This is an optimization exercise on Yosys and OpenROAD, whose aim is small area, not a production implementation.
RTL that was checked went through simulation tests only; none was proved equivalent to the original.
The series may have gaps, and a smaller design here may also do less where the tests do not look.
Function not checked in runs 2 to 5, 7, 8 and 15: the RTL went through the layout flow alone.

==> design/flow/design.v <==
`timescale 1ns / 1ps
module preprocess #(parameter E_WIDTH=8, M_WIDTH=23) (clk, reset, a, b, res_sign, a_with_hid, b_with_hid, a_exp, b_exp);
    input [E_WIDTH+M_WIDTH:0] a;
    input [E_WIDTH+M_WIDTH:0] b;
    input clk;
    input reset;
    output reg res_sign;
    output reg [M_WIDTH:0] a_with_hid;
    output reg [M_WIDTH:0] b_with_hid;
    output reg [E_WIDTH-1:0] a_exp;
    output reg [E_WIDTH-1:0] b_exp;
    wire [M_WIDTH-1 : 0]a_m = a[M_WIDTH-1 : 0];
    wire [M_WIDTH-1 : 0]b_m = b[M_WIDTH-1 : 0];
    wire [E_WIDTH-1 : 0]a_e = a[E_WIDTH+M_WIDTH-1 : M_WIDTH];
    wire [E_WIDTH-1 : 0]b_e = b[E_WIDTH+M_WIDTH-1 : M_WIDTH];
    wire a_s = a[E_WIDTH+M_WIDTH];
    wire b_s = b[E_WIDTH+M_WIDTH];
    wire a_expo_is_00 = ~|a_e;
    wire b_expo_is_00 = ~|b_e;
    wire a_expo_is_ff = &a_e;
    wire b_expo_is_ff = &b_e;
    wire a_frac_is_00 = ~|a_e;
    wire b_frac_is_00 = ~|b_e;
    wire a_is_inf = a_expo_is_ff & a_frac_is_00;
    wire b_is_inf = b_expo_is_ff & b_frac_is_00;
    wire a_is_nan = a_expo_is_ff & ~a_frac_is_00;
    wire b_is_nan = b_expo_is_ff & ~b_frac_is_00;
    wire a_is_0 = a_expo_is_00 & a_frac_is_00;
    wire b_is_0 = b_expo_is_00 & b_frac_is_00;
    wire out_is_0 = a_is_0 | b_is_0;
  	wire [2:0] spc_case;
  assign spc_case[0] = a_is_nan | b_is_nan | (a_is_0 & b_is_inf) | (b_is_0 & a_is_inf);
  assign spc_case[1] = a_is_inf | b_is_inf;
  assign spc_case[2] = ~spc_case[1] & ~spc_case[0];
    always @(posedge clk) begin
      if(reset == 0) begin
        res_sign <= 0;
        a_with_hid <= 0;
        b_with_hid <= 0;
        res_sign <= 0;
        a_exp <= 0;
        b_exp <= 0;
      end
      else begin
    	a_with_hid <= {~a_expo_is_00,a_m};  
    	b_with_hid <= {~b_expo_is_00,b_m};
        res_sign <= a_s ^ b_s;
        a_exp <= a_e;
        b_exp <= b_e;
      end
    end
endmodule
`timescale 1ns / 1ps
module mult1 #(parameter E_WIDTH=8, M_WIDTH=23) (clk, reset, a_with_hid, b_with_hid, a_exp, b_exp, a_with_hid_prev, b_with_hid_prev, temp_48resman, norm_e);
    input clk;
    input reset;
    input [M_WIDTH:0] a_with_hid;
    input [M_WIDTH:0] b_with_hid;
  	input [E_WIDTH-1:0] a_exp;
    input [E_WIDTH-1:0] b_exp;
  	output reg [M_WIDTH:0] a_with_hid_prev;
    output reg [M_WIDTH:0] b_with_hid_prev;
  	output reg [E_WIDTH:0] norm_e;
    output reg [2*M_WIDTH+1:0] temp_48resman;
    always @(posedge clk) begin
      if(reset == 0) begin
        temp_48resman <= 0;
        norm_e <= 0;
        a_with_hid_prev <= 0;
        b_with_hid_prev <= 0;
      end
      else begin
    	temp_48resman <= ({6'b000000, a_with_hid[23:0]}*{11'b00000000000, b_with_hid[23:17]});
        norm_e <= a_exp+b_exp;
        a_with_hid_prev <= a_with_hid;
        b_with_hid_prev <= b_with_hid;
      end
    end
endmodule
`timescale 1ns / 1ps
module mult2 #(parameter E_WIDTH=8, M_WIDTH=23) (clk, reset, a_with_hid, b_with_hid, norm_e_prev, temp_48resman, norm_m, norm_e, grs);
    input clk;
    input reset;
    input [M_WIDTH:0] a_with_hid;
    input [M_WIDTH:0] b_with_hid;
    input [E_WIDTH:0] norm_e_prev;
    input [2*(M_WIDTH+1)-1:0] temp_48resman;
    output reg [M_WIDTH-1:0] norm_m;
    output reg [E_WIDTH:0] norm_e;
    output reg grs;
    wire [2*(E_WIDTH+M_WIDTH+1)-1:0]temp_m;
    assign temp_m = (temp_48resman<<17) + ({6'b000000, a_with_hid}*{1'b0, b_with_hid[16:0]});
    always @(posedge clk) begin
      if(reset == 0) begin
        grs <= 0;
        norm_m <= 0;
        norm_e <= 0;
      end
      else begin
  		grs <= (temp_m[M_WIDTH] & temp_m[M_WIDTH+1]) | (|temp_m[M_WIDTH-1:0]);
    	norm_m <= (temp_m[2*(M_WIDTH+1)-1]? temp_m[2*M_WIDTH:M_WIDTH+1] : temp_m[2*(M_WIDTH+1)-1:M_WIDTH]);
    	norm_e <= norm_e_prev + temp_m[2*(M_WIDTH+1)-1];
      end
    end
endmodule
`timescale 1ns / 1ps
module norm_round #(parameter E_WIDTH=8, M_WIDTH=23) (clk, reset, res_sign, norm_e, norm_m, grs, res);
    input clk;
    input reset;
    input res_sign;
    input [E_WIDTH:0] norm_e;
    input [M_WIDTH-1:0] norm_m;
    input grs;
    output reg [E_WIDTH+M_WIDTH:0] res;
    wire [E_WIDTH:0] e;
    wire [M_WIDTH:0] m;
    wire [M_WIDTH:0] mm;
    wire [M_WIDTH:0] round_man;
    assign mm = norm_m + 1;
    assign round_man = grs ? mm : norm_m;
    assign m = round_man[M_WIDTH] ? {1'b0, round_man[M_WIDTH:1]} : round_man[M_WIDTH:0];
    assign e = round_man[M_WIDTH] ? norm_e - 126 : norm_e - 127;
  	always @(posedge clk) begin
      if(reset == 0) begin
      	res <= 0;
      end
      else begin
  		res <= {res_sign, e[E_WIDTH-1:0], m[M_WIDTH-1:0]};
      end
    end
endmodule
`timescale 1ns / 1ps
module fp_mult #(parameter E_WIDTH=8, M_WIDTH=23) (clk, reset, a, b, res);
    input clk;
    input reset;
    input [E_WIDTH+M_WIDTH:0] a;
    input [E_WIDTH+M_WIDTH:0] b;
    output [E_WIDTH+M_WIDTH:0] res;
  	wire res_sign;
    wire [M_WIDTH:0] a_with_hid;
    wire [M_WIDTH:0] b_with_hid;
    wire [M_WIDTH:0] a_with_hid_prev;
    wire [M_WIDTH:0] b_with_hid_prev;
    wire [E_WIDTH-1:0] a_exp;
    wire [E_WIDTH-1:0] b_exp;
    wire [2*(M_WIDTH+1)-1:0] temp_48resman;
    wire [M_WIDTH-1:0] norm_m;
    wire [E_WIDTH:0] norm_e;
  	wire [E_WIDTH:0] norm_e_prev;
    wire grs;
  	wire [E_WIDTH+M_WIDTH:0] ress;    
  reg [2:1] res_sign_prev;
  preprocess #(E_WIDTH, M_WIDTH) prep(
    				clk, 
    				reset, 
    				a,
    				b,
    				res_sign, 
    				a_with_hid[M_WIDTH:0], 		
    				b_with_hid[M_WIDTH:0], 
    				a_exp[E_WIDTH-1:0], 
    				b_exp[E_WIDTH-1:0]
  				);
  mult1 #(E_WIDTH, M_WIDTH) m1 (
    				clk, 
    				reset,
    				a_with_hid,
    				b_with_hid,
    				a_exp[E_WIDTH-1:0], 
    				b_exp[E_WIDTH-1:0], 
    				a_with_hid_prev,
    				b_with_hid_prev,
    				temp_48resman[2*(M_WIDTH+1)-1:0],
    				norm_e_prev
  		   );
  mult2 #(E_WIDTH, M_WIDTH) m2 (
    				clk, 
    				reset, 
    				a_with_hid_prev, 
    				b_with_hid_prev, 
    				norm_e_prev,
    				temp_48resman, 
    				norm_m[M_WIDTH-1:0], 
    				norm_e[E_WIDTH:0], 
    				grs
  		   );
  norm_round #(E_WIDTH, M_WIDTH) nr(
    				clk, 
    				reset, 
    				res_sign_prev[2], 
    				norm_e, 
    				norm_m, 
    				grs, 
    				ress[E_WIDTH+M_WIDTH:0]
  			   );
    assign res = ress;
  always @ (posedge clk) begin
      res_sign_prev[2] <= res_sign_prev[1];
      res_sign_prev[1] <= res_sign;
    end
endmodule
==> design/flow/run.sh <==
#!/bin/bash
# synth_recipe.tcl (not shown) runs the flow's synth.tcl, then flattens the netlist and writes it again
# the make line also repeats each setting of config.mk as NAME=value (left out here)
make -C /OpenROAD-flow-scripts/flow DESIGN_CONFIG=/design/flow/config.mk WORK_HOME=/design/flow/orfs CLKGATE_MAP_FILE= SYNTH_SCRIPT=/design/flow/synth_recipe.tcl finish
==> design/flow/config.mk <==
export PLATFORM = sky130hd
export DESIGN_NAME = fp_mult
export DESIGN_NICKNAME = fp_mult
export VERILOG_FILES = /design/flow/design.v
export SDC_FILE = /design/flow/constraint.sdc
export NUM_CORES = 4
export LEC_CHECK = 0
export CAP_MARGIN = 20
export CORE_MARGIN = 2
export CORE_UTILIZATION = 40
export SLEW_MARGIN = 20
==> design/flow/constraint.sdc <==
create_clock -name core_clock -period 8.0 [get_ports {clk}]
set_input_delay 1.6000 -clock core_clock [delete_from_list [all_inputs] [get_ports {clk}]]
set_output_delay 1.6000 -clock core_clock [all_outputs]
set_load 0.01 [all_outputs]
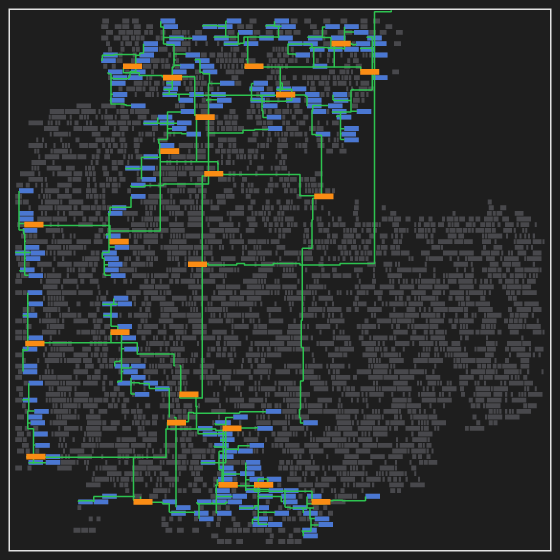
Fig. 1. Routed clock nets over the placement (run 1).
Key: flip-flops = blue [count 211]; clock wires = green [length 2940 um]; clock drivers = orange [count 23]
There are 24 routed clock nets.

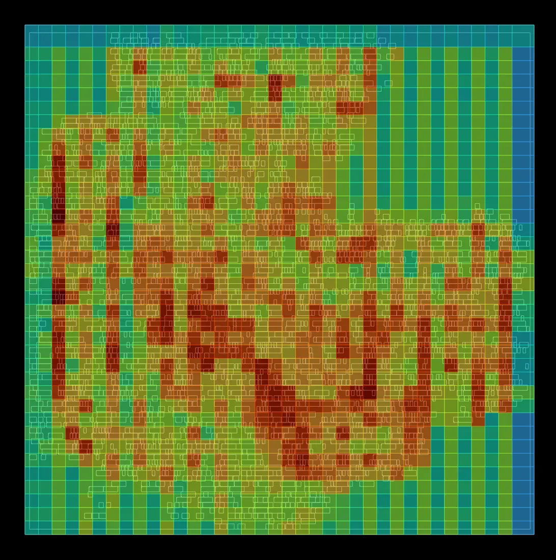
Fig. 2. Routing congestion map (run 1).
GRT Total Usage: 0.1979
grt met2 use: 0.3621
Core Util, Final: 0.4455
M3 GR Usage: 0.02290
average wire per standard cell: 16.50 um

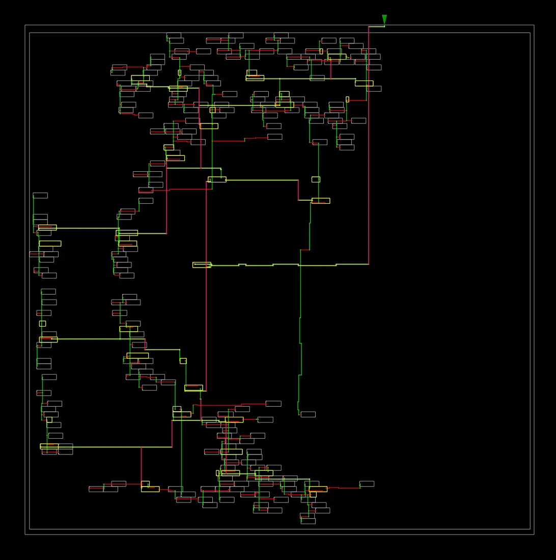
Fig. 3. The clock network (run 1).
Sink Count: 211
Num CTS Buffers: 23
Worst Skew: 0.02159 ns
worst-skew pair later-pin latency: 0.54 ns

==> run summary, run 1 <==
* Largest net degree at the start of global routing at 99
* Storage cell area at 4228 um^2
* Die Area at 67400 um^2
* Placed Cells incl. Taps at 3788
* Met3 routed WL at 3042 um
* RSZ-0062 raised after global routing: false
* Achievable Freq at between 100 and 150 MHz
* Hold_buf cts at 0
* Top layer reached by signal wires: met4
* Nets at 3681
* Status: complete, no violations
* Met1 WL at 26350 um
* Fin worst setup slack at approximately 0.5 ns
* Number of global-route vias before repair at between 20000 and 25000
* Root Buffer: clkbuf_16
* Crit path to: m2.norm_e[7]$_SDFF_PN0_
* Clkbuf count at 30
* Hold Path Class: register to register
* Area of the multi-input gates at between 15000 and 20000 um^2
* Hold Startpoint: prep.res_sign$_SDFF_PN0_
* # fillers at about 6300
* Critical Path Source: m1.b_with_hid_prev[11]$_SDFF_PN0_
* Hpwl dp at a little over 50000 um
==> run 1: worst max-delay path: stages (launching register included) <==
cell      delay, ns
dfxtp_1        1.03
nand2_1        0.19
fa_1           0.58
inv_1          0.05
fa_1           0.55
fa_1           0.43
fa_1           0.46
fa_1           0.50
inv_1          0.05
fa_1           0.57
inv_1          0.06
ha_1           0.37
a21oi_1        0.21
o21ai_0        0.15
a311oi_2       0.20
nand2_1        0.13
a211oi_2       0.39
mux2_4         0.27
nand3_4        0.27
ha_1           0.35
and3_1         0.22
nand3_1        0.11
xor2_1         0.15
nor2_1         0.06
==> run 1: logic make-up after synthesis <==
logic type / after synthesis / share of synthesized area
buf+inv: 688 / 0.1002
xor+xnor: 98 / 0.03284
mux: 19 / 0.007564
flops: 211 / 0.1616
compound gates: 262 / 0.06425
simple gates: 986 / 0.1859
fa+ha+maj: 657 / 0.4475
==> run 1: cells in the final DEF (no fill, tap or decap), types with 54 or more instances in the layout <==
master,synthesis,routed
a21oi_1,93,93
and2_1,325,325
clkdlybuf4s50_1,0,96
dfxtp_1,211,208
fa_1,463,463
ha_1,194,194
inv_1,570,570
nand2_1,426,426
nor2_1,100,100
xnor2_1,54,54
Fig. 4: run 1, wiring by layer
The bar under the picture is 100 um long.
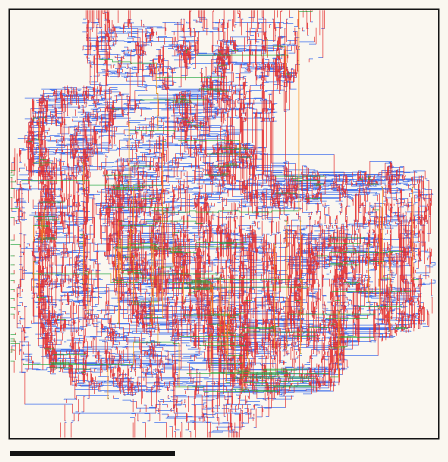

--- run 2: outline of the changes from run 1 ---
design/flow/design.v: 201 -> 1300 lines; modules unchanged: 0
  fpm_pre: new, 22 lines
  fpm_mul: new, 1201 lines
  fpm_fa: new, 6 lines
  fpm_ha: new, 6 lines
  fpm_round: new, 28 lines
  fp_mult: edited, 69 -> 37 lines
  removed: preprocess, mult1, mult2, norm_round
==> module fp_mult as of run 2 <==
module fp_mult (clk, reset, a, b, res);
  input clk;
  input reset;
  input [31:0] a;
  input [31:0] b;
  output reg [31:0] res;
  wire [7:0] xe0;
  wire [23:0] ma0, mb0;
  fpm_pre pre (.a(a), .b(b), .xe(xe0), .ma(ma0), .mb(mb0));
  reg s1;
  reg [7:0] xe1;
  reg [23:0] ma1, mb1;
  always @(posedge clk) begin
    s1 <= a[31] ^ b[31];
    xe1 <= xe0;
    ma1 <= ma0;
    mb1 <= mb0;
  end
  wire [24:0] ph1;
  wire g1;
  fpm_mul mul (.ma(ma1), .mb(mb1), .ph(ph1), .g(g1));
  reg s2;
  reg [7:0] xe2;
  reg [24:0] ph2;
  reg g2;
  always @(posedge clk) begin
    s2 <= s1;
    xe2 <= xe1;
    ph2 <= ph1;
    g2 <= g1;
  end
  wire [30:0] r2;
  fpm_round rnd (.xe(xe2), .ph(ph2), .g(g2), .r(r2));
  reg [31:0] r3n;
  always @(posedge clk) r3n <= ~{s2, r2};
  always @(posedge clk) res <= ~(r3n | {32{~reset}});
endmodule
==> module fpm_fa as of run 2 <==
module fpm_fa (a, b, c, s, co);
  input a, b, c;
  output s, co;
  assign s = a ^ b ^ c;
  assign co = (a & b) | (a & c) | (b & c);
endmodule
==> module fpm_pre as of run 2 <==
module fpm_pre (a, b, xe, ma, mb);
  input [31:0] a;
  input [31:0] b;
  output [7:0] xe;
  output [23:0] ma;
  output [23:0] mb;
  wire [7:0] ea = a[30:23];
  wire [7:0] eb = b[30:23];
  wire [7:0] c;
  wire [7:0] s;
  fpm_fa e0 (.a(ea[0]), .b(eb[0]), .c(1'b1), .s(s[0]), .co(c[1]));
  genvar i;
  generate
    for (i = 1; i < 7; i = i + 1) begin : g_e
      fpm_fa ei (.a(ea[i]), .b(eb[i]), .c(c[i]), .s(s[i]), .co(c[i + 1]));
    end
  endgenerate
  assign s[7] = ~(ea[7] ^ eb[7] ^ c[7]);
  assign xe = s;
  assign ma = {|ea, a[22:0]};
  assign mb = {|eb, b[22:0]};
endmodule
==> module fpm_ha as of run 2 <==
module fpm_ha (a, b, s, co);
  input a, b;
  output s, co;
  assign s = a ^ b;
  assign co = a & b;
endmodule
==> module fpm_round as of run 2 <==
module fpm_round (xe, ph, g, r);
  input [7:0] xe;
  input [24:0] ph;
  input g;
  output [30:0] r;
  wire t = ph[24];
  wire [22:0] n = t ? ph[23:1] : ph[22:0];
  wire [23:0] c;
  wire [22:0] rr;
  assign c[0] = g;
  genvar i;
  generate
    for (i = 0; i < 23; i = i + 1) begin : g_r
      fpm_ha ri (.a(n[i]), .b(c[i]), .s(rr[i]), .co(c[i + 1]));
    end
  endgenerate
  wire ovf = c[23];
  wire [7:0] e;
  wire [8:0] ec;
  fpm_fa e0 (.a(xe[0]), .b(t), .c(ovf), .s(e[0]), .co(ec[1]));
  generate
    for (i = 1; i < 7; i = i + 1) begin : g_e
      fpm_ha ei (.a(xe[i]), .b(ec[i]), .s(e[i]), .co(ec[i + 1]));
    end
  endgenerate
  assign e[7] = xe[7] ^ ec[7];
  assign r = {e, rr[22] | ovf, rr[21:0]};
endmodule
--- a/design/flow/config.mk
+++ b/design/flow/config.mk
@@ -9,3 +9,6 @@
 export CORE_MARGIN = 2
 export CORE_UTILIZATION = 40
+export CTS_BUF_LIST = sky130_fd_sc_hd__clkbuf_4 sky130_fd_sc_hd__clkbuf_8
 export SLEW_MARGIN = 20
+export SYNTH_HIERARCHICAL = 1
+export SYNTH_MINIMUM_KEEP_SIZE = 0
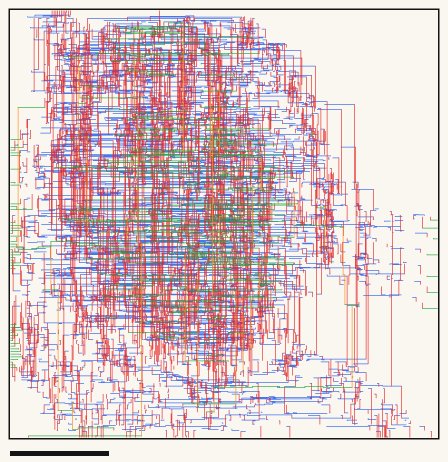
Fig. 5. Wiring by layer (run 2).
The bar under the picture is 50 um long.
Key: metal 3 = green [wire length 4880 um]; metal 1 = blue [wire length 21.9 mm]; metal 4 = orange [wire length 1200 um]; metal 2 = red [wire length 23.4 mm]
via count: 12906
average wire per standard cell: 21.96 um
GRT Total Usage: 0.2264
final WL: 51310 um

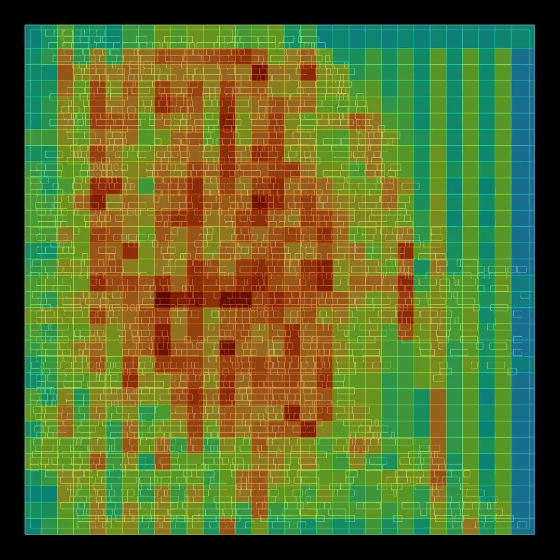
Fig. 6. Routing congestion map (run 2).
GRT Max-Usage Layer: met2
met1 Usage GRT: 0.3071

==> run summary, run 2 <==
* Achievable Freq at 133.1 MHz
* Fin worst setup slack at 0.4844 ns
* CP max stage cell: fa_1
* Post-synth EDFFs at 0
* Crit-path cells: ha_1, nand2b_1, inv_2, buf_12, xnor2_1, o22ai_1, fa_1, fa_1, fa_1, fa_1, fa_1, fa_1, ha_1, a21oi_1, o21ai_0, a221o_1, a31o_1, a31o_2, a221o_1, a211o_1, fa_1, xor2_1
* Worst Skew at 0.02580 ns
* Min Tclk post-route at ~7.5 ns
* Hold Path Class: register to register
* Reg2Reg Depth at 22
* Pre-CTS setup slack at 0.4937 ns
* Area of the multi-input gates at 13780 um^2
* Simple-gate share of the synthesized area at 0.05153
* Post-Synth Adder-Cell Area at 0.4073
* M3 GR Usage at 0.05940
* Slew HR at 0.4401
* Worst-skew pair later-pin latency at around 0.54 ns
* # fillers at 4332
* Number of global-route vias before repair at 13542
* Synth Area in XOR/XNOR at 0.1395
* Met3 routed WL at 4875 um
* Post-CTS Setup Bufs at 0
* Max incr delay on CP at 0.54 ns
* Hpwl dp at 42550 um
* Synth Area in Compound Gates at 0.1301
* Sink Count at 156
* I/O pins at 98
* Die Area at ~47000 um^2
* Ys async rst share at 0
* Root Buffer: clkbuf_8
* WP buf/inv at 2
* Most used cell, CP: fa_1
* Clkbuf count at 18
* RSZ-0062 raised after global routing: false
* Placed Cells incl. Taps at between 2000 and 2500
* Core Util, Final at 0.4427
* Storage cell area at 3123 um^2
* Hold Vio Cnt, Final at 0
* Commonest cells after routing, fill and taps aside: 299 x fa_1, 272 x xnor2_1, 264 x o22ai_1
* Top layer reached by signal wires: met4
* Delay-heaviest family, CP: adder cells
* Crit path depth at 22
* Mux cell area share after synthesis at 0.02697
* Largest net degree at the start of global routing at 33
* Synthesized area at between 15000 and 20000 um^2
* Status: complete, no violations
* Yosys reg bits at 156
* Grt met2 use at 0.3540
* Most common cell after layout, fill and taps aside: fa_1
* Hold_buf cts at 0
* Met1 WL at about 22000 um
* Num CTS Buffers at 17
## run 2: cell count changes in the layout (fill, tap and decap cells not counted), sizes merged, moves of 65 or more
| cell | previous run | this run |
|---|---|---|
| o22ai | 7 | 264 |
| xnor2 | 54 | 272 |
| inv | 576 | 83 |
| fa | 463 | 299 |
| a21oi | 95 | 30 |
| nand2 | 426 | 37 |
| nor2 | 100 | 6 |
| and2 | 326 | 25 |
| ha | 194 | 112 |
## run 2: final timing paths
kind	slack [ns]	end	start
max	0.48	ph2[22]$_DFF_P_	mb1[7]$_DFF_P_
min	0.33	xe2[0]$_DFF_P_	xe1[0]$_DFF_P_
max reg2reg	0.48	ph2[22]$_DFF_P_	mb1[7]$_DFF_P_
min reg2reg	0.33	xe2[0]$_DFF_P_	xe1[0]$_DFF_P_
## run 2: cells by family after synthesis
| logic type | count (synthesis) |
|---|---|
| AND/OR/NAND/NOR | 158 |
| other | 2 |
| AO/OA/AOI/OAI | 372 |
| flip-flops | 156 |
| adder cells (fa/ha/maj) | 411 |
| multiplexers | 46 |
| XOR/XNOR | 289 |
| buffers and inverters | 275 |
Fig. 7: run 2, sequential cells coloured by netlist name
The bar under the picture is 50 um long. Other sequential cells in the stronger grey, the rest of the logic in the fainter grey.
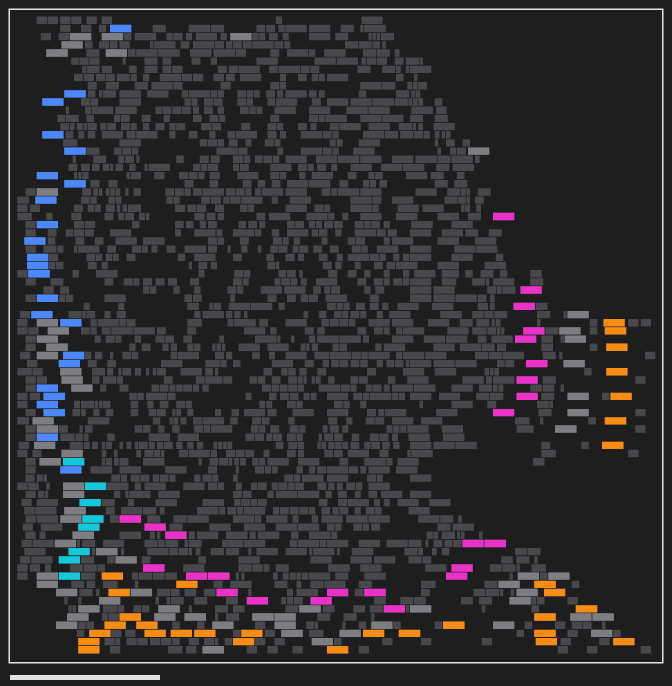

## Run 3: what changed since run 2
--- a/design/flow/config.mk
+++ b/design/flow/config.mk
@@ -9,5 +9,4 @@
 export CORE_MARGIN = 2
 export CORE_UTILIZATION = 40
-export CTS_BUF_LIST = sky130_fd_sc_hd__clkbuf_4 sky130_fd_sc_hd__clkbuf_8
 export SLEW_MARGIN = 20
 export SYNTH_HIERARCHICAL = 1
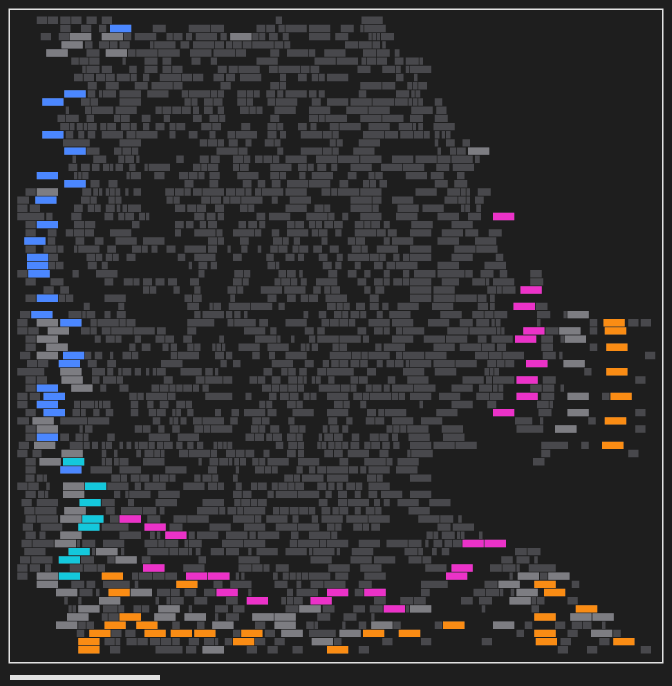
Fig. 8. Sequential cells coloured by netlist name (run 3).
The bar under the picture is 50 um long. Other sequential cells in the stronger grey, the rest of the logic in the fainter grey.
Key: ph2 = magenta [flops 25]; xe2 = cyan [flops 8, where south-west]; mb1 = blue [flops 24]; res = orange [flops 32]
Another 67 sequential cells are not coloured.
fraction of area in registers: 0.1550
Storage cell area: 3123 um^2
Core Util, Final: 0.4470

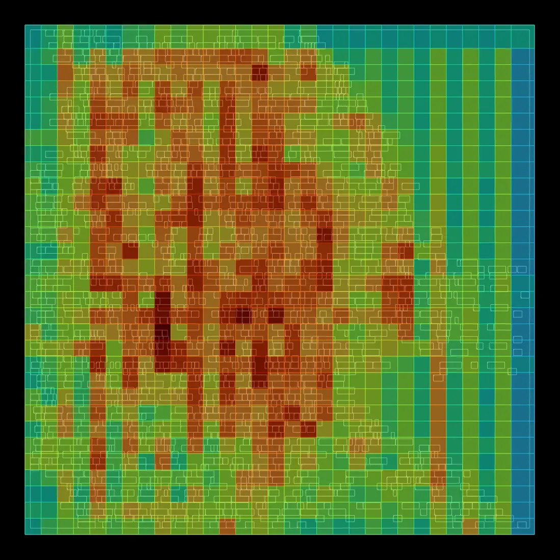
Fig. 9. Routing congestion map (run 3).
met1 Usage GRT: 0.2943
M3 GR Usage: 0.08050
GRT Total Usage: 0.2266
grt met2 use: 0.3493
average wire per standard cell: 21.95 um

==> run summary, run 3 <==
* Critical Path Source: mb1[7]$_DFF_P_
* Post-synth EDFFs at 0
* Post-CTS Setup Bufs at 0
* Commonest cells after routing, fill and taps aside: 299 x fa_1, 272 x xnor2_1, 264 x o22ai_1
* RSZ-0062 raised after global routing: false
* Largest net degree at the start of global routing at 33
* R2r endpoint: ph2[22]$_DFF_P_
* Placed Cells incl. Taps at 2304
* Max incr delay on CP at ~0.53 ns
* Worst r2r src: mb1[7]$_DFF_P_
* Worst-skew pair later-pin latency at roughly 0.48 ns
* I/O pins at 98
* Yosys reg bits at 156
* Root Buffer: clkbuf_16
* CP max stage cell: fa_1
* Hold Startpoint: xe1[1]$_DFF_P_
* Crit-path cells: ha_1, nand2b_1, inv_2, buf_12, xnor2_1, o22ai_1, fa_1, fa_1, fa_1, fa_1, fa_1, fa_1, ha_1, a21oi_2, o21ai_1, a221o_1, a31o_1, a31o_2, a221o_1, a211o_1, fa_1, xor2_1
* Hold Vio Cnt, Final at 0
* Status: complete, no violations
* Num CTS Buffers at 17
* Ys async rst share at 0
* Nets at 2200
* Min Tclk post-route at 7.495 ns
* Hold Path Class: register to register
* Most common cell after layout, fill and taps aside: fa_1
* Synthesized area at about 18000 um^2
[run 3: cell count changes in the layout (fill, tap and decap cells not counted)]
cell,before,now
clkbuf_8,18,1
clkbuf_16,0,17
[run 3: metal layers]
layer	wire, um	track usage
met4	1500	0.08059
met5	0	0
met1	21150	0.2943
met2	23080	0.3493
met3	5559	0.08050
[run 3: logic make-up (layout without fill, tap and decap cells)]
group,Yosys count,in the layout,synth area share
fa+ha+maj,411,411,0.4073
other cells,2,13,0.0004140
compound gates,372,372,0.1301
xor+xnor,289,289,0.1395
flops,156,156,0.1722
mux,46,46,0.02697
buf+inv,275,291,0.07201
simple gates,158,158,0.05153
[run 3: worst max-delay path: cells and delay by family (launching register included)]
kind	cells	cell delay [ns]
and+or+nand+nor	1	0.45
DFF	1	0.49
adders and majority gates	9	3.77
AOI/OAI and AO/OA	8	1.99
buffers and inverters	2	0.29
xor gates and xnor gates	2	0.37
[run 3: area by class of cell]
type / instances / area [um^2]
inverter: 76 / 285.3
timing repair buffer: 183 / 1624
fill: 4313 / 24940
multi-input combinational: 1289 / 13780
clock buffer: 18 / 439.2
clock inverter: 14 / 150.1
sequential: 156 / 3123
tap: 600 / 750.7
Fig. 10: run 3, ports around the boundary
The bar under the picture is 50 um long. Pins as bars across the die edge, other pins in grey.
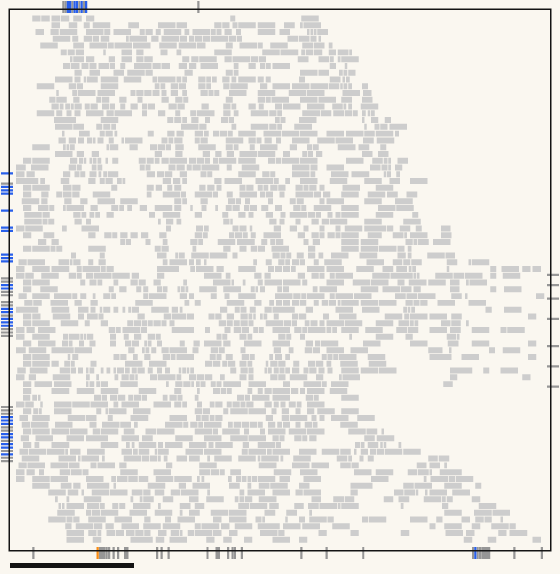

## Run 4: what changed since run 3
--- a/design/flow/design.v
+++ b/design/flow/design.v
@@ -1295,6 +1295,6 @@
   wire [30:0] r2;
   fpm_round rnd (.xe(xe2), .ph(ph2), .g(g2), .r(r2));
-  reg [31:0] r3n;
-  always @(posedge clk) r3n <= ~{s2, r2};
-  always @(posedge clk) res <= ~(r3n | {32{~reset}});
+  reg [31:0] r3;
+  always @(posedge clk) r3 <= {s2, r2};
+  always @(posedge clk) res <= reset ? r3 : 32'd0;
 endmodule
--- a/design/flow/config.mk
+++ b/design/flow/config.mk
@@ -6,8 +6,9 @@
 export NUM_CORES = 4
 export LEC_CHECK = 0
-export CAP_MARGIN = 20
+export CAP_MARGIN = 0
 export CORE_MARGIN = 2
-export CORE_UTILIZATION = 40
-export SLEW_MARGIN = 20
+export CORE_UTILIZATION = 60
+export CTS_BUF_LIST = sky130_fd_sc_hd__clkbuf_8
+export SLEW_MARGIN = 0
 export SYNTH_HIERARCHICAL = 1
 export SYNTH_MINIMUM_KEEP_SIZE = 0
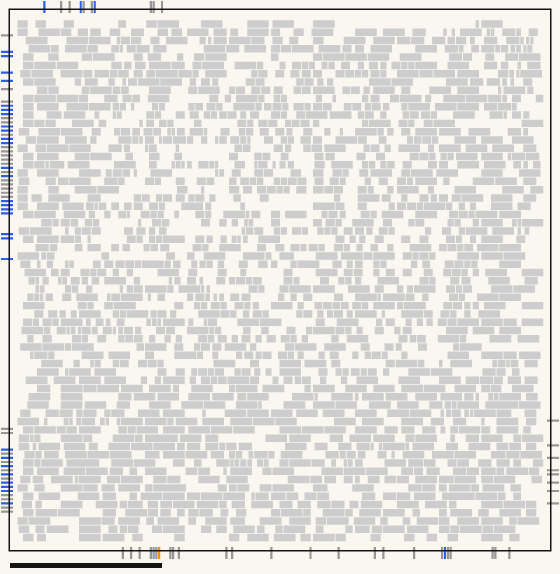
Fig. 11. Ports around the boundary (run 4).
The bar under the picture is 50 um long. Pins as bars across the die edge, other pins in grey.
Key: b = blue [pins 32, direction input, edge 28 west, 3 north, 1 south]; reset = orange [pins 1, direction input, edge south]
All pins by edge: 55 west, 25 south, 10 north, 8 east.
die width: 177.3 um
Vert. Die Dim: 177.3 um
Port Buffers: 97

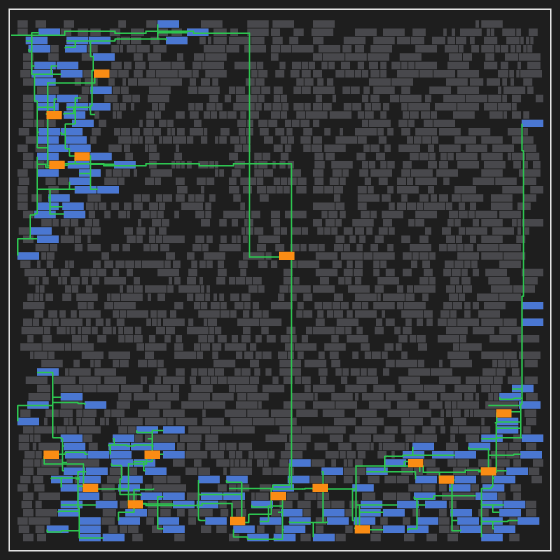
Fig. 12. Routed clock nets over the placement (run 4).
Key: flip-flops = blue [count 156]; clock wires = green [length 1850 um]; clock drivers = orange [count 17]
There are 18 routed clock nets.

==> run summary, run 4 <==
* Status: complete, no violations
* Ys async rst share at 0
* Synth Area in XOR/XNOR at 0.1405
* I/O pins at 98
* H-Tree Depth at 4
* Die Area at 31440 um^2
* Yosys reg bits at 156
* CP max stage cell: fa_1
* Slew HR at 0.4479
* RSZ-0062 raised after global routing: false
* Hold_buf cts at 0
* Max-cap violation count at 0
* Synthesized area at 18020 um^2
* Root Buffer: clkbuf_8
* Placed Cells incl. Taps at 2055
* Core Util, Final at 0.6610
* Initial antenna violation count at 1
* Nets at approximately 2200
* Global-route wire length before repair at 75310 um
* Max-slew violation count at 0
* # diodes at 0
* WP buf/inv at 1
* Post-CTS sizing at 0
* Sink Count at 156
* Commonest cells after routing, fill and taps aside: 299 x fa_1, 274 x xnor2_1, 264 x o22ai_1
* Combinational family with the most area after synthesis: adder cells
* Max incr delay on CP at approximately 0.54 ns
* Hold Vio Cnt, Final at 0
* Synth Area in Compound Gates at 0.1309
* Via count at approximately 13000
* Delay-heaviest family, CP: adder cells
* Pre-CTS setup slack at 0.5300 ns
* Number of global-route vias before repair at 13077
* Hold Path Class: register to register
* Worst-skew pair later-pin latency at 0.49 ns
* Post-synth EDFFs at 0
* Min Tclk post-route at 7.502 ns
* Most used cell, CP: fa_1
* Min Hold Slack at 0.3256 ns
* Sum of negative setup slack at 0 ns
* Top cells by count, synth: 299 x fa_1, 274 x xnor2_1, 264 x o22ai_1
* Num CTS Buffers at 17
* Fin worst setup slack at 0.4980 ns
* Crit-path cells: ha_1, nand2b_1, inv_2, xnor2_1, o22ai_1, fa_1, fa_1, fa_1, fa_1, fa_1, ha_1, ha_1, a21oi_1, o21ai_0, a221o_1, a31o_1, a31o_2, a221o_1, a211o_1, fa_1, xor2_1
* GRT Total Usage at 0.3238
* Achievable Freq at 133.3 MHz
* Final WL at 48970 um
* Worst Skew at 0.01967 ns
* Average wire per standard cell at 23.46 um
* Mux cell area share after synthesis at 0.02715
* Hpwl dp at 40280 um
* Simple-gate share of the synthesized area at 0.05200
==> run 4: routing by layer <==
layer | track usage | wire, um | vias to the layer above
met5 | 0 | 0 | -
met4 | 0.09460 | 1247 | 0
met3 | 0.07541 | 4690 | 95
met2 | 0.4903 | 21730 | 637
met1 | 0.4659 | 21300 | 6288
li1 | - | - | 5756
==> run 4: cell type report <==
| type | count | area [um^2] |
|---|---|---|
| flip-flops and latches | 156 | 3123 |
| clock inverters | 14 | 216.5 |
| clock buffers | 18 | 247.7 |
| well taps | 390 | 488.0 |
| inverters | 44 | 165.2 |
| fillers | 2434 | 10050 |
| multi-input cells | 1289 | 13790 |
| repair buffers | 176 | 1564 |
==> run 4: worst paths after layout <==
check,start,end,slack [ns],cells after the start
hold / removal,s1$_DFF_P_,s2$_DFF_P_,0.33,0
setup reg to reg,mb1[13]$_DFF_P_,ph2[22]$_DFF_P_,0.50,21
setup / recovery,mb1[13]$_DFF_P_,ph2[22]$_DFF_P_,0.50,21
hold reg to reg,s1$_DFF_P_,s2$_DFF_P_,0.33,0
Fig. 13: run 4, routing congestion map
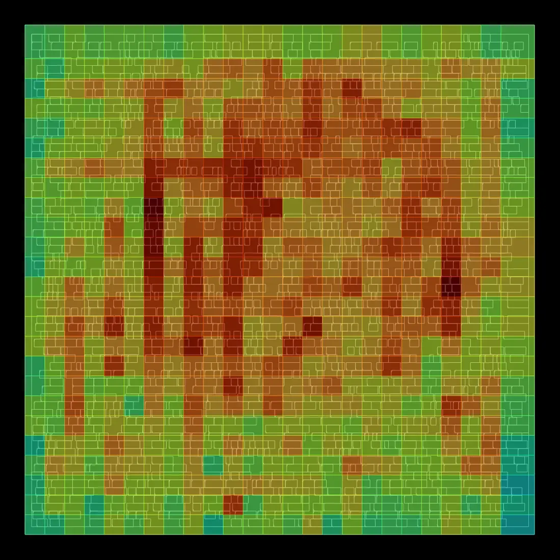

## Run 5: what changed since run 4
==> design/flow/flow/run.sh (new file) <==
#!/bin/bash
# Layout flow: the standard ORFS flow (standard synthesis unchanged),
# with the port buffers that global placement inserts made plain buf_1
# cells instead of the tool's default choice. Every input and output port
# still gets its own buffer.
set -euo pipefail
export BUFFER_PORTS_ARGS="-buffer_cell sky130_fd_sc_hd__buf_1"
bash standard.sh > standard_flow.log 2>&1
==> design/flow/standard.sh (new file) <==
#!/bin/bash
# synth_recipe.tcl (not shown) runs the flow's synth.tcl, then flattens the netlist and writes it again
# the make line also repeats each setting of config.mk as NAME=value (left out here)
make -C /OpenROAD-flow-scripts/flow DESIGN_CONFIG=/design/flow/config.mk WORK_HOME=/design/flow/orfs CLKGATE_MAP_FILE= SYNTH_SCRIPT=/design/flow/synth_recipe.tcl "${@:-finish}"
removed: design/flow/run.sh
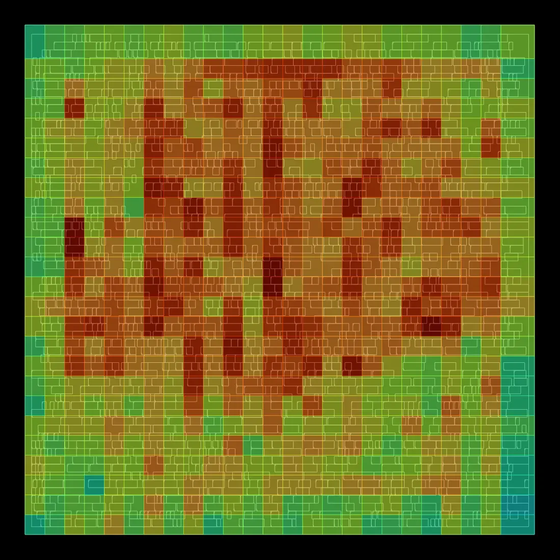
Fig. 14. Routing congestion map (run 5).
grt met2 use: 0.5063
Core Util, Final: 0.6391
average wire per standard cell: 24.34 um
met1 Usage GRT: 0.4740

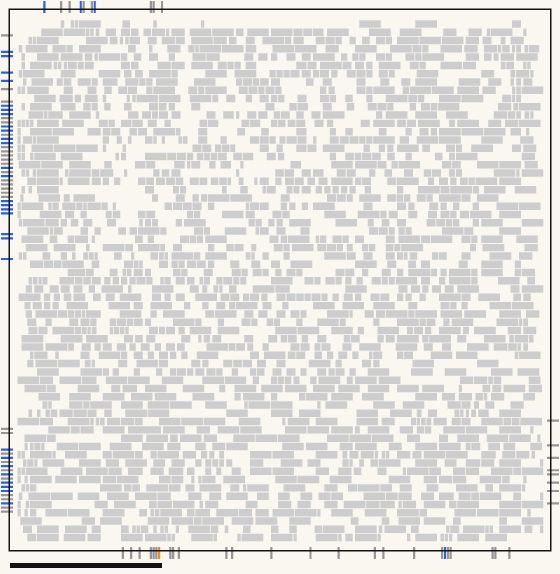
Fig. 15. Ports around the boundary (run 5).
The bar under the picture is 50 um long. Pins as bars across the die edge, other pins in grey.
Key: b = blue [pins 32, direction input, edge 28 west, 3 north, 1 south]; reset = orange [pins 1, direction input, edge south]
All pins by edge: 55 west, 25 south, 10 north, 8 east.

==> run summary, run 5 <==
* Flop-to-flop setup slack at around 0.33 ns
* Synth Area in Compound Gates at 0.1309
* Delay-heaviest family, CP: adder cells
* Critical Path Source: mb1[1]$_DFF_P_
* Fin worst setup slack at 0.3326 ns
* Top cells by count, synth: 299 x fa_1, 274 x xnor2_1, 264 x o22ai_1
* Combinational family with the most area after synthesis: adder cells
* Largest net degree at the start of global routing at 33
* Post-synth EDFFs at 0
* Num CTS Buffers at 17
* Status: complete, no violations
* Min Tclk post-route at 7.667 ns
* GRT Total Usage at 0.3358
* Sum of negative setup slack at 0 ns
* Worst-skew pair later-pin latency at 0.48 ns
* Via count at 12878
* Sink Count at 156
* Hpwl dp at 41720 um
* Yosys reg bits at between 150 and 200
* Port Buffers at 97
* Hold_buf cts at 0
* Hold depth at 0
* Hold Vio Cnt, Final at 0
* Die width at 177.3 um
* Initial antenna violation count at 0
* Max-cap violation count at 0
* Achievable Freq at 130.4 MHz
* Root Buffer: clkbuf_8
* I/O pins at 98
* WP buf/inv at 1
* Min Hold Slack at about 0.33 ns
* Post-CTS Setup Bufs at 0
* Mux cell area share after synthesis at 0.02715
* Number of global-route vias before repair at between 10000 and 15000
* R2r endpoint: ph2[22]$_DFF_P_
* RSZ-0062 raised after global routing: false
* Crit-path cells: ha_1, nand2b_1, inv_2, xnor2_1, o22ai_1, fa_1, fa_1, fa_1, fa_1, fa_1, fa_1, fa_1, ha_1, fa_1, a211oi_2, o211ai_1, a41o_1, a31o_1, a31o_2, a221o_1, a211o_1, fa_1, xor2_1
* Vert. Die Dim at 177.3 um
* Worst r2r src: mb1[1]$_DFF_P_
* Worst Skew at 0.01505 ns
* Simple-gate share of the synthesized area at 0.05200
* Synthesized area at 18020 um^2
* # diodes at 0
run 5: routing by layer:
| metal | vias to the layer above | track usage | wire length (um) | part of all wire |
|---|---|---|---|---|
| met3 | 110 | 0.09233 | 5486 | 0.11 |
| li1 | 5762 | - | - | - |
| met2 | 680 | 0.5063 | 22330 | 0.44 |
| met4 | 0 | 0.1018 | 1461 | 0.029 |
| met5 | - | 0 | 0 | 0 |
| met1 | 6326 | 0.4740 | 21570 | 0.42 |
run 5: Yosys stat by module, one instance, submodules excluded:
module     flops+latches  copies in the design  cell area [um^2]  cells inside
fpm_round              0                     1             461.7            49
fp_mult              156                     1              3387           192
fpm_pre                0                     1             399.1            55
fpm_ha                 0                    64             12.51             1
fpm_mul                0                     1              7387          1038
fpm_fa                 0                   279             20.02             1
run 5: final cells by class:
| cell class | instances | area [um^2] |
|---|---|---|
| fill | 2475 | 10700 |
| multi-input combinational | 1289 | 13790 |
| inverter | 44 | 165.2 |
| sequential | 156 | 3123 |
| clock buffer | 18 | 247.7 |
| clock inverter | 14 | 138.9 |
| timing repair buffer | 178 | 984.7 |
| tap | 390 | 488.0 |
Fig. 16: run 5, sequential cells coloured by netlist name
The bar under the picture is 50 um long. Other sequential cells in the stronger grey, the rest of the logic in the fainter grey.
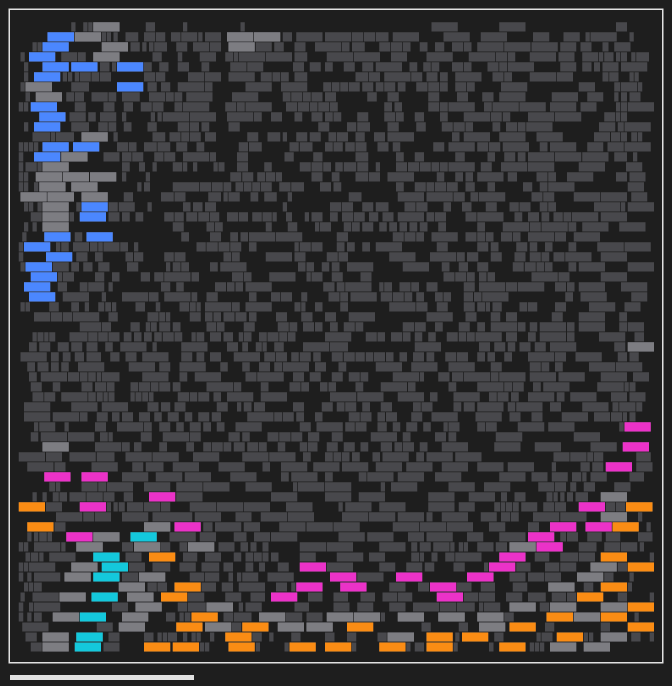

## Run 6: what changed since run 5
--- a/design/flow/design.v
+++ b/design/flow/design.v
@@ -5,19 +5,7 @@
   output [23:0] ma;
   output [23:0] mb;
-  wire [7:0] ea = a[30:23];
-  wire [7:0] eb = b[30:23];
-  wire [7:0] c;
-  wire [7:0] s;
-  fpm_fa e0 (.a(ea[0]), .b(eb[0]), .c(1'b1), .s(s[0]), .co(c[1]));
-  genvar i;
-  generate
-    for (i = 1; i < 7; i = i + 1) begin : g_e
-      fpm_fa ei (.a(ea[i]), .b(eb[i]), .c(c[i]), .s(s[i]), .co(c[i + 1]));
-    end
-  endgenerate
-  assign s[7] = ~(ea[7] ^ eb[7] ^ c[7]);
-  assign xe = s;
-  assign ma = {|ea, a[22:0]};
-  assign mb = {|eb, b[22:0]};
+  assign xe = a[30:23] + b[30:23] + 8'd129;
+  assign ma = {|a[30:23], a[22:0]};
+  assign mb = {|b[30:23], b[22:0]};
 endmodule
 module fpm_mul (ma, mb, ph, g);
@@ -1241,24 +1229,7 @@
   wire t = ph[24];
   wire [22:0] n = t ? ph[23:1] : ph[22:0];
-  wire [23:0] c;
-  wire [22:0] rr;
-  assign c[0] = g;
-  genvar i;
-  generate
-    for (i = 0; i < 23; i = i + 1) begin : g_r
-      fpm_ha ri (.a(n[i]), .b(c[i]), .s(rr[i]), .co(c[i + 1]));
-    end
-  endgenerate
-  wire ovf = c[23];
-  wire [7:0] e;
-  wire [8:0] ec;
-  fpm_fa e0 (.a(xe[0]), .b(t), .c(ovf), .s(e[0]), .co(ec[1]));
-  generate
-    for (i = 1; i < 7; i = i + 1) begin : g_e
-      fpm_ha ei (.a(xe[i]), .b(ec[i]), .s(e[i]), .co(ec[i + 1]));
-    end
-  endgenerate
-  assign e[7] = xe[7] ^ ec[7];
-  assign r = {e, rr[22] | ovf, rr[21:0]};
+  wire [23:0] rr = {1'b0, n} + g;
+  wire [7:0] e = xe + t + rr[23];
+  assign r = {e, rr[23] ? rr[23:1] : rr[22:0]};
 endmodule
 module fp_mult (clk, reset, a, b, res);
==> design/flow/run.sh (new file) <==
#!/bin/bash
# synth_recipe.tcl (not shown) runs the flow's synth.tcl, then flattens the netlist and writes it again
# the make line also repeats each setting of config.mk as NAME=value (left out here)
make -C /OpenROAD-flow-scripts/flow DESIGN_CONFIG=/design/flow/config.mk WORK_HOME=/design/flow/orfs CLKGATE_MAP_FILE= SYNTH_SCRIPT=/design/flow/synth_recipe.tcl finish
==> design/flow/config.mk (replaced) <==
export PLATFORM = sky130hd
export DESIGN_NAME = fp_mult
export DESIGN_NICKNAME = fp_mult
export VERILOG_FILES = /design/flow/design.v
export SDC_FILE = /design/flow/constraint.sdc
export NUM_CORES = 4
export LEC_CHECK = 0
export CAP_MARGIN = 20
export CORE_MARGIN = 2
export CORE_UTILIZATION = 40
export SLEW_MARGIN = 20
export SYNTH_HIERARCHICAL = 1
export SYNTH_MINIMUM_KEEP_SIZE = 0
removed: design/flow/flow/run.sh
removed: design/flow/standard.sh
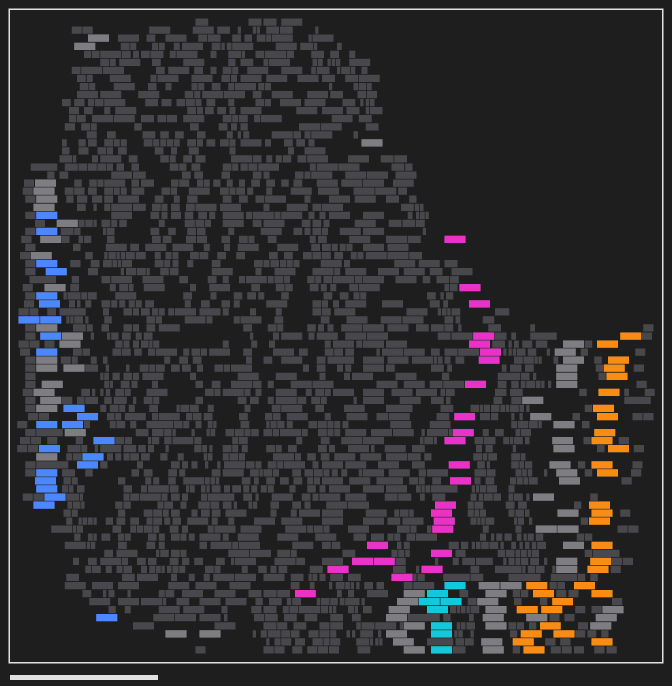
Fig. 17. Sequential cells coloured by netlist name (run 6).
The bar under the picture is 50 um long. Other sequential cells in the stronger grey, the rest of the logic in the fainter grey.
Key: res = orange [flops 32, where south-east]; ph2 = magenta [flops 25]; xe2 = cyan [flops 8]; mb1 = blue [flops 24]

==> run summary, run 6 <==
* # diodes at 0
* Max incr delay on CP at 0.60 ns
* Port Buffers at 97
* Global-route wire length before repair at 81940 um
* Largest net degree at the start of global routing at 43
* Met1 Usage GRT at 0.3153
* Sum of negative setup slack at 0 ns
* Die Area at 48550 um^2
* Most common cell after layout, fill and taps aside: fa_1
* Via count at 13969
* Number of global-route vias before repair at 14105
* Worst Skew at between 0.015 and 0.02 ns
* Initial antenna violation count at 0
* Min Hold Slack at about 0.33 ns
* Pre-CTS setup slack at between 0.5 and 0.6 ns
* Synthesized area at 18720 um^2
* Core Util, Final at 0.4468
* Hold_buf cts at 0
* Placed Cells incl. Taps at 2422
* Slew HR at 0.2858
* Num CTS Buffers at 17
* Most used cell, CP: fa_1
* Sink Count at roughly 160
* Max-cap violation count at 0
* Die width at roughly 220 um
* Met3 routed WL at 4434 um
* WP buf/inv at 1
* Post-CTS Setup Bufs at 0
* # fillers at around 4400
* Ys async rst share at 0
* Area of the multi-input gates at between 10000 and 15000 um^2
* Delay-heaviest family, CP: adder cells
* Top cells by count, synth: 292 x fa_1, 286 x xnor2_1, 264 x o22ai_1
* CP max stage cell: inv_2
* Met2 wire length at 23200 um
* Max-slew violation count at 0
* I/O pins at 98
* Post-CTS sizing at 0
* Fin worst setup slack at 0.5292 ns
* Top layer reached by signal wires: met4
* Hold Vio Cnt, Final at 0
* Storage cell area at between 3000 and 4000 um^2
* Nets at approximately 2300
* Hold Startpoint: xe1[2]$_DFF_P_
* RSZ-0062 raised after global routing: false
* Min Tclk post-route at 7.471 ns
* GRT Max-Usage Layer: met2
* Status: complete, no violations
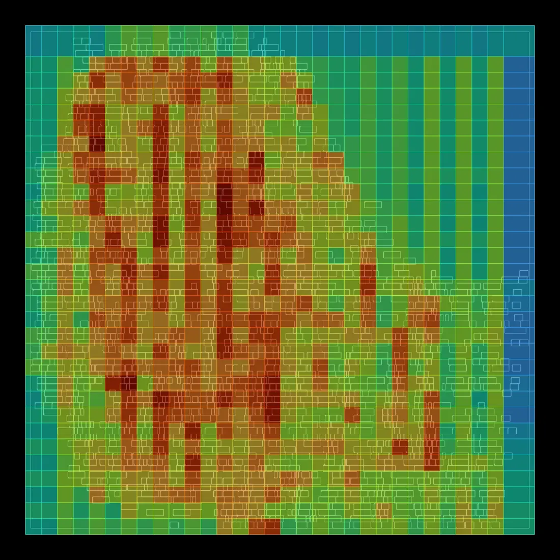
Fig. 18. Routing congestion map (run 6).
grt met2 use: 0.3417
M3 GR Usage: 0.04646
average wire per standard cell: 21.63 um

run 6: kinds of logic (layout without fill, tap and decap cells):
| logic type | Yosys count | count (layout) | share of synthesized area |
|---|---|---|---|
| compound gates | 423 | 423 | 0.1456 |
| fa+ha+maj | 392 | 392 | 0.3791 |
| xor+xnor | 315 | 315 | 0.1474 |
| simple gates | 256 | 256 | 0.07806 |
| buf+inv | 247 | 254 | 0.06135 |
| flops | 156 | 156 | 0.1668 |
| mux | 39 | 39 | 0.02152 |
| other cells | 1 | 12 | 0.0002003 |
run 6: final timing paths:
| kind | end | slack, ns | cells past startpoint |
|---|---|---|---|
| max | ph2[22]$_DFF_P_ | 0.53 | 21 |
| min | xe2[2]$_DFF_P_ | 0.33 | 0 |
| max reg2reg | ph2[22]$_DFF_P_ | 0.53 | 21 |
| min reg2reg | xe2[2]$_DFF_P_ | 0.33 | 0 |
run 6: area by class of cell:
type	instances	share of cell area
clock buffers	17	0.02054
clock inverters	15	0.009061
inverters	57	0.01033
multi-input cells	1437	0.7011
flip-flops and latches	156	0.1508
well taps	607	0.03667
repair buffers	165	0.07152
Fig. 19: run 6, routed clock nets over the placement
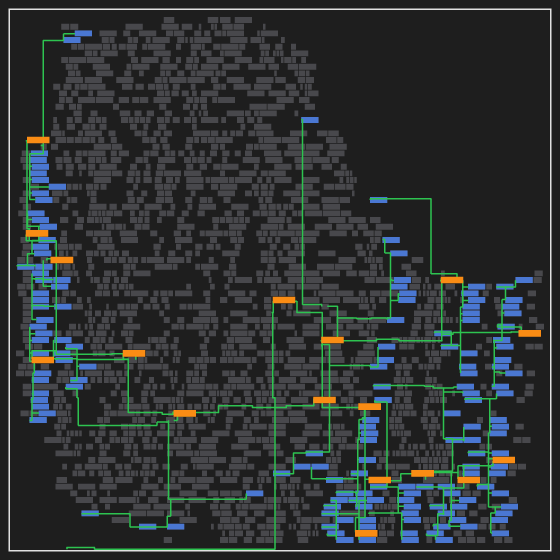

## Run 7: large edit since run 6, in outline
design/flow/design.v: 1271 -> 1300 lines; modules unchanged: 3
  fpm_pre: edited, 10 -> 22 lines
  fpm_mul: edited, 1201 -> 1201 lines
  fpm_round: edited, 11 -> 28 lines
==> module fpm_round as of run 7 <==
module fpm_round (xe, ph, g, r);
  input [7:0] xe;
  input [24:0] ph;
  input g;
  output [30:0] r;
  wire t = ph[24];
  wire [22:0] n = t ? ph[23:1] : ph[22:0];
  wire [23:0] c;
  wire [22:0] rr;
  assign c[0] = g;
  genvar i;
  generate
    for (i = 0; i < 23; i = i + 1) begin : g_r
      fpm_ha ri (.a(n[i]), .b(c[i]), .s(rr[i]), .co(c[i + 1]));
    end
  endgenerate
  wire ovf = c[23];
  wire [7:0] e;
  wire [8:0] ec;
  fpm_fa e0 (.a(xe[0]), .b(t), .c(ovf), .s(e[0]), .co(ec[1]));
  generate
    for (i = 1; i < 7; i = i + 1) begin : g_e
      fpm_ha ei (.a(xe[i]), .b(ec[i]), .s(e[i]), .co(ec[i + 1]));
    end
  endgenerate
  assign e[7] = xe[7] ^ ec[7];
  assign r = {e, rr[22] | ovf, rr[21:0]};
endmodule
==> module fpm_pre as of run 7 <==
module fpm_pre (a, b, xe, ma, mb);
  input [31:0] a;
  input [31:0] b;
  output [7:0] xe;
  output [23:0] ma;
  output [23:0] mb;
  wire [7:0] ea = a[30:23];
  wire [7:0] eb = b[30:23];
  wire [7:0] c;
  wire [7:0] s;
  fpm_fa e0 (.a(ea[0]), .b(eb[0]), .c(1'b1), .s(s[0]), .co(c[1]));
  genvar i;
  generate
    for (i = 1; i < 7; i = i + 1) begin : g_e
      fpm_fa ei (.a(ea[i]), .b(eb[i]), .c(c[i]), .s(s[i]), .co(c[i + 1]));
    end
  endgenerate
  assign s[7] = ~(ea[7] ^ eb[7] ^ c[7]);
  assign xe = s;
  assign ma = {|ea, a[22:0]};
  assign mb = {|eb, b[22:0]};
endmodule
==> design/flow/flow/run.sh (new file) <==
#!/bin/bash
# Layout flow: the standard ORFS flow (standard synthesis unchanged),
# with the port buffers that global placement inserts made plain buf_1
# cells instead of the tool's default choice. Every input and output port
# still gets its own buffer.
set -euo pipefail
export BUFFER_PORTS_ARGS="-buffer_cell sky130_fd_sc_hd__buf_1"
bash standard.sh > standard_flow.log 2>&1
==> design/flow/standard.sh (new file) <==
#!/bin/bash
# synth_recipe.tcl (not shown) runs the flow's synth.tcl, then flattens the netlist and writes it again
# the make line also repeats each setting of config.mk as NAME=value (left out here)
make -C /OpenROAD-flow-scripts/flow DESIGN_CONFIG=/design/flow/config.mk WORK_HOME=/design/flow/orfs CLKGATE_MAP_FILE= SYNTH_SCRIPT=/design/flow/synth_recipe.tcl "${@:-finish}"
--- a/design/flow/config.mk
+++ b/design/flow/config.mk
@@ -6,8 +6,10 @@
 export NUM_CORES = 4
 export LEC_CHECK = 0
-export CAP_MARGIN = 20
+export CAP_MARGIN = 0
 export CORE_MARGIN = 2
-export CORE_UTILIZATION = 40
-export SLEW_MARGIN = 20
+export CORE_UTILIZATION = 60
+export CTS_BUF_LIST = sky130_fd_sc_hd__clkbuf_8
+export GPL_TIMING_DRIVEN = 0
+export SLEW_MARGIN = 0
 export SYNTH_HIERARCHICAL = 1
 export SYNTH_MINIMUM_KEEP_SIZE = 0
removed: design/flow/run.sh
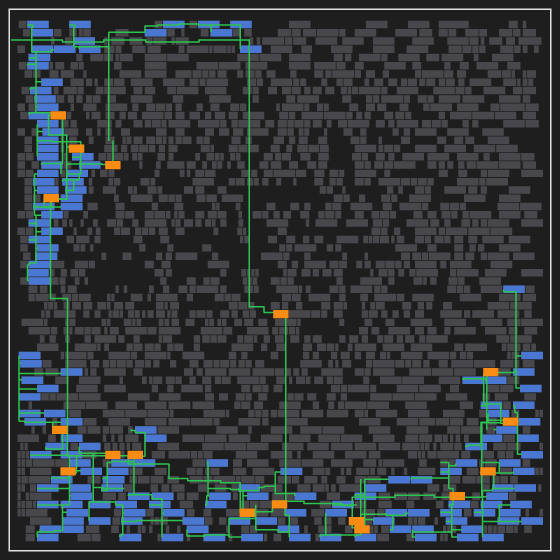
Fig. 20. Routed clock nets over the placement (run 7).
Key: clock wires = green [length 1830 um]; flip-flops = blue [count 156]; clock drivers = orange [count 17]
There are 18 routed clock nets.
worst-skew pair later-pin latency: 0.49 ns
Worst Skew: 0.02194 ns

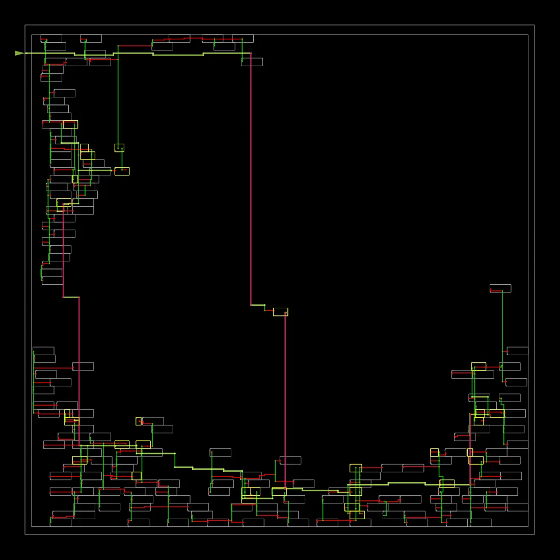
Fig. 21. The clock network (run 7).
clkbuf count: 17
Sink Count: 156
num sequential: 156
Num CTS Buffers: 17

==> run summary, run 7 <==
* Status: complete, no violations
* Max-area cell class: multi-input gates
* Critical Path Source: ma1[4]$_DFF_P_
* Hold Vio Cnt, Final at 0
* Fin worst setup slack at 0.1805 ns
* # diodes at 0
* Area of the multi-input gates at ~14000 um^2
* Average wire per standard cell at about 25 um
* Post-synth EDFFs at 0
* I/O pins at 98
* Storage cell area at 3123 um^2
* Slew HR at 0.1378
* WP buf/inv at 2
* Crit path to: g2$_DFF_P_
* Number of global-route vias before repair at 13379
* Yosys reg bits at 156
* Commonest cells after routing, fill and taps aside: 300 x fa_1, 272 x xnor2_1, 264 x o22ai_1
* Hold Path Class: register to register
* Most used cell, CP: fa_1
* Most common cell after layout, fill and taps aside: fa_1
* Nets at approximately 2200
* Comb_multi_in at 1271
* Top cells by count, synth: 301 x fa_1, 272 x xnor2_1, 264 x o22ai_1
* # fillers at 2504
* Largest net degree at the start of global routing at 17
* Die width at 177.5 um
* Final WL at 52300 um
* Non-CTS buffers at 247
* Sum of negative setup slack at 0 ns
* Worst r2r src: ma1[4]$_DFF_P_
* Core Util, Final at 0.6459
run 7: cell count changes after synthesis, moves of 13 or more:
cell      before  now
buf_4         49   88
nand4_1       17    4
clkbuf_1      81   46
mux2_2         7   23
a21oi_1       43   23
buf_1         50    2
inv_1         45   20
xnor2_1      286  272
nand2_1       67   34
buf_2          3   56
run 7: routing by layer:
metal	track usage	wire [um]	vias up
met5	0	0	-
met4	0.1260	1736	0
met3	0.09919	6109	110
met2	0.5166	22660	739
met1	0.4918	21790	6551
li1	-	-	5813
run 7: cell families (layout without fill, tap and decap cells):
logic type / after synthesis / in the layout / share of synthesized area
other cells: 2 / 13 / 0.0004160
fa+ha+maj: 400 / 400 / 0.4024
compound gates: 363 / 363 / 0.1304
mux: 46 / 46 / 0.02710
xor+xnor: 289 / 289 / 0.1402
simple gates: 160 / 160 / 0.05455
flops: 156 / 156 / 0.1730
buf+inv: 230 / 309 / 0.07188
run 7: what timing repair did:
action / 4_1_cts / 5_1_grt
pin swaps: 1 / 1
endpoints found under the setup margin: 1 / 1
buffers inserted: 1 / 0
hold buffers: 0 / 0
resized for setup: 4 / 9
Fig. 22: run 7, sequential cells coloured by netlist name
The bar under the picture is 50 um long. Other sequential cells in the stronger grey, the rest of the logic in the fainter grey.
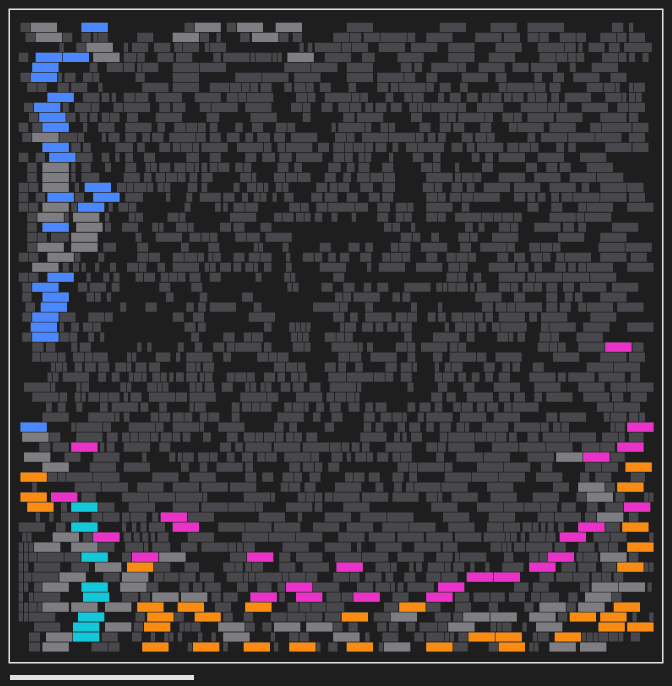

## Run 8: what changed since run 7
--- a/design/flow/config.mk
+++ b/design/flow/config.mk
@@ -9,5 +9,5 @@
 export CORE_MARGIN = 2
 export CORE_UTILIZATION = 60
-export CTS_BUF_LIST = sky130_fd_sc_hd__clkbuf_8
+export CTS_BUF_LIST = sky130_fd_sc_hd__clkbuf_4 sky130_fd_sc_hd__clkbuf_8 sky130_fd_sc_hd__clkbuf_16
 export GPL_TIMING_DRIVEN = 0
 export SLEW_MARGIN = 0
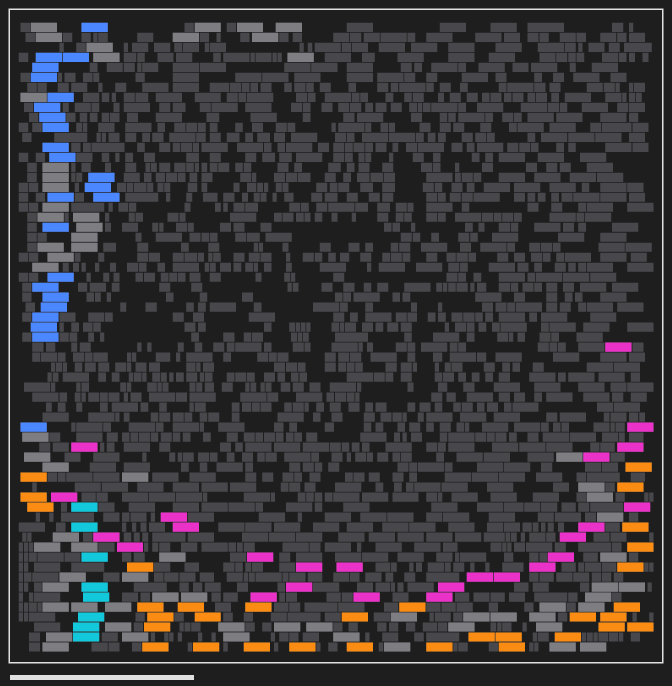
Fig. 23. Sequential cells coloured by netlist name (run 8).
The bar under the picture is 50 um long. Other sequential cells in the stronger grey, the rest of the logic in the fainter grey.
Key: mb1 = blue [flops 24]; ph2 = magenta [flops 25]; res = orange [flops 32, where a horizontal strip, bottom]; xe2 = cyan [flops 8, where south-west]
Another 67 sequential cells are not coloured.
Core Util, Final: 0.6521
fraction of area in registers: 0.1616

==> run summary, run 8 <==
* Max-area cell class: multi-input gates
* Hold depth at 0
* I/O pins at 98
* Worst hold endpoint: r3[31]$_DFF_P_
* Comb_multi_in at 1271
* Root Buffer: clkbuf_16
* Worst r2r src: ma1[1]$_DFF_P_
* Slew HR at 0.09480
* Ys async rst share at 0
* WP buf/inv at 2
* Logic inverters at 31
* Number of global-route vias before repair at 13487
* CP max stage cell: fa_2
* Top cells by count, synth: 301 x fa_1, 272 x xnor2_1, 264 x o22ai_1
* Max-slew violation count at 0
* Num CTS Buffers at 17
* H-Tree Depth at 4
* Initial antenna violation count at 0
* Worst-skew pair later-pin latency at 0.45 ns
* Clkbuf count at 17
* Global-route wire length before repair at 80410 um
* Critical Path Source: ma1[1]$_DFF_P_
* Most common cell after layout, fill and taps aside: fa_1
* Area of the multi-input gates at between 10000 and 15000 um^2
* Yosys reg bits at 156
* Achievable Freq at about 130 MHz
* Post-CTS Setup Bufs at 1
* Tap cells at between 300 and 400
* Via count at ~13000
* Worst Skew at around 0.022 ns
* Port Buffers at 51
* Final WL at about 53000 um
* R2r endpoint: g2$_DFF_P_
* Num sequential at around 160
* Max-cap violation count at 0
* Nets at between 2000 and 2500
* Non-CTS buffers at between 200 and 250
* Hold_buf cts at 0
* Average wire per standard cell at 24.87 um
* Status: complete, no violations
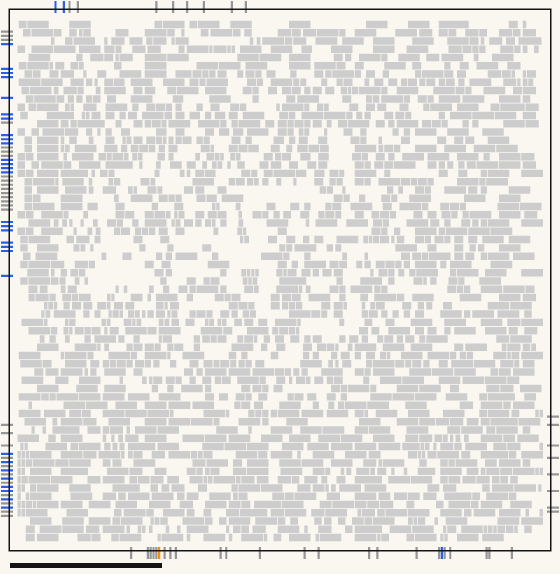
Fig. 24. Ports around the boundary (run 8).
The bar under the picture is 50 um long. Pins as bars across the die edge, other pins in grey.
Key: b = blue [pins 32, direction input, edge 29 west, 2 north, 1 south]; reset = orange [pins 1, direction input, edge south]
All pins by edge: 56 west, 24 south, 10 north, 8 east.

## run 8: cell counts after synthesis
Identical to the previous run, type by type.
## run 8: stage by stage
step	std cells	hold WS [ns]	setup WS, ns
floorplan	1657	0.3096	1.292
global placement	2098	0.3097	-0.08466
detailed placement	2098	0.3135	-0.1553
CTS	2130	0.3287	0.01390
global route	2127	0.3284	-0.04506
finish	2127	0.3273	0.1491
## run 8: modules after synthesis (local to each module, per instance)
module	cells	area (um^2)
fpm_ha	1	12.51
fpm_fa	1	20.02
fpm_pre	55	399.1
fpm_round	49	461.7
fpm_mul	1007	7327
fp_mult	192	3387
## run 8: kinds of logic (layout without fill, tap and decap cells)
kind of cell / after synthesis / count (layout) / share of synthesized area
flops: 156 / 156 / 0.1730
compound gates: 363 / 363 / 0.1304
xor+xnor: 289 / 289 / 0.1402
simple gates: 160 / 160 / 0.05455
buf+inv: 230 / 310 / 0.07188
fa+ha+maj: 400 / 400 / 0.4024
mux: 46 / 46 / 0.02710
other cells: 2 / 13 / 0.0004160
## run 8: metal layers
layer  up-vias  share of wire  global-route usage
met1      6641           0.42              0.4892
met4         0          0.033              0.1236
li1       5813              -                   -
met5         -              0                   0
met2       762           0.43              0.5237
met3       106           0.12              0.1090
Fig. 25: run 8, routing congestion map
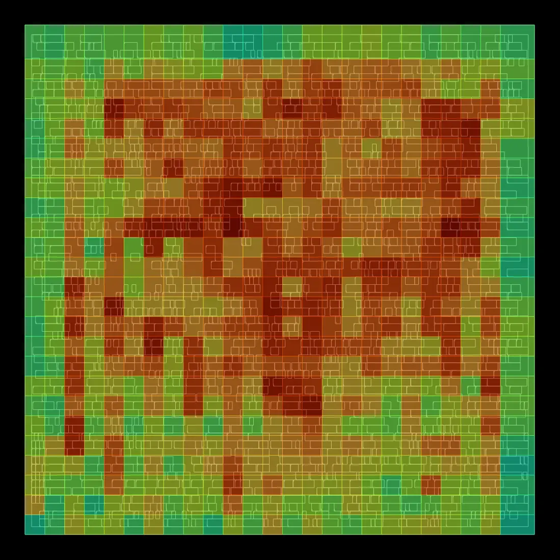

--- run 9: outline of the changes from run 8 ---
design/flow/design.v: 1300 -> 1341 lines; modules unchanged: 5
  fpm_mul: edited, 1201 -> 1237 lines
  fpm_bsel: new, 5 lines
==> module fpm_bsel as of run 9 <==
module fpm_bsel (y0, y1, one_n, two_n, pp);
  input y0, y1, one_n, two_n;
  output pp;
  assign pp = ~((one_n | y0) & (two_n | y1));
endmodule
--- a/design/flow/config.mk
+++ b/design/flow/config.mk
@@ -10,5 +10,5 @@
 export CORE_UTILIZATION = 60
 export CTS_BUF_LIST = sky130_fd_sc_hd__clkbuf_4 sky130_fd_sc_hd__clkbuf_8 sky130_fd_sc_hd__clkbuf_16
-export GPL_TIMING_DRIVEN = 0
+export CTS_CLUSTER_SIZE = 30
 export SLEW_MARGIN = 0
 export SYNTH_HIERARCHICAL = 1
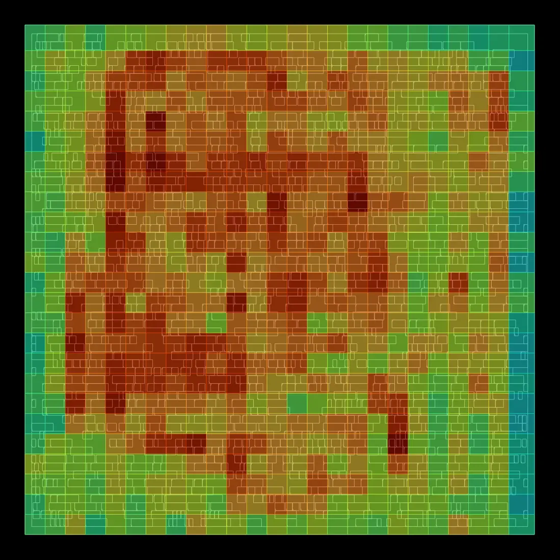
Fig. 26. Routing congestion map (run 9).
GRT Max-Usage Layer: met1
Core Util, Final: 0.6462
GRT Total Usage: 0.3345
M3 GR Usage: 0.1039
grt met2 use: 0.4704

==> run summary, run 9 <==
* Status: complete, no violations
* Storage cell area at 3123 um^2
* Nets at around 2000
* Num sequential at 156
* Post-Synth Adder-Cell Area at 0.4172
* Synthesized area at around 17000 um^2
* Reg2Reg Depth at 23
* Hpwl dp at roughly 38000 um
* Yosys reg bits at roughly 160
* Average wire per standard cell at 24.90 um
* Delay-heaviest family, CP: adder cells
* Max-area cell class: multi-input gates
* Slew HR at 0.1748
* Mux cell area share after synthesis at 0.01487
* Max incr delay on CP at roughly 0.53 ns
* Tap cells at 384
* Met1 Usage GRT at 0.5004
* Hold Path Class: register to register
* Final WL at 49260 um
* Top cells by count, synth: 301 x fa_1, 300 x o22ai_1, 293 x xnor2_1
* # fillers at 2336
* Post-synth EDFFs at 0
* Worst r2r src: mb1[1]$_DFF_P_
* Worst Skew at 0.02246 ns
* Global-route wire length before repair at 75910 um
* Most used cell, CP: fa_1
* Initial antenna violation count at 0
* RSZ-0062 raised after global routing: false
* Max-slew violation count at 0
* Fraction of area in multi-input gates at 0.7284
* Hold Vio Cnt, Final at 0
* Final Non-Filler Cells at between 1500 and 2000
* Logic inverters at 30
* I/O pins at 98
* Hold_buf cts at 0
* Via count at 12618
* Comb_multi_in at between 1000 and 1500
* Achievable Freq at 139.0 MHz
* Clkbuf count at 17
* Max-cap violation count at 0
* Largest net degree at the start of global routing at 33
* Crit path to: g2$_DFF_P_
* R2r endpoint: g2$_DFF_P_
* Clock network area share at 0.03362
* Area of the multi-input gates at 13470 um^2
* H-Tree Depth at 4
* Sum of negative setup slack at 0 ns
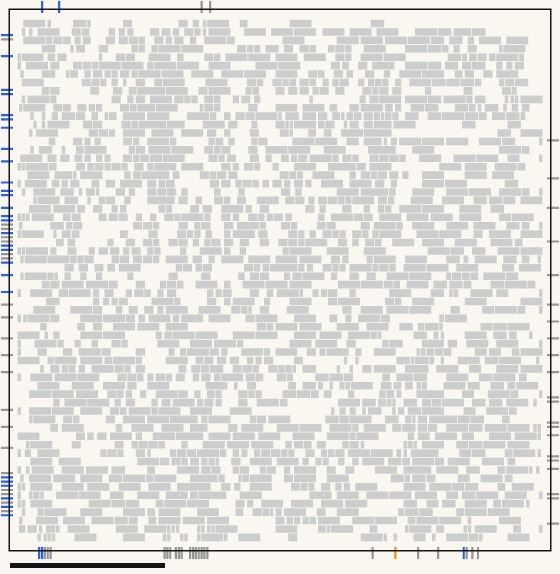
Fig. 27. Ports around the boundary (run 9).
The bar under the picture is 50 um long. Pins as bars across the die edge, other pins in grey.
Key: reset = orange [pins 1, direction input, edge south]; b = blue [pins 32, direction input, edge 27 west, 3 south, 2 north]
All pins by edge: 47 west, 26 south, 21 east, 4 north.
Vert. Die Dim: 174.4 um
die width: 174.4 um

-- run 9: cell types whose count changed in the layout (fill, tap and decap cells not counted), moves of 11 or more --
cell / before / now
nor2b_2: 0 / 11
nand2_1: 34 / 14
mux2i_1: 23 / 0
a22o_1: 23 / 0
xnor2_1: 272 / 293
a21oi_1: 22 / 11
buf_2: 54 / 0
o22ai_1: 264 / 300
buf_1: 53 / 97
clkbuf_1: 44 / 0
buf_4: 90 / 43
o21ai_0: 26 / 7
-- run 9: worst min-delay path by stage --
stage                        start             end  slack (ns)  cells past startpoint
global placement        s1$_DFF_P_      s2$_DFF_P_        0.31                      0
global route        xe1[2]$_DFF_P_  xe2[2]$_DFF_P_        0.32                      0
finish              xe1[2]$_DFF_P_  xe2[2]$_DFF_P_        0.32                      0
CTS                 xe1[2]$_DFF_P_  xe2[2]$_DFF_P_        0.32                      0
detailed placement  xe1[5]$_DFF_P_  xe2[5]$_DFF_P_        0.31                      0
floorplan               s2$_DFF_P_  r3[31]$_DFF_P_        0.31                      0
Fig. 28: run 9, sequential cells coloured by netlist name
The bar under the picture is 50 um long. Other sequential cells in the stronger grey, the rest of the logic in the fainter grey.
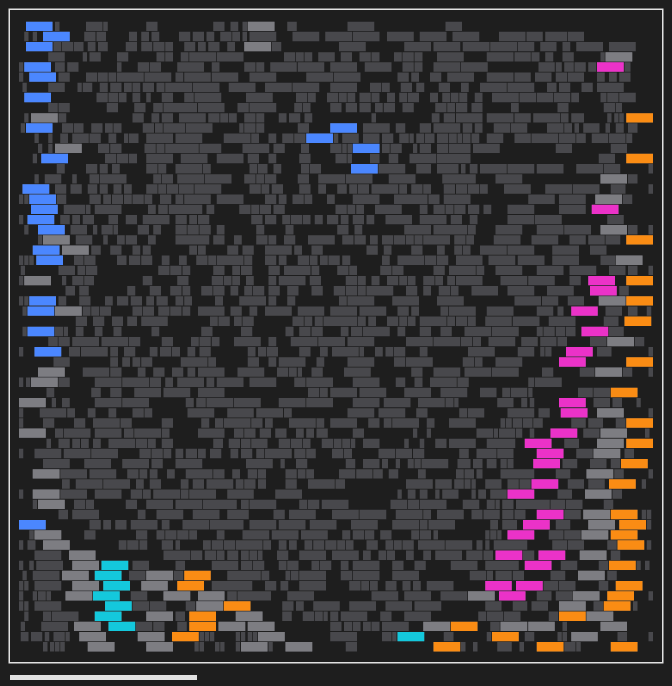

## Run 10: what changed since run 9
==> design/flow/flow/run.sh (replaced) <==
#!/bin/bash
# Layout flow: the standard ORFS flow (standard synthesis unchanged) with
#  - plain buf_1 cells as the port buffers global placement inserts (every
#    input and output port still gets its own buffer);
#  - clock tree built from clkbuf_8 (clkbuf_16 at the root), without the
#    dummy loads CTS otherwise adds for balancing.
set -euo pipefail
export BUFFER_PORTS_ARGS="-buffer_cell sky130_fd_sc_hd__buf_1"
export CTS_ARGS="-sink_clustering_enable -repair_clock_nets -buf_list sky130_fd_sc_hd__clkbuf_8 -root_buf sky130_fd_sc_hd__clkbuf_16 -dont_use_dummy_load"
bash standard.sh > standard_flow.log 2>&1
--- a/design/flow/config.mk
+++ b/design/flow/config.mk
@@ -8,7 +8,6 @@
 export CAP_MARGIN = 0
 export CORE_MARGIN = 2
-export CORE_UTILIZATION = 60
-export CTS_BUF_LIST = sky130_fd_sc_hd__clkbuf_4 sky130_fd_sc_hd__clkbuf_8 sky130_fd_sc_hd__clkbuf_16
-export CTS_CLUSTER_SIZE = 30
+export CORE_UTILIZATION = 70
+export CTS_BUF_LIST = sky130_fd_sc_hd__clkbuf_8
 export SLEW_MARGIN = 0
 export SYNTH_HIERARCHICAL = 1
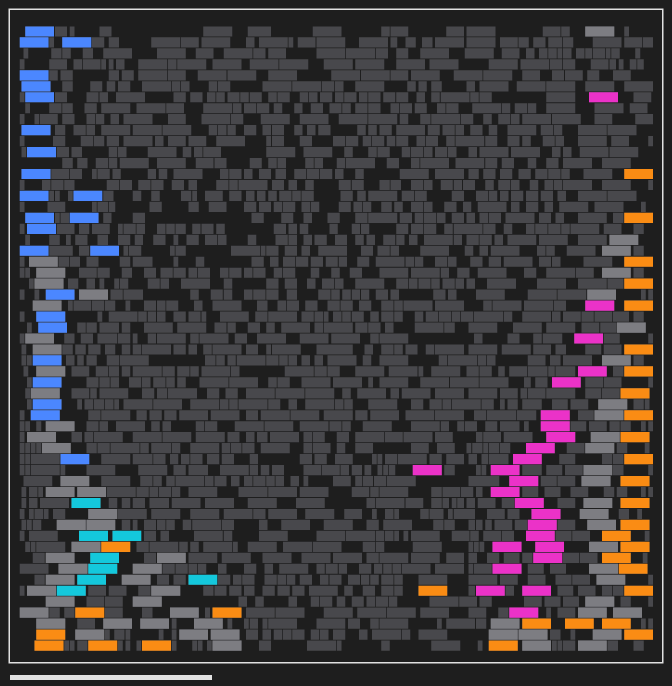
Fig. 29. Sequential cells coloured by netlist name (run 10).
The bar under the picture is 50 um long. Other sequential cells in the stronger grey, the rest of the logic in the fainter grey.
Key: mb1 = blue [flops 24]; ph2 = magenta [flops 25]; xe2 = cyan [flops 8, where south-west]; res = orange [flops 32]
fraction of area in registers: 0.1729
Core Util, Final: 0.7406

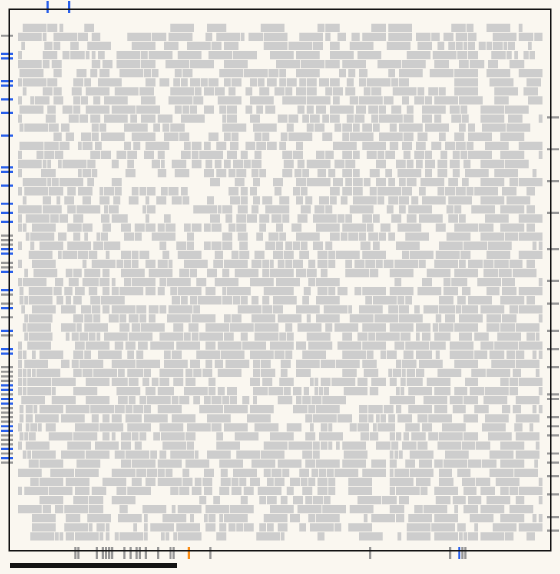
Fig. 30. Ports around the boundary (run 10).
The bar under the picture is 50 um long. Pins as bars across the die edge, other pins in grey.
Key: reset = orange [pins 1, direction input, edge south]; b = blue [pins 32, direction input, edge 29 west, 2 north, 1 south]
All pins by edge: 53 west, 22 south, 21 east, 2 north.

==> run summary, run 10 <==
* Status: complete, no violations
* Delay-heaviest family, CP: adder cells
* M3 GR Usage at 0.1341
* Num sequential at around 160
* Synthesized area at 17410 um^2
* Number of global-route vias before repair at between 10000 and 15000
* Largest net degree at the start of global routing at 33
* Top cells by count, synth: 301 x fa_1, 300 x o22ai_1, 293 x xnor2_1
* Vert. Die Dim at approximately 160 um
* Via count at 12844
* Post-synth EDFFs at 0
* Worst-skew pair later-pin latency at 0.40 ns
* Fraction of area in multi-input gates at 0.7452
* Commonest cells after routing, fill and taps aside: 301 x fa_1, 300 x o22ai_1, 293 x xnor2_1
* Mux cell area share after synthesis at 0.01487
* Hold Path Class: register to register
* Pre-CTS setup slack at between 0.7 and 0.8 ns
* Max-area cell class: multi-input gates
* Hpwl dp at 36090 um
* Grt met2 use at 0.5699
* I/O pins at 98
* Global-route wire length before repair at 75810 um
* CP max stage cell: fa_1
* Yosys reg bits at 156
* Max incr delay on CP at approximately 0.46 ns
* Sum of negative setup slack at 0 ns
* Die width at 161.7 um
* Final WL at 47970 um
* Port Buffers at 97
* Non-clk buf share at 0.03969
* Post-CTS Setup Bufs at 0
* RSZ-0062 raised after global routing: false
* GRT Max-Usage Layer: met2
* Root Buffer: clkbuf_16
* Flop-to-flop setup slack at 0.58 ns
* Fin worst setup slack at 0.5780 ns
* Met1 Usage GRT at 0.5248
* Tap cells at 324
* Ys async rst share at 0
* Most used cell, CP: fa_1
## run 10: cell counts after synthesis
Identical to the previous run, type by type.
## run 10: through the flow
stage	instance area (um^2)	hold slack (ns)	utilization
finish	18060	0.3121	0.7406
global route	18060	0.3136	0.7406
CTS	18060	0.3084	0.7406
detailed placement	17820	0.3121	0.7306
global placement	17820	0.3103	0.7306
floorplan	17460	0.3096	-
## run 10: path summary, 6_finish.rpt
check	start	end	cells past startpoint
max	mb1[1]$_DFF_P_	g2$_DFF_P_	23
min	s1$_DFF_P_	s2$_DFF_P_	0
min reg2reg	s1$_DFF_P_	s2$_DFF_P_	0
max reg2reg	mb1[1]$_DFF_P_	g2$_DFF_P_	23
## run 10: layer usage
layer / part of all wire / vias to the layer above / routed length, um
li1: - / 5439 / -
met1: 0.39 / 6264 / 18650
met2: 0.43 / 991 / 20590
met3: 0.15 / 148 / 6965
met4: 0.036 / 2 / 1740
met5: 0.00029 / - / 14
Fig. 31: run 10, the clock network
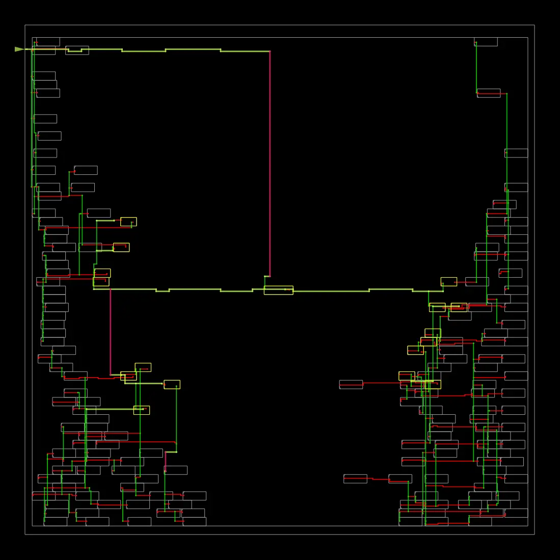

## Run 11: what changed since run 10
--- a/design/flow/config.mk
+++ b/design/flow/config.mk
@@ -6,7 +6,8 @@
 export NUM_CORES = 4
 export LEC_CHECK = 0
+export ABC_AREA = 1
 export CAP_MARGIN = 0
 export CORE_MARGIN = 2
-export CORE_UTILIZATION = 70
+export CORE_UTILIZATION = 60
 export CTS_BUF_LIST = sky130_fd_sc_hd__clkbuf_8
 export SLEW_MARGIN = 0
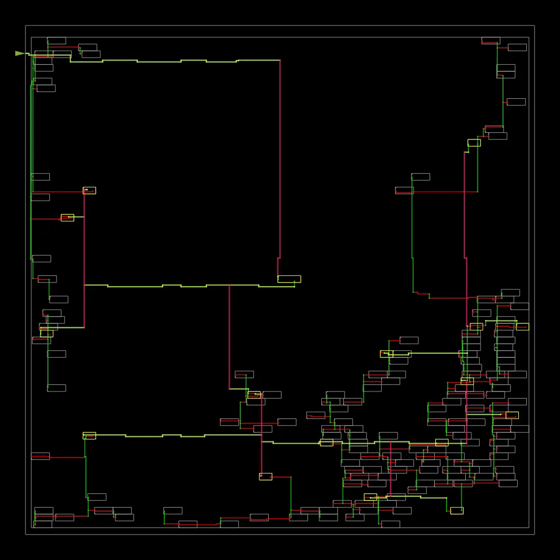
Fig. 32. The clock network (run 11).
Worst Skew: 0.04439 ns
worst-skew pair later-pin latency: 0.45 ns

==> run summary, run 11 <==
* Storage cell area at 3123 um^2
* Pre-CTS setup slack at 1.083 ns
* Root Buffer: clkbuf_16
* Number of global-route vias before repair at 18313
* Post-CTS Setup Bufs at 0
* Num sequential at 156
* Final Non-Filler Cells at 4100
* Critical Path Source: mb1[2]$_DFF_P_
* R2r endpoint: g2$_DFF_P_
* Fraction of area in multi-input gates at 0.6005
* Ys async rst share at 0
* # diodes at 0
* Status: complete, no violations
* Placed Instance Area at 24430 um^2
* GRT Total Usage at 0.3356
* Sink Count at 156
* Commonest cells after routing, fill and taps aside: 1327 x inv_1, 1081 x nand2_1, 301 x fa_1
* Min Hold Slack at about 0.33 ns
* Top cells by count, synth: 1327 x inv_1, 1081 x nand2_1, 301 x fa_1
* Hold depth at 0
* Max-slew violation count at 0
* Worst hold endpoint: xe2[7]$_DFF_P_
* Fin worst setup slack at 1.133 ns
* Achievable Freq at 145.6 MHz
* Hold Vio Cnt, Final at 0
* Fraction of area in registers at 0.1265
* Average wire per standard cell at 15.88 um
* Post-synth EDFFs at 0
* Logic inverters at 1330
* Port Buffers at 97
* Hpwl dp at ~52000 um
* Area of the multi-input gates at 14820 um^2
* Max-area cell class: multi-input gates
* Min Tclk post-route at around 6.9 ns
* Core Util, Final at 0.6341
* Via count at ~18000
* Largest net degree at the start of global routing at 33
* Hold Path Class: register to register
* Worst r2r src: mb1[2]$_DFF_P_
* Vert. Die Dim at 203.3 um
* Yosys reg bits at 156
* Die width at 203.3 um
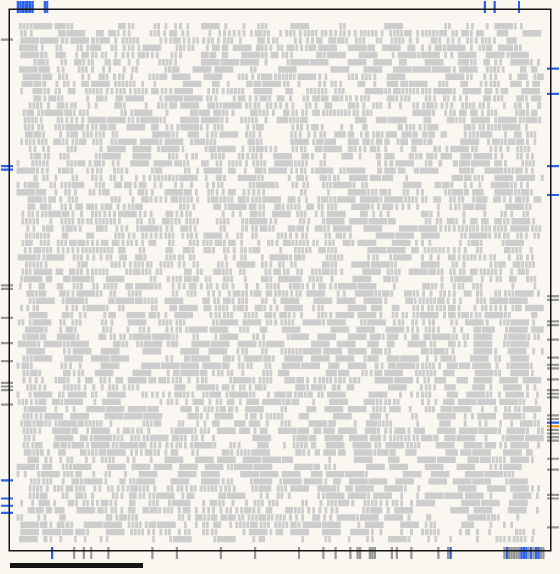
Fig. 33. Ports around the boundary (run 11).
The bar under the picture is 50 um long. Pins as bars across the die edge, other pins in grey.
Key: reset = orange [pins 1, direction input, edge east]; b = blue [pins 32, direction input, edge 12 north, 9 south, 6 west, 5 east]
All pins by edge: 41 south, 29 east, 16 west, 12 north.

[run 11: cell types whose count changed in the layout (fill, tap and decap cells not counted), moves of 24 or more]
cell	previous run	this run
o22ai_1	300	1
nand2_1	14	1081
and2_2	33	0
inv_1	30	1327
nor2_1	7	31
and2_1	24	0
[run 11: worst max-delay path: cells and delay by family (launching register included)]
family | cells | cell delay, ns
flops | 1 | 0.34
compound gates | 2 | 0.37
xor+xnor | 1 | 0.22
fa+ha+maj | 11 | 4.03
simple gates | 11 | 1.69
buf+inv | 1 | 0.06
[run 11: logic make-up after synthesis]
group                    count (synthesis)  synth area share
adder cells (fa/ha/maj)                400            0.3049
flip-flops                             156            0.1311
XOR/XNOR                               304            0.1118
other                                    2         0.0003152
AND/OR/NAND/NOR                       1163            0.1915
AO/OA/AOI/OAI                           39          0.009507
buffers and inverters                 1481            0.2509
[run 11: per-layer routing]
| metal | wire length (um) | global-route usage |
|---|---|---|
| met5 | 0 | 0 |
| met4 | 1906 | 0.1082 |
| met3 | 5640 | 0.08549 |
| met2 | 28200 | 0.5235 |
| met1 | 29380 | 0.4576 |
Fig. 34: run 11, sequential cells coloured by netlist name
The bar under the picture is 50 um long. Other sequential cells in the stronger grey, the rest of the logic in the fainter grey.
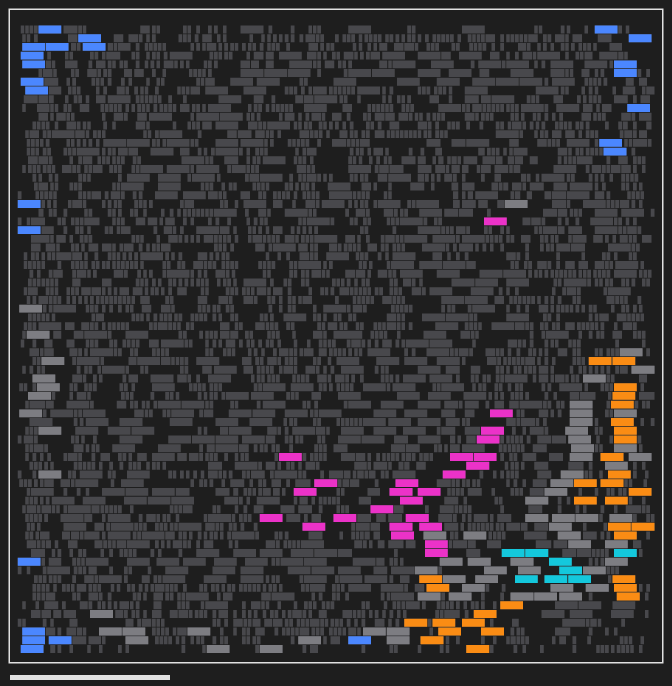

## Run 12: what changed since run 11
--- a/design/flow/config.mk
+++ b/design/flow/config.mk
@@ -6,5 +6,4 @@
 export NUM_CORES = 4
 export LEC_CHECK = 0
-export ABC_AREA = 1
 export CAP_MARGIN = 0
 export CORE_MARGIN = 2
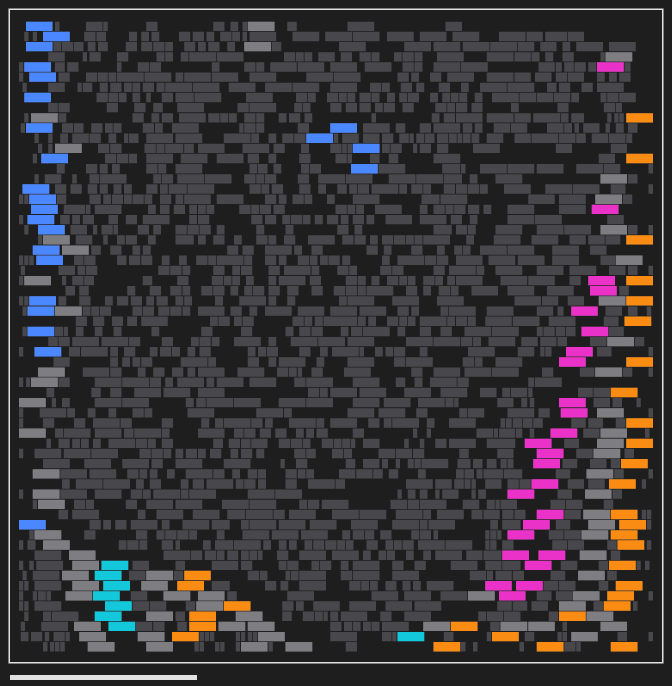
Fig. 35. Sequential cells coloured by netlist name (run 12).
The bar under the picture is 50 um long. Other sequential cells in the stronger grey, the rest of the logic in the fainter grey.
Key: res = orange [flops 32]; xe2 = cyan [flops 8, where south-west]; mb1 = blue [flops 24]; ph2 = magenta [flops 25]

==> run summary, run 12 <==
* Worst r2r src: mb1[1]$_DFF_P_
* Hold Vio Cnt, Final at 0
* Grt met2 use at 0.4605
* Commonest cells after routing, fill and taps aside: 301 x fa_1, 300 x o22ai_1, 293 x xnor2_1
* Largest net degree at the start of global routing at 33
* Reg2Reg Depth at 23
* Max-slew violation count at 0
* Average wire per standard cell at 24.83 um
* Max-cap violation count at 0
* Number of global-route vias before repair at 12675
* Achievable Freq at between 100 and 150 MHz
* I/O pins at 98
* Delay-heaviest family, CP: adder cells
* Post-CTS sizing at 0
* Met1 WL at 21530 um
* Hpwl dp at ~38000 um
* CP max stage cell: nor2b_2
* Crit-path cells: ha_1, nor2b_2, xnor2_1, o22ai_1, fa_1, fa_1, fa_1, fa_1, fa_1, fa_1, fa_1, ha_1, fa_1, a41oi_2, o21bai_1, a31o_2, a31oi_1, o21ai_0, fa_1, nor4b_1, nand4_1, a21oi_1, nand4_1
* Met3 routed WL at around 6300 um
* GRT Max-Usage Layer: met1
* Met1 Usage GRT at 0.4954
* Post-Synth Adder-Cell Area at 0.4172
* Worst hold endpoint: xe2[2]$_DFF_P_
* Hold Startpoint: xe1[2]$_DFF_P_
* Hold_buf cts at 0
* Synth Area in Compound Gates at 0.1290
* R2r endpoint: g2$_DFF_P_
* # fillers at 2374
* Most common cell after layout, fill and taps aside: fa_1
* Critical Path Source: mb1[1]$_DFF_P_
* Status: complete, no violations
* RSZ-0062 raised after global routing: false
* Post-synth EDFFs at 0
* Port Buffers at 97
* Initial antenna violation count at 0
* Combinational family with the most area after synthesis: adder cells
* Slew HR at 0.1747
* Post-CTS Setup Bufs at 0
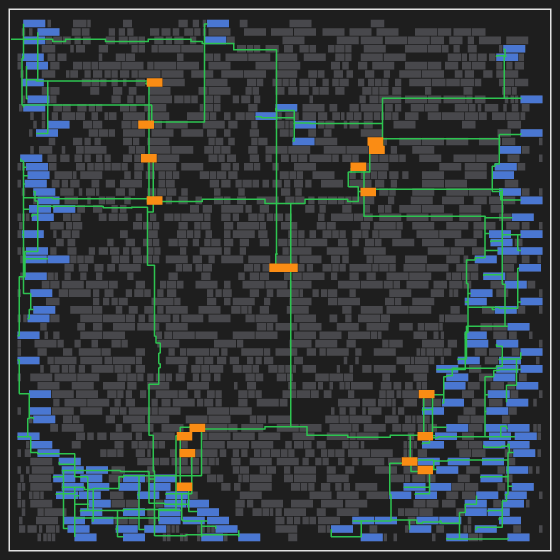
Fig. 36. Routed clock nets over the placement (run 12).
Key: flip-flops = blue [count 156]; clock drivers = orange [count 17]; clock wires = green [length 2510 um]
Position of the flops: widely spread. There are 18 routed clock nets.
worst-skew pair later-pin latency: 0.41 ns
Worst Skew: 0.04315 ns

-- run 12: final cells by class --
cell class,instances,area [um^2],area share
antenna,1,2.502,0.0001381
clock buffer,17,245.2,0.01353
inverter,30,112.6,0.006213
multi-input combinational,1236,13470,0.7434
sequential,156,3123,0.1723
tap,384,480.5,0.02651
timing repair buffer,140,686.9,0.03790
-- run 12: metrics by stage --
step | setup slack, ns | hold WS [ns] | utilization | instances | cell area [um^2]
4_1_cts | 0.8173 | 0.3057 | 0.6331 | 1963 | 18120
5_1_grt | 0.3392 | 0.3008 | 0.6331 | 1963 | 18120
6_report | 0.7733 | 0.3042 | 0.6331 | 1964 | 18120
3_5_place_dp | 0.8401 | 0.3132 | 0.6245 | 1946 | 17880
3_3_place_gp | 1.025 | 0.3115 | 0.6245 | 1946 | 17880
2_1_floorplan | 0.6865 | 0.3096 | - | 1557 | 17460
Fig. 37: run 12, the clock network
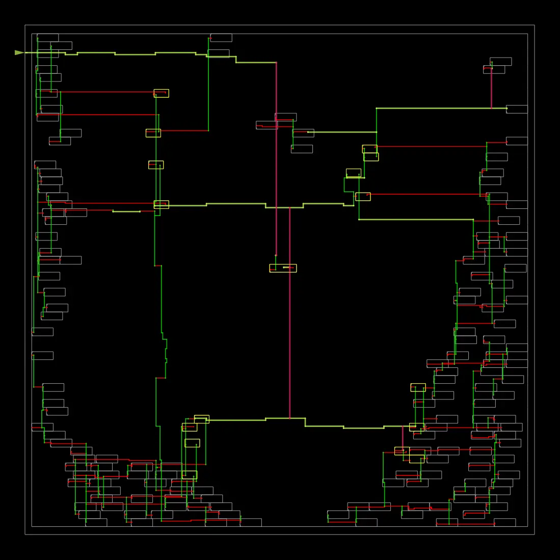

## Run 13: what changed since run 12
--- a/design/flow/config.mk
+++ b/design/flow/config.mk
@@ -10,4 +10,5 @@
 export CORE_UTILIZATION = 60
 export CTS_BUF_LIST = sky130_fd_sc_hd__clkbuf_8
+export PLACE_DENSITY = 0.8
 export SLEW_MARGIN = 0
 export SYNTH_HIERARCHICAL = 1
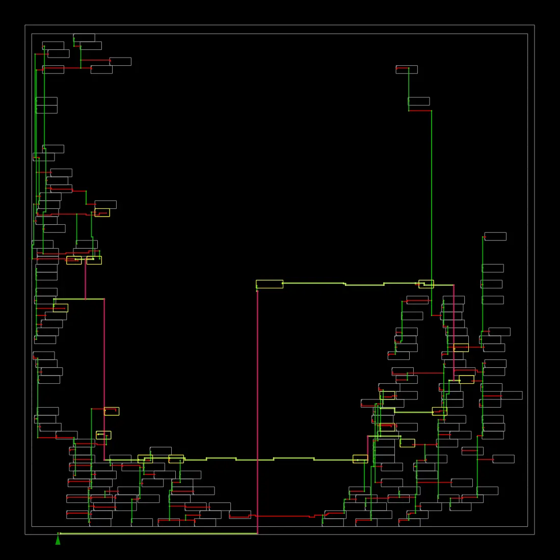
Fig. 38. The clock network (run 13).
Worst Skew: 0.03230 ns
worst-skew pair later-pin latency: 0.40 ns

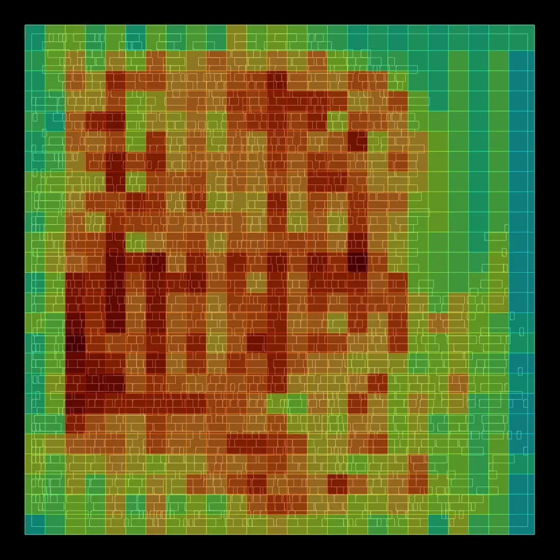
Fig. 39. Routing congestion map (run 13).
GRT Total Usage: 0.3171
average wire per standard cell: 23.73 um
GRT Max-Usage Layer: met2
Core Util, Final: 0.6330

==> run summary, run 13 <==
* Num CTS Buffers at 17
* Reg2Reg Depth at 24
* Status: complete, no violations
* CP max stage cell: fa_1
* Commonest cells after routing, fill and taps aside: 301 x fa_1, 300 x o22ai_1, 293 x xnor2_1
* Number of global-route vias before repair at between 10000 and 15000
* Vert. Die Dim at approximately 170 um
* Worst r2r src: mb1[1]$_DFF_P_
* Post-synth EDFFs at 0
* Hold Path Class: register to register
* Storage cell area at 3123 um^2
* Post-CTS Setup Bufs at 0
* Hold Startpoint: xe1[1]$_DFF_P_
* Top layer reached by signal wires: met4
* R2r endpoint: g2$_DFF_P_
* Fin area at 18120 um^2
* Initial antenna violation count at 0
* Worst hold endpoint: xe2[1]$_DFF_P_
* Sink Count at 156
* Met1 Usage GRT at 0.4181
* Met1 WL at 17750 um
* Crit-path cells: buf_4, nor3b_1, a21oi_1, buf_4, o22ai_1, fa_1, fa_1, fa_1, fa_1, fa_1, fa_1, fa_1, ha_1, fa_1, a41oi_2, o21bai_1, a31o_2, a31oi_1, o21ai_0, fa_1, nor4b_1, nand4_1, a21oi_1, nand4_1
* Crit path to: g2$_DFF_P_
* Max-cap violation count at 0
* Placed Cells incl. Taps at 1947
* Hpwl dp at around 36000 um
-- run 13: changes by cell type in the layout (fill, tap and decap cells not counted), sizes merged --
cell / previous run / this run
buf: 140 / 141
diode: 1 / 0
-- run 13: modules after synthesis (local to each module, per instance) --
module / copies in the design / flip-flops and latches / cells
fp_mult: 1 / 156 / 192
fpm_bsel: 300 / 0 / 1
fpm_fa: 291 / 0 / 1
fpm_ha: 52 / 0 / 1
fpm_mul: 1 / 0 / 607
fpm_pre: 1 / 0 / 55
fpm_round: 1 / 0 / 49
-- run 13: cells by family (layout without fill, tap and decap cells) --
family                   after synthesis  after routing  synth area share
adder cells (fa/ha/maj)              400            400            0.4172
AO/OA/AOI/OAI                        355            355            0.1290
XOR/XNOR                             312            312            0.1569
buffers and inverters                165            188           0.05374
flip-flops                           156            156            0.1793
AND/OR/NAND/NOR                      133            133           0.04850
multiplexers                          23             23           0.01487
other                                  2             13         0.0004313
-- run 13: layout make-up --
| type | count | share of cell area |
|---|---|---|
| tap | 384 | 0.02652 |
| clock buffer | 17 | 0.01353 |
| sequential | 156 | 0.1724 |
| multi-input combinational | 1236 | 0.7424 |
| timing repair buffer | 141 | 0.03902 |
| inverter | 30 | 0.006215 |
Fig. 40: run 13, routed clock nets over the placement
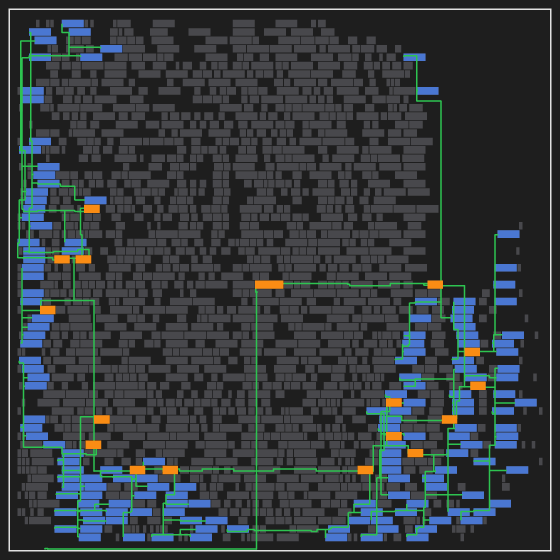

## Run 14: what changed since run 13
--- a/design/flow/flow/run.sh
+++ b/design/flow/flow/run.sh
@@ -1,4 +1,6 @@
 #!/bin/bash
 # Layout flow: the standard ORFS flow (standard synthesis unchanged) with
+#  - the buffers synthesis inserted removed at floorplan (global placement
+#    is not timing-driven here, so it would not remove them);
 #  - plain buf_1 cells as the port buffers global placement inserts (every
 #    input and output port still gets its own buffer);
@@ -6,4 +8,5 @@
 #    dummy loads CTS otherwise adds for balancing.
 set -euo pipefail
+export REMOVE_ABC_BUFFERS=1
 export BUFFER_PORTS_ARGS="-buffer_cell sky130_fd_sc_hd__buf_1"
 export CTS_ARGS="-sink_clustering_enable -repair_clock_nets -buf_list sky130_fd_sc_hd__clkbuf_8 -root_buf sky130_fd_sc_hd__clkbuf_16 -dont_use_dummy_load"
--- a/design/flow/config.mk
+++ b/design/flow/config.mk
@@ -10,5 +10,5 @@
 export CORE_UTILIZATION = 60
 export CTS_BUF_LIST = sky130_fd_sc_hd__clkbuf_8
-export PLACE_DENSITY = 0.8
+export GPL_TIMING_DRIVEN = 0
 export SLEW_MARGIN = 0
 export SYNTH_HIERARCHICAL = 1
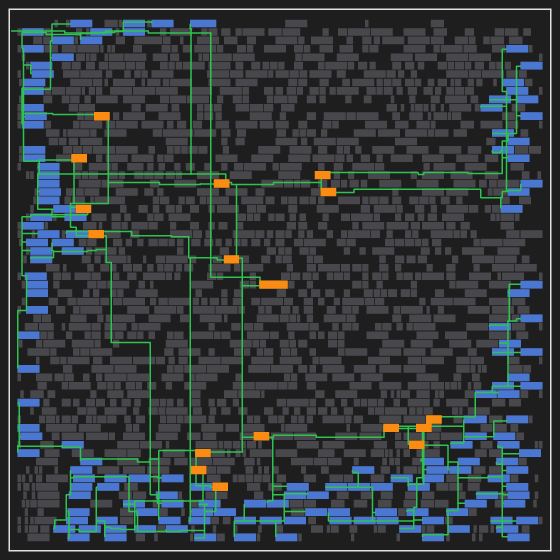
Fig. 41. Routed clock nets over the placement (run 14).
Key: clock drivers = orange [count 17]; flip-flops = blue [count 156]; clock wires = green [length 2350 um]
Position of the flops: widely spread. There are 18 routed clock nets.
Worst Skew: 0.03238 ns

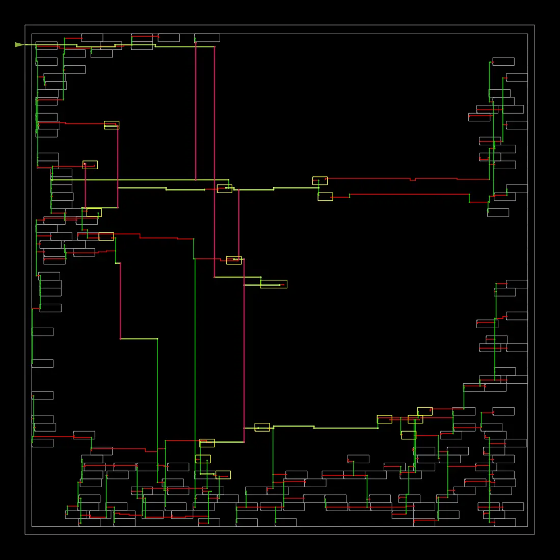
Fig. 42. The clock network (run 14).

==> run summary, run 14 <==
* Flop-to-flop setup slack at 0.34 ns
* Hold Vio Cnt, Final at 0
* Die width at ~170 um
* Most used cell, CP: fa_1
* Crit path to: g2$_DFF_P_
* # diodes at 0
* Combinational family with the most area after synthesis: adder cells
* Hold Path Class: register to register
* I/O pins at 98
* Crit-path cells: nor3b_1, a21oi_2, o22ai_1, fa_1, fa_1, fa_1, fa_1, fa_1, fa_1, fa_1, ha_1, fa_1, a41oi_2, o21bai_1, a31o_2, a31oi_2, o21ai_0, fa_1, nor4b_1, nand4_1, a21oi_1, nand4_1
* Root Buffer: clkbuf_16
* Min Hold Slack at 0.3324 ns
* Delay-heaviest family, CP: adder cells
* Post-CTS sizing at 2
* Largest net degree at the start of global routing at 33
* Global-route wire length before repair at 76170 um
* Post-CTS Setup Bufs at 0
* Die Area at 30400 um^2
* Max incr delay on CP at 0.74 ns
* Worst hold endpoint: xe2[6]$_DFF_P_
* Initial antenna violation count at 0
* R2r endpoint: g2$_DFF_P_
* Fin area at around 18000 um^2
* Simple-gate share of the synthesized area at 0.04850
* Yosys reg bits at 156
* Most common cell after layout, fill and taps aside: fa_1
* Max-cap violation count at 0
* Average wire per standard cell at about 25 um
* Nets at ~2000
* Hpwl dp at 37050 um
* Crit path depth at 22
* Reg2Reg Depth at 22
* Hold Startpoint: xe1[6]$_DFF_P_
* Post-synth EDFFs at 0
* # fillers at 2306
* Sink Count at between 150 and 200
* RSZ-0062 raised after global routing: false
* Worst-skew pair later-pin latency at 0.40 ns
* Hold depth at 0
* Mux cell area share after synthesis at 0.01487
* Achievable Freq at roughly 130 MHz
* Hold_buf cts at 0
* Status: complete, no violations
* Synth Area in XOR/XNOR at 0.1569
* H-Tree Depth at 4
## run 14: cell counts after synthesis
Identical to the previous run, type by type.
## run 14: cell type report
class / instances / share of cell area
Multi-Input combinational cell: 1236 / 0.7394
Inverter: 30 / 0.006556
Clock buffer: 17 / 0.01339
Tap cell: 384 / 0.02623
Timing Repair Buffer: 126 / 0.04364
Sequential cell: 156 / 0.1707
## run 14: per-stage QoR
step                TNS (ns)  instances  setup slack, ns  utilization
floorplan            -0.6317       1422          -0.4759            -
global placement      -41.65       1903           -2.233       0.6105
detailed placement   -0.2722       1923          -0.2722       0.6278
CTS                        0       1940          0.01243       0.6365
global route               0       1949          0.01561       0.6400
finish                     0       1949           0.3353       0.6400
## run 14: cell families (layout without fill, tap and decap cells)
group,Yosys count,count (layout)
DFF,156,156
and+or+nand+nor,133,133
xor gates and xnor gates,312,312
AOI/OAI and AO/OA,355,355
buffers and inverters,165,173
other,2,13
muxes,23,23
adders and majority gates,400,400
## run 14: metal layers
metal / up-vias / track usage / share of wire
met4: 0 / 0.09734 / 0.025
met5: - / 0 / 0
met1: 6308 / 0.4989 / 0.43
met3: 90 / 0.09558 / 0.13
li1: 5416 / - / -
met2: 873 / 0.4734 / 0.42
Fig. 43: run 14, wiring by layer
The bar under the picture is 50 um long.
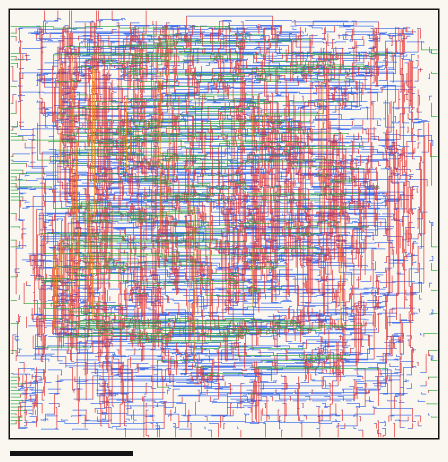

## Run 15: what changed since run 14
--- a/design/flow/design.v
+++ b/design/flow/design.v
@@ -1275,4 +1275,10 @@
   assign pp = ~((one_n | y0) & (two_n | y1));
 endmodule
+module fpm_clr (d, keep, q);
+  input [31:0] d;
+  input keep;
+  output [31:0] q;
+  assign q = d & {32{keep}};
+endmodule
 module fpm_round (xe, ph, g, r);
   input [7:0] xe;
@@ -1338,4 +1344,6 @@
   reg [31:0] r3;
   always @(posedge clk) r3 <= {s2, r2};
-  always @(posedge clk) res <= reset ? r3 : 32'd0;
+  wire [31:0] r3g;
+  fpm_clr clr (.d(r3), .keep(reset), .q(r3g));
+  always @(posedge clk) res <= r3g;
 endmodule
==> design/flow/flow/run.sh (replaced) <==
#!/bin/bash
# Layout flow: the standard ORFS flow (standard synthesis unchanged) with
#  - plain buf_1 cells as the port buffers global placement inserts (every
#    input and output port still gets its own buffer);
#  - clock tree built from clkbuf_8 (clkbuf_16 at the root), without the
#    dummy loads CTS otherwise adds for balancing.
set -euo pipefail
export BUFFER_PORTS_ARGS="-buffer_cell sky130_fd_sc_hd__buf_1"
export CTS_ARGS="-sink_clustering_enable -repair_clock_nets -buf_list sky130_fd_sc_hd__clkbuf_8 -root_buf sky130_fd_sc_hd__clkbuf_16 -dont_use_dummy_load"
bash standard.sh > standard_flow.log 2>&1
--- a/design/flow/config.mk
+++ b/design/flow/config.mk
@@ -10,5 +10,4 @@
 export CORE_UTILIZATION = 60
 export CTS_BUF_LIST = sky130_fd_sc_hd__clkbuf_8
-export GPL_TIMING_DRIVEN = 0
 export SLEW_MARGIN = 0
 export SYNTH_HIERARCHICAL = 1
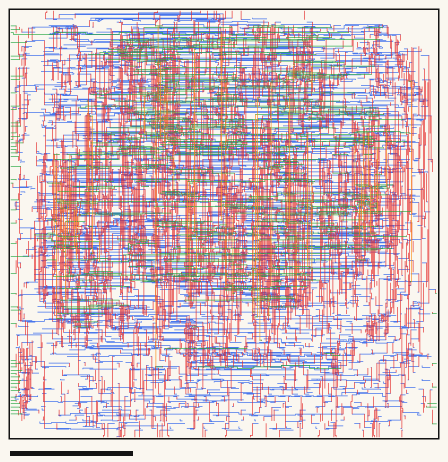
Fig. 44. Wiring by layer (run 15).
The bar under the picture is 50 um long.
Key: metal 4 = orange [wire length 1760 um]; metal 1 = blue [wire length 21.1 mm]; metal 2 = red [wire length 21.3 mm]; metal 3 = green [wire length 5940 um]
final WL: 50160 um
via count: 12852
GRT Total Usage: 0.3421
average wire per standard cell: 25.22 um

==> run summary, run 15 <==
* Post-Synth Adder-Cell Area at 0.4184
* Sink Count at 156
* RSZ-0062 raised after global routing: false
* Nets at 2073
* Hold depth at 0
* Most common cell after layout, fill and taps aside: fa_1
* Storage cell area at 3123 um^2
* Synth Area in Compound Gates at 0.1274
* Critical Path Source: mb1[1]$_DFF_P_
* Synthesized area at 17360 um^2
* Top cells by count, synth: 301 x fa_1, 300 x o22ai_1, 295 x xnor2_1
* Max-cap violation count at 0
* Root Buffer: clkbuf_16
* Area of the multi-input gates at 13430 um^2
* Commonest cells after routing, fill and taps aside: 301 x fa_1, 300 x o22ai_1, 295 x xnor2_1
* Fin area at 18290 um^2
* Synth Area in XOR/XNOR at 0.1574
* Worst hold endpoint: xe2[7]$_DFF_P_
* Num CTS Buffers at 17
* Met3 routed WL at 5943 um
* Top layer reached by signal wires: met4
* Slew HR at 0.1841
* Number of global-route vias before repair at between 10000 and 15000
* Non-clk buf share at 0.04906
* Fraction of area in registers at 0.1708
* Worst-skew pair later-pin latency at 0.40 ns
* Port Buffers at 97
* Status: complete, no violations
* Tap cells at 384
* Crit path to: g2$_DFF_P_
* Worst r2r src: mb1[1]$_DFF_P_
* Met2 wire length at 21320 um
* Hold Vio Cnt, Final at 0
* Global-route wire length before repair at 77830 um
* Logic inverters at 30
* Max-slew violation count at 0
* Clkbuf count at 17
* R2r endpoint: g2$_DFF_P_
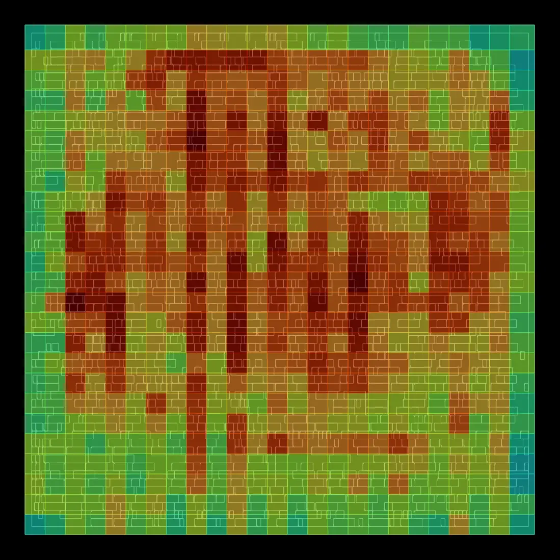
Fig. 45. Routing congestion map (run 15).
met1 Usage GRT: 0.4945
grt met2 use: 0.4985
M3 GR Usage: 0.09449
Core Util, Final: 0.6388

==> run 15: cells by family after synthesis <==
group | Yosys count
buffers and inverters | 165
xor gates and xnor gates | 312
other | 2
AOI/OAI and AO/OA | 351
and+or+nand+nor | 135
muxes | 23
adders and majority gates | 400
DFF | 156
==> run 15: metrics by stage <==
stage               cells  setup slack [ns]  hold WS (ns)    util
CTS                  1989            0.6498        0.3251  0.6388
detailed placement   1972            0.6852        0.3121  0.6303
finish               1989            0.5878        0.3208  0.6388
global placement     1972            0.7853        0.3103  0.6303
floorplan            1555            0.5384        0.3096       -
global route         1989            0.2724        0.3286  0.6388
==> run 15: critical path: stages (launching register included) <==
cell     delay, ns
dfxtp_1       0.35
buf_4         0.40
nor3b_1       0.13
a21oi_2       0.42
o22ai_1       0.18
fa_1          0.42
fa_1          0.43
fa_1          0.42
fa_1          0.40
fa_1          0.40
fa_1          0.39
fa_1          0.44
ha_1          0.20
fa_1          0.41
a41o_1        0.21
a41o_1        0.28
a31o_2        0.27
a31oi_1       0.25
o21ai_0       0.18
fa_1          0.45
nor4b_1       0.28
nand4_1       0.13
a21oi_1       0.14
nand4_1       0.10

==> gallery <==
Sequential cells coloured by netlist name.
shot_01.png
The bar under the picture is 50 um long. Other sequential cells in the stronger grey, the rest of the logic in the fainter grey.
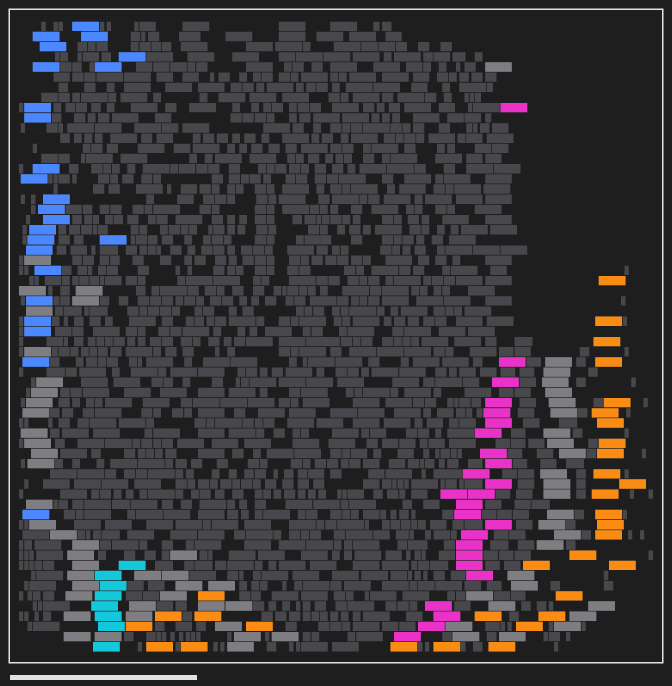
shot_02.png
The bar under the picture is 50 um long. Other sequential cells in the stronger grey, the rest of the logic in the fainter grey.
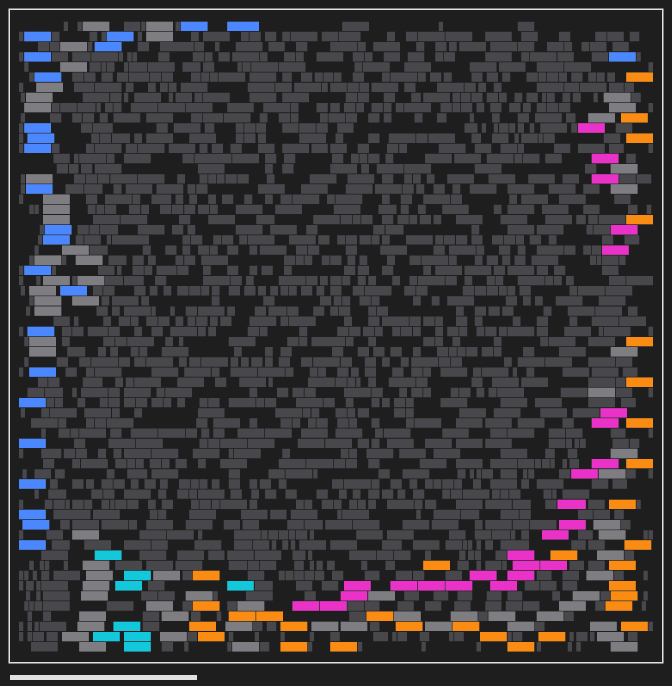
shot_03.png
The bar under the picture is 50 um long. Other sequential cells in the stronger grey, the rest of the logic in the fainter grey.
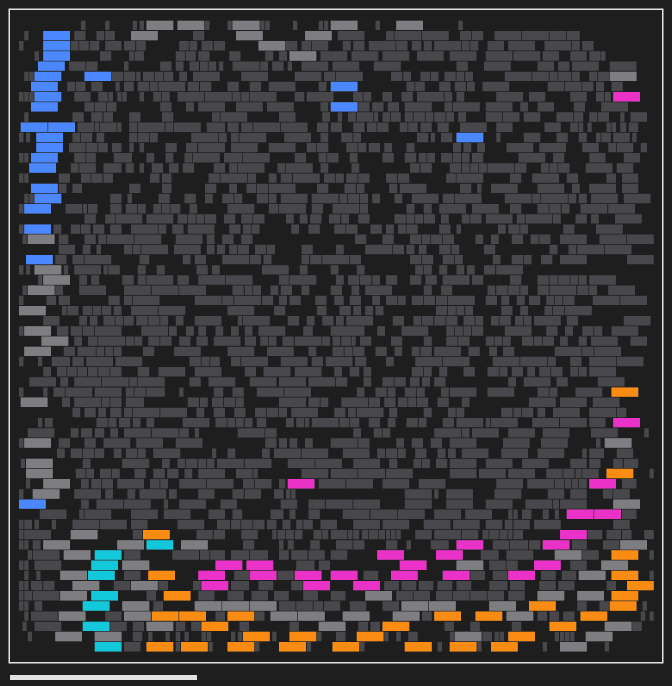
shot_04.png
The bar under the picture is 100 um long. Other sequential cells in the stronger grey, the rest of the logic in the fainter grey.
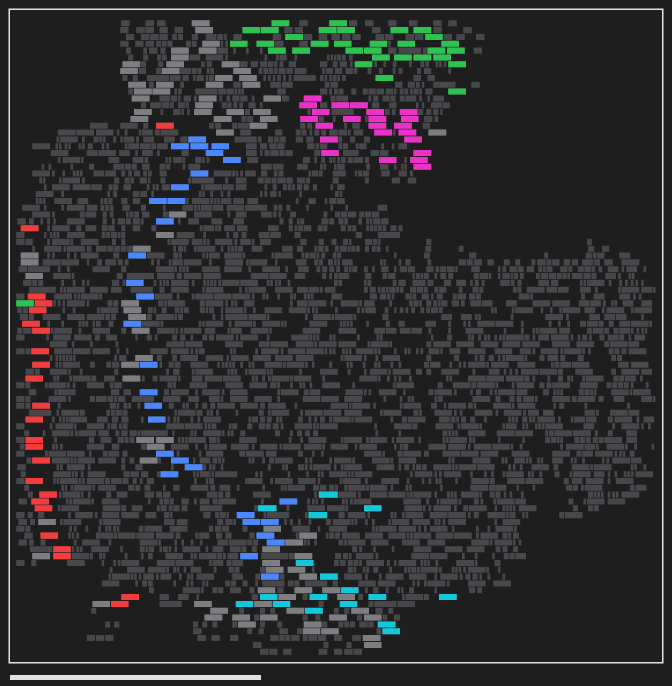
run 13 -> shot_01.png
run 15 -> shot_03.png
run 14 -> shot_02.png
run 1 -> shot_04.png
The one with the most cells is shot_04.png.
The one with the most sequential cells is shot_04.png.


==> screenshots <==
Wiring by layer.
The bar under the picture is 50 um long.
panel A
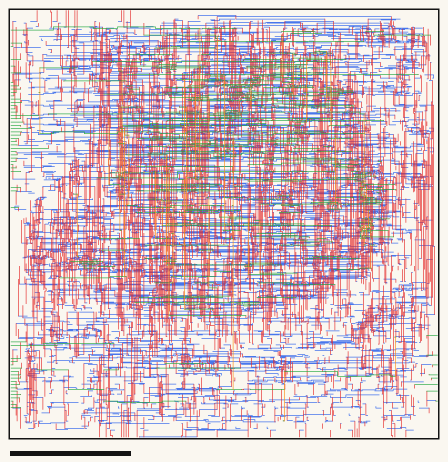
panel B
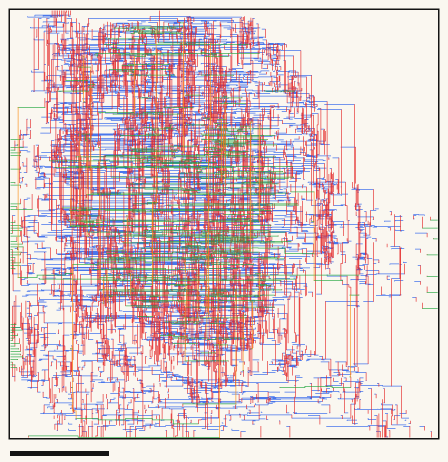
panel C
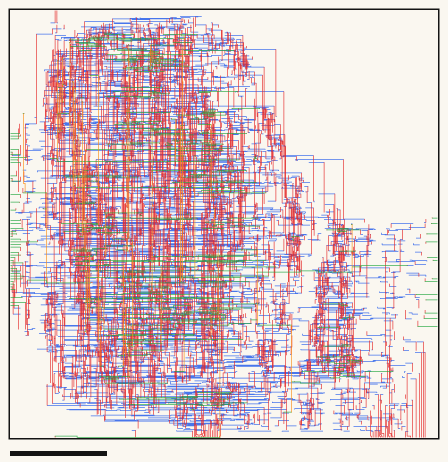
panel D
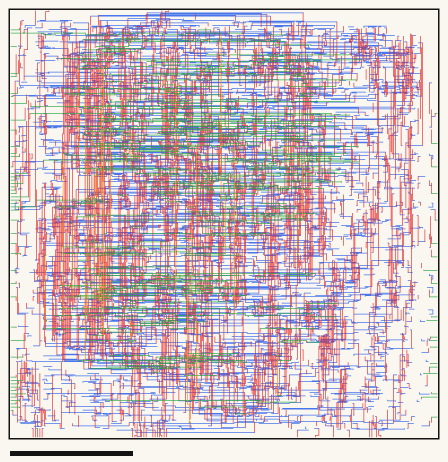
panel E
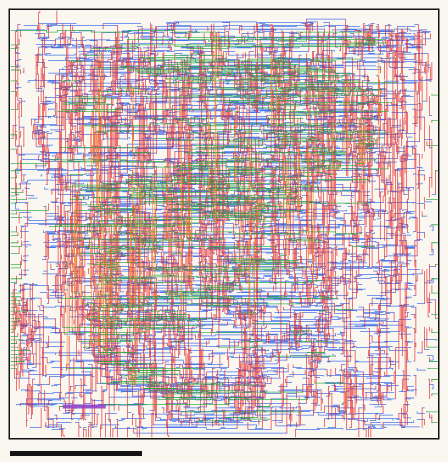
panel F
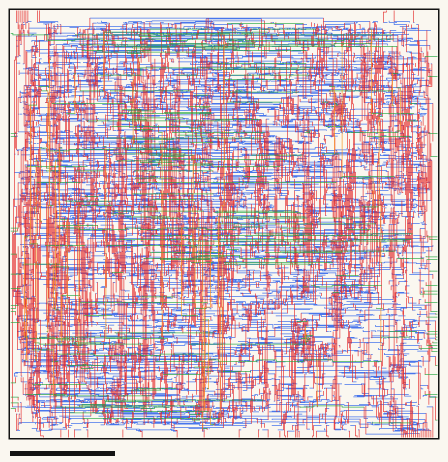
- most wire: panel F
| picture | from |
|---|---|
| panel F | run 11 |
| panel D | run 9 |
| panel E | run 10 |
| panel A | run 4 |
| panel B | run 3 |
| panel C | run 6 |

==> port drivers added, routing unchanged <==
Ports are ideal in the flow. The routed layouts listed here were re-timed in OpenROAD.
Step 1 (the two cells are an assumption about what drives the block):
set clk [get_ports {clk}]
set_driving_cell -lib_cell sky130_fd_sc_hd__clkbuf_16 $clk
set_driving_cell -lib_cell sky130_fd_sc_hd__buf_2 [delete_from_list [all_inputs] $clk]
Step 2, shift: input delay + t, output delay - t, t = (earliest + latest rising clock arrival at the registers) / 2. This alone moves slack from input paths to output paths.
Slacks: ideal / step 1 / step 2; pairs: ideal / step 1.
| run | t, ns | setup WS [ns] | cell pins on the clock port's net |
|---|---|---|---|
| run 1 | 0.587 | 0.512 / 0.512 / 0.512 | 1 |
| run 2 | 0.582 | 0.484 / 0.484 / 0.484 | 1 |
| run 3 | 0.521 | 0.505 / 0.505 / 0.505 | 1 |
| run 4 | 0.531 | 0.498 / 0.498 / 0.498 | 1 |
| run 5 | 0.528 | 0.333 / 0.333 / 0.333 | 1 |
| run 6 | 0.506 | 0.529 / 0.529 / 0.529 | 1 |
| run 7 | 0.527 | 0.181 / 0.181 / 0.181 | 1 |
| run 8 | 0.492 | 0.149 / 0.149 / 0.149 | 1 |
| run 9 | 0.498 | 0.806 / 0.806 / 0.806 | 1 |
| run 10 | 0.422 | 0.578 / 0.578 / 0.578 | 1 |
| run 11 | 0.486 | 1.133 / 1.133 / 1.133 | 1 |
| run 12 | 0.438 | 0.773 / 0.773 / 0.773 | 1 |
| run 13 | 0.426 | 0.727 / 0.727 / 0.727 | 1 |
| run 14 | 0.439 | 0.335 / 0.335 / 0.335 | 1 |
| run 15 | 0.441 | 0.588 / 0.588 / 0.588 | 1 |
After both steps every run listed still meets setup and hold.
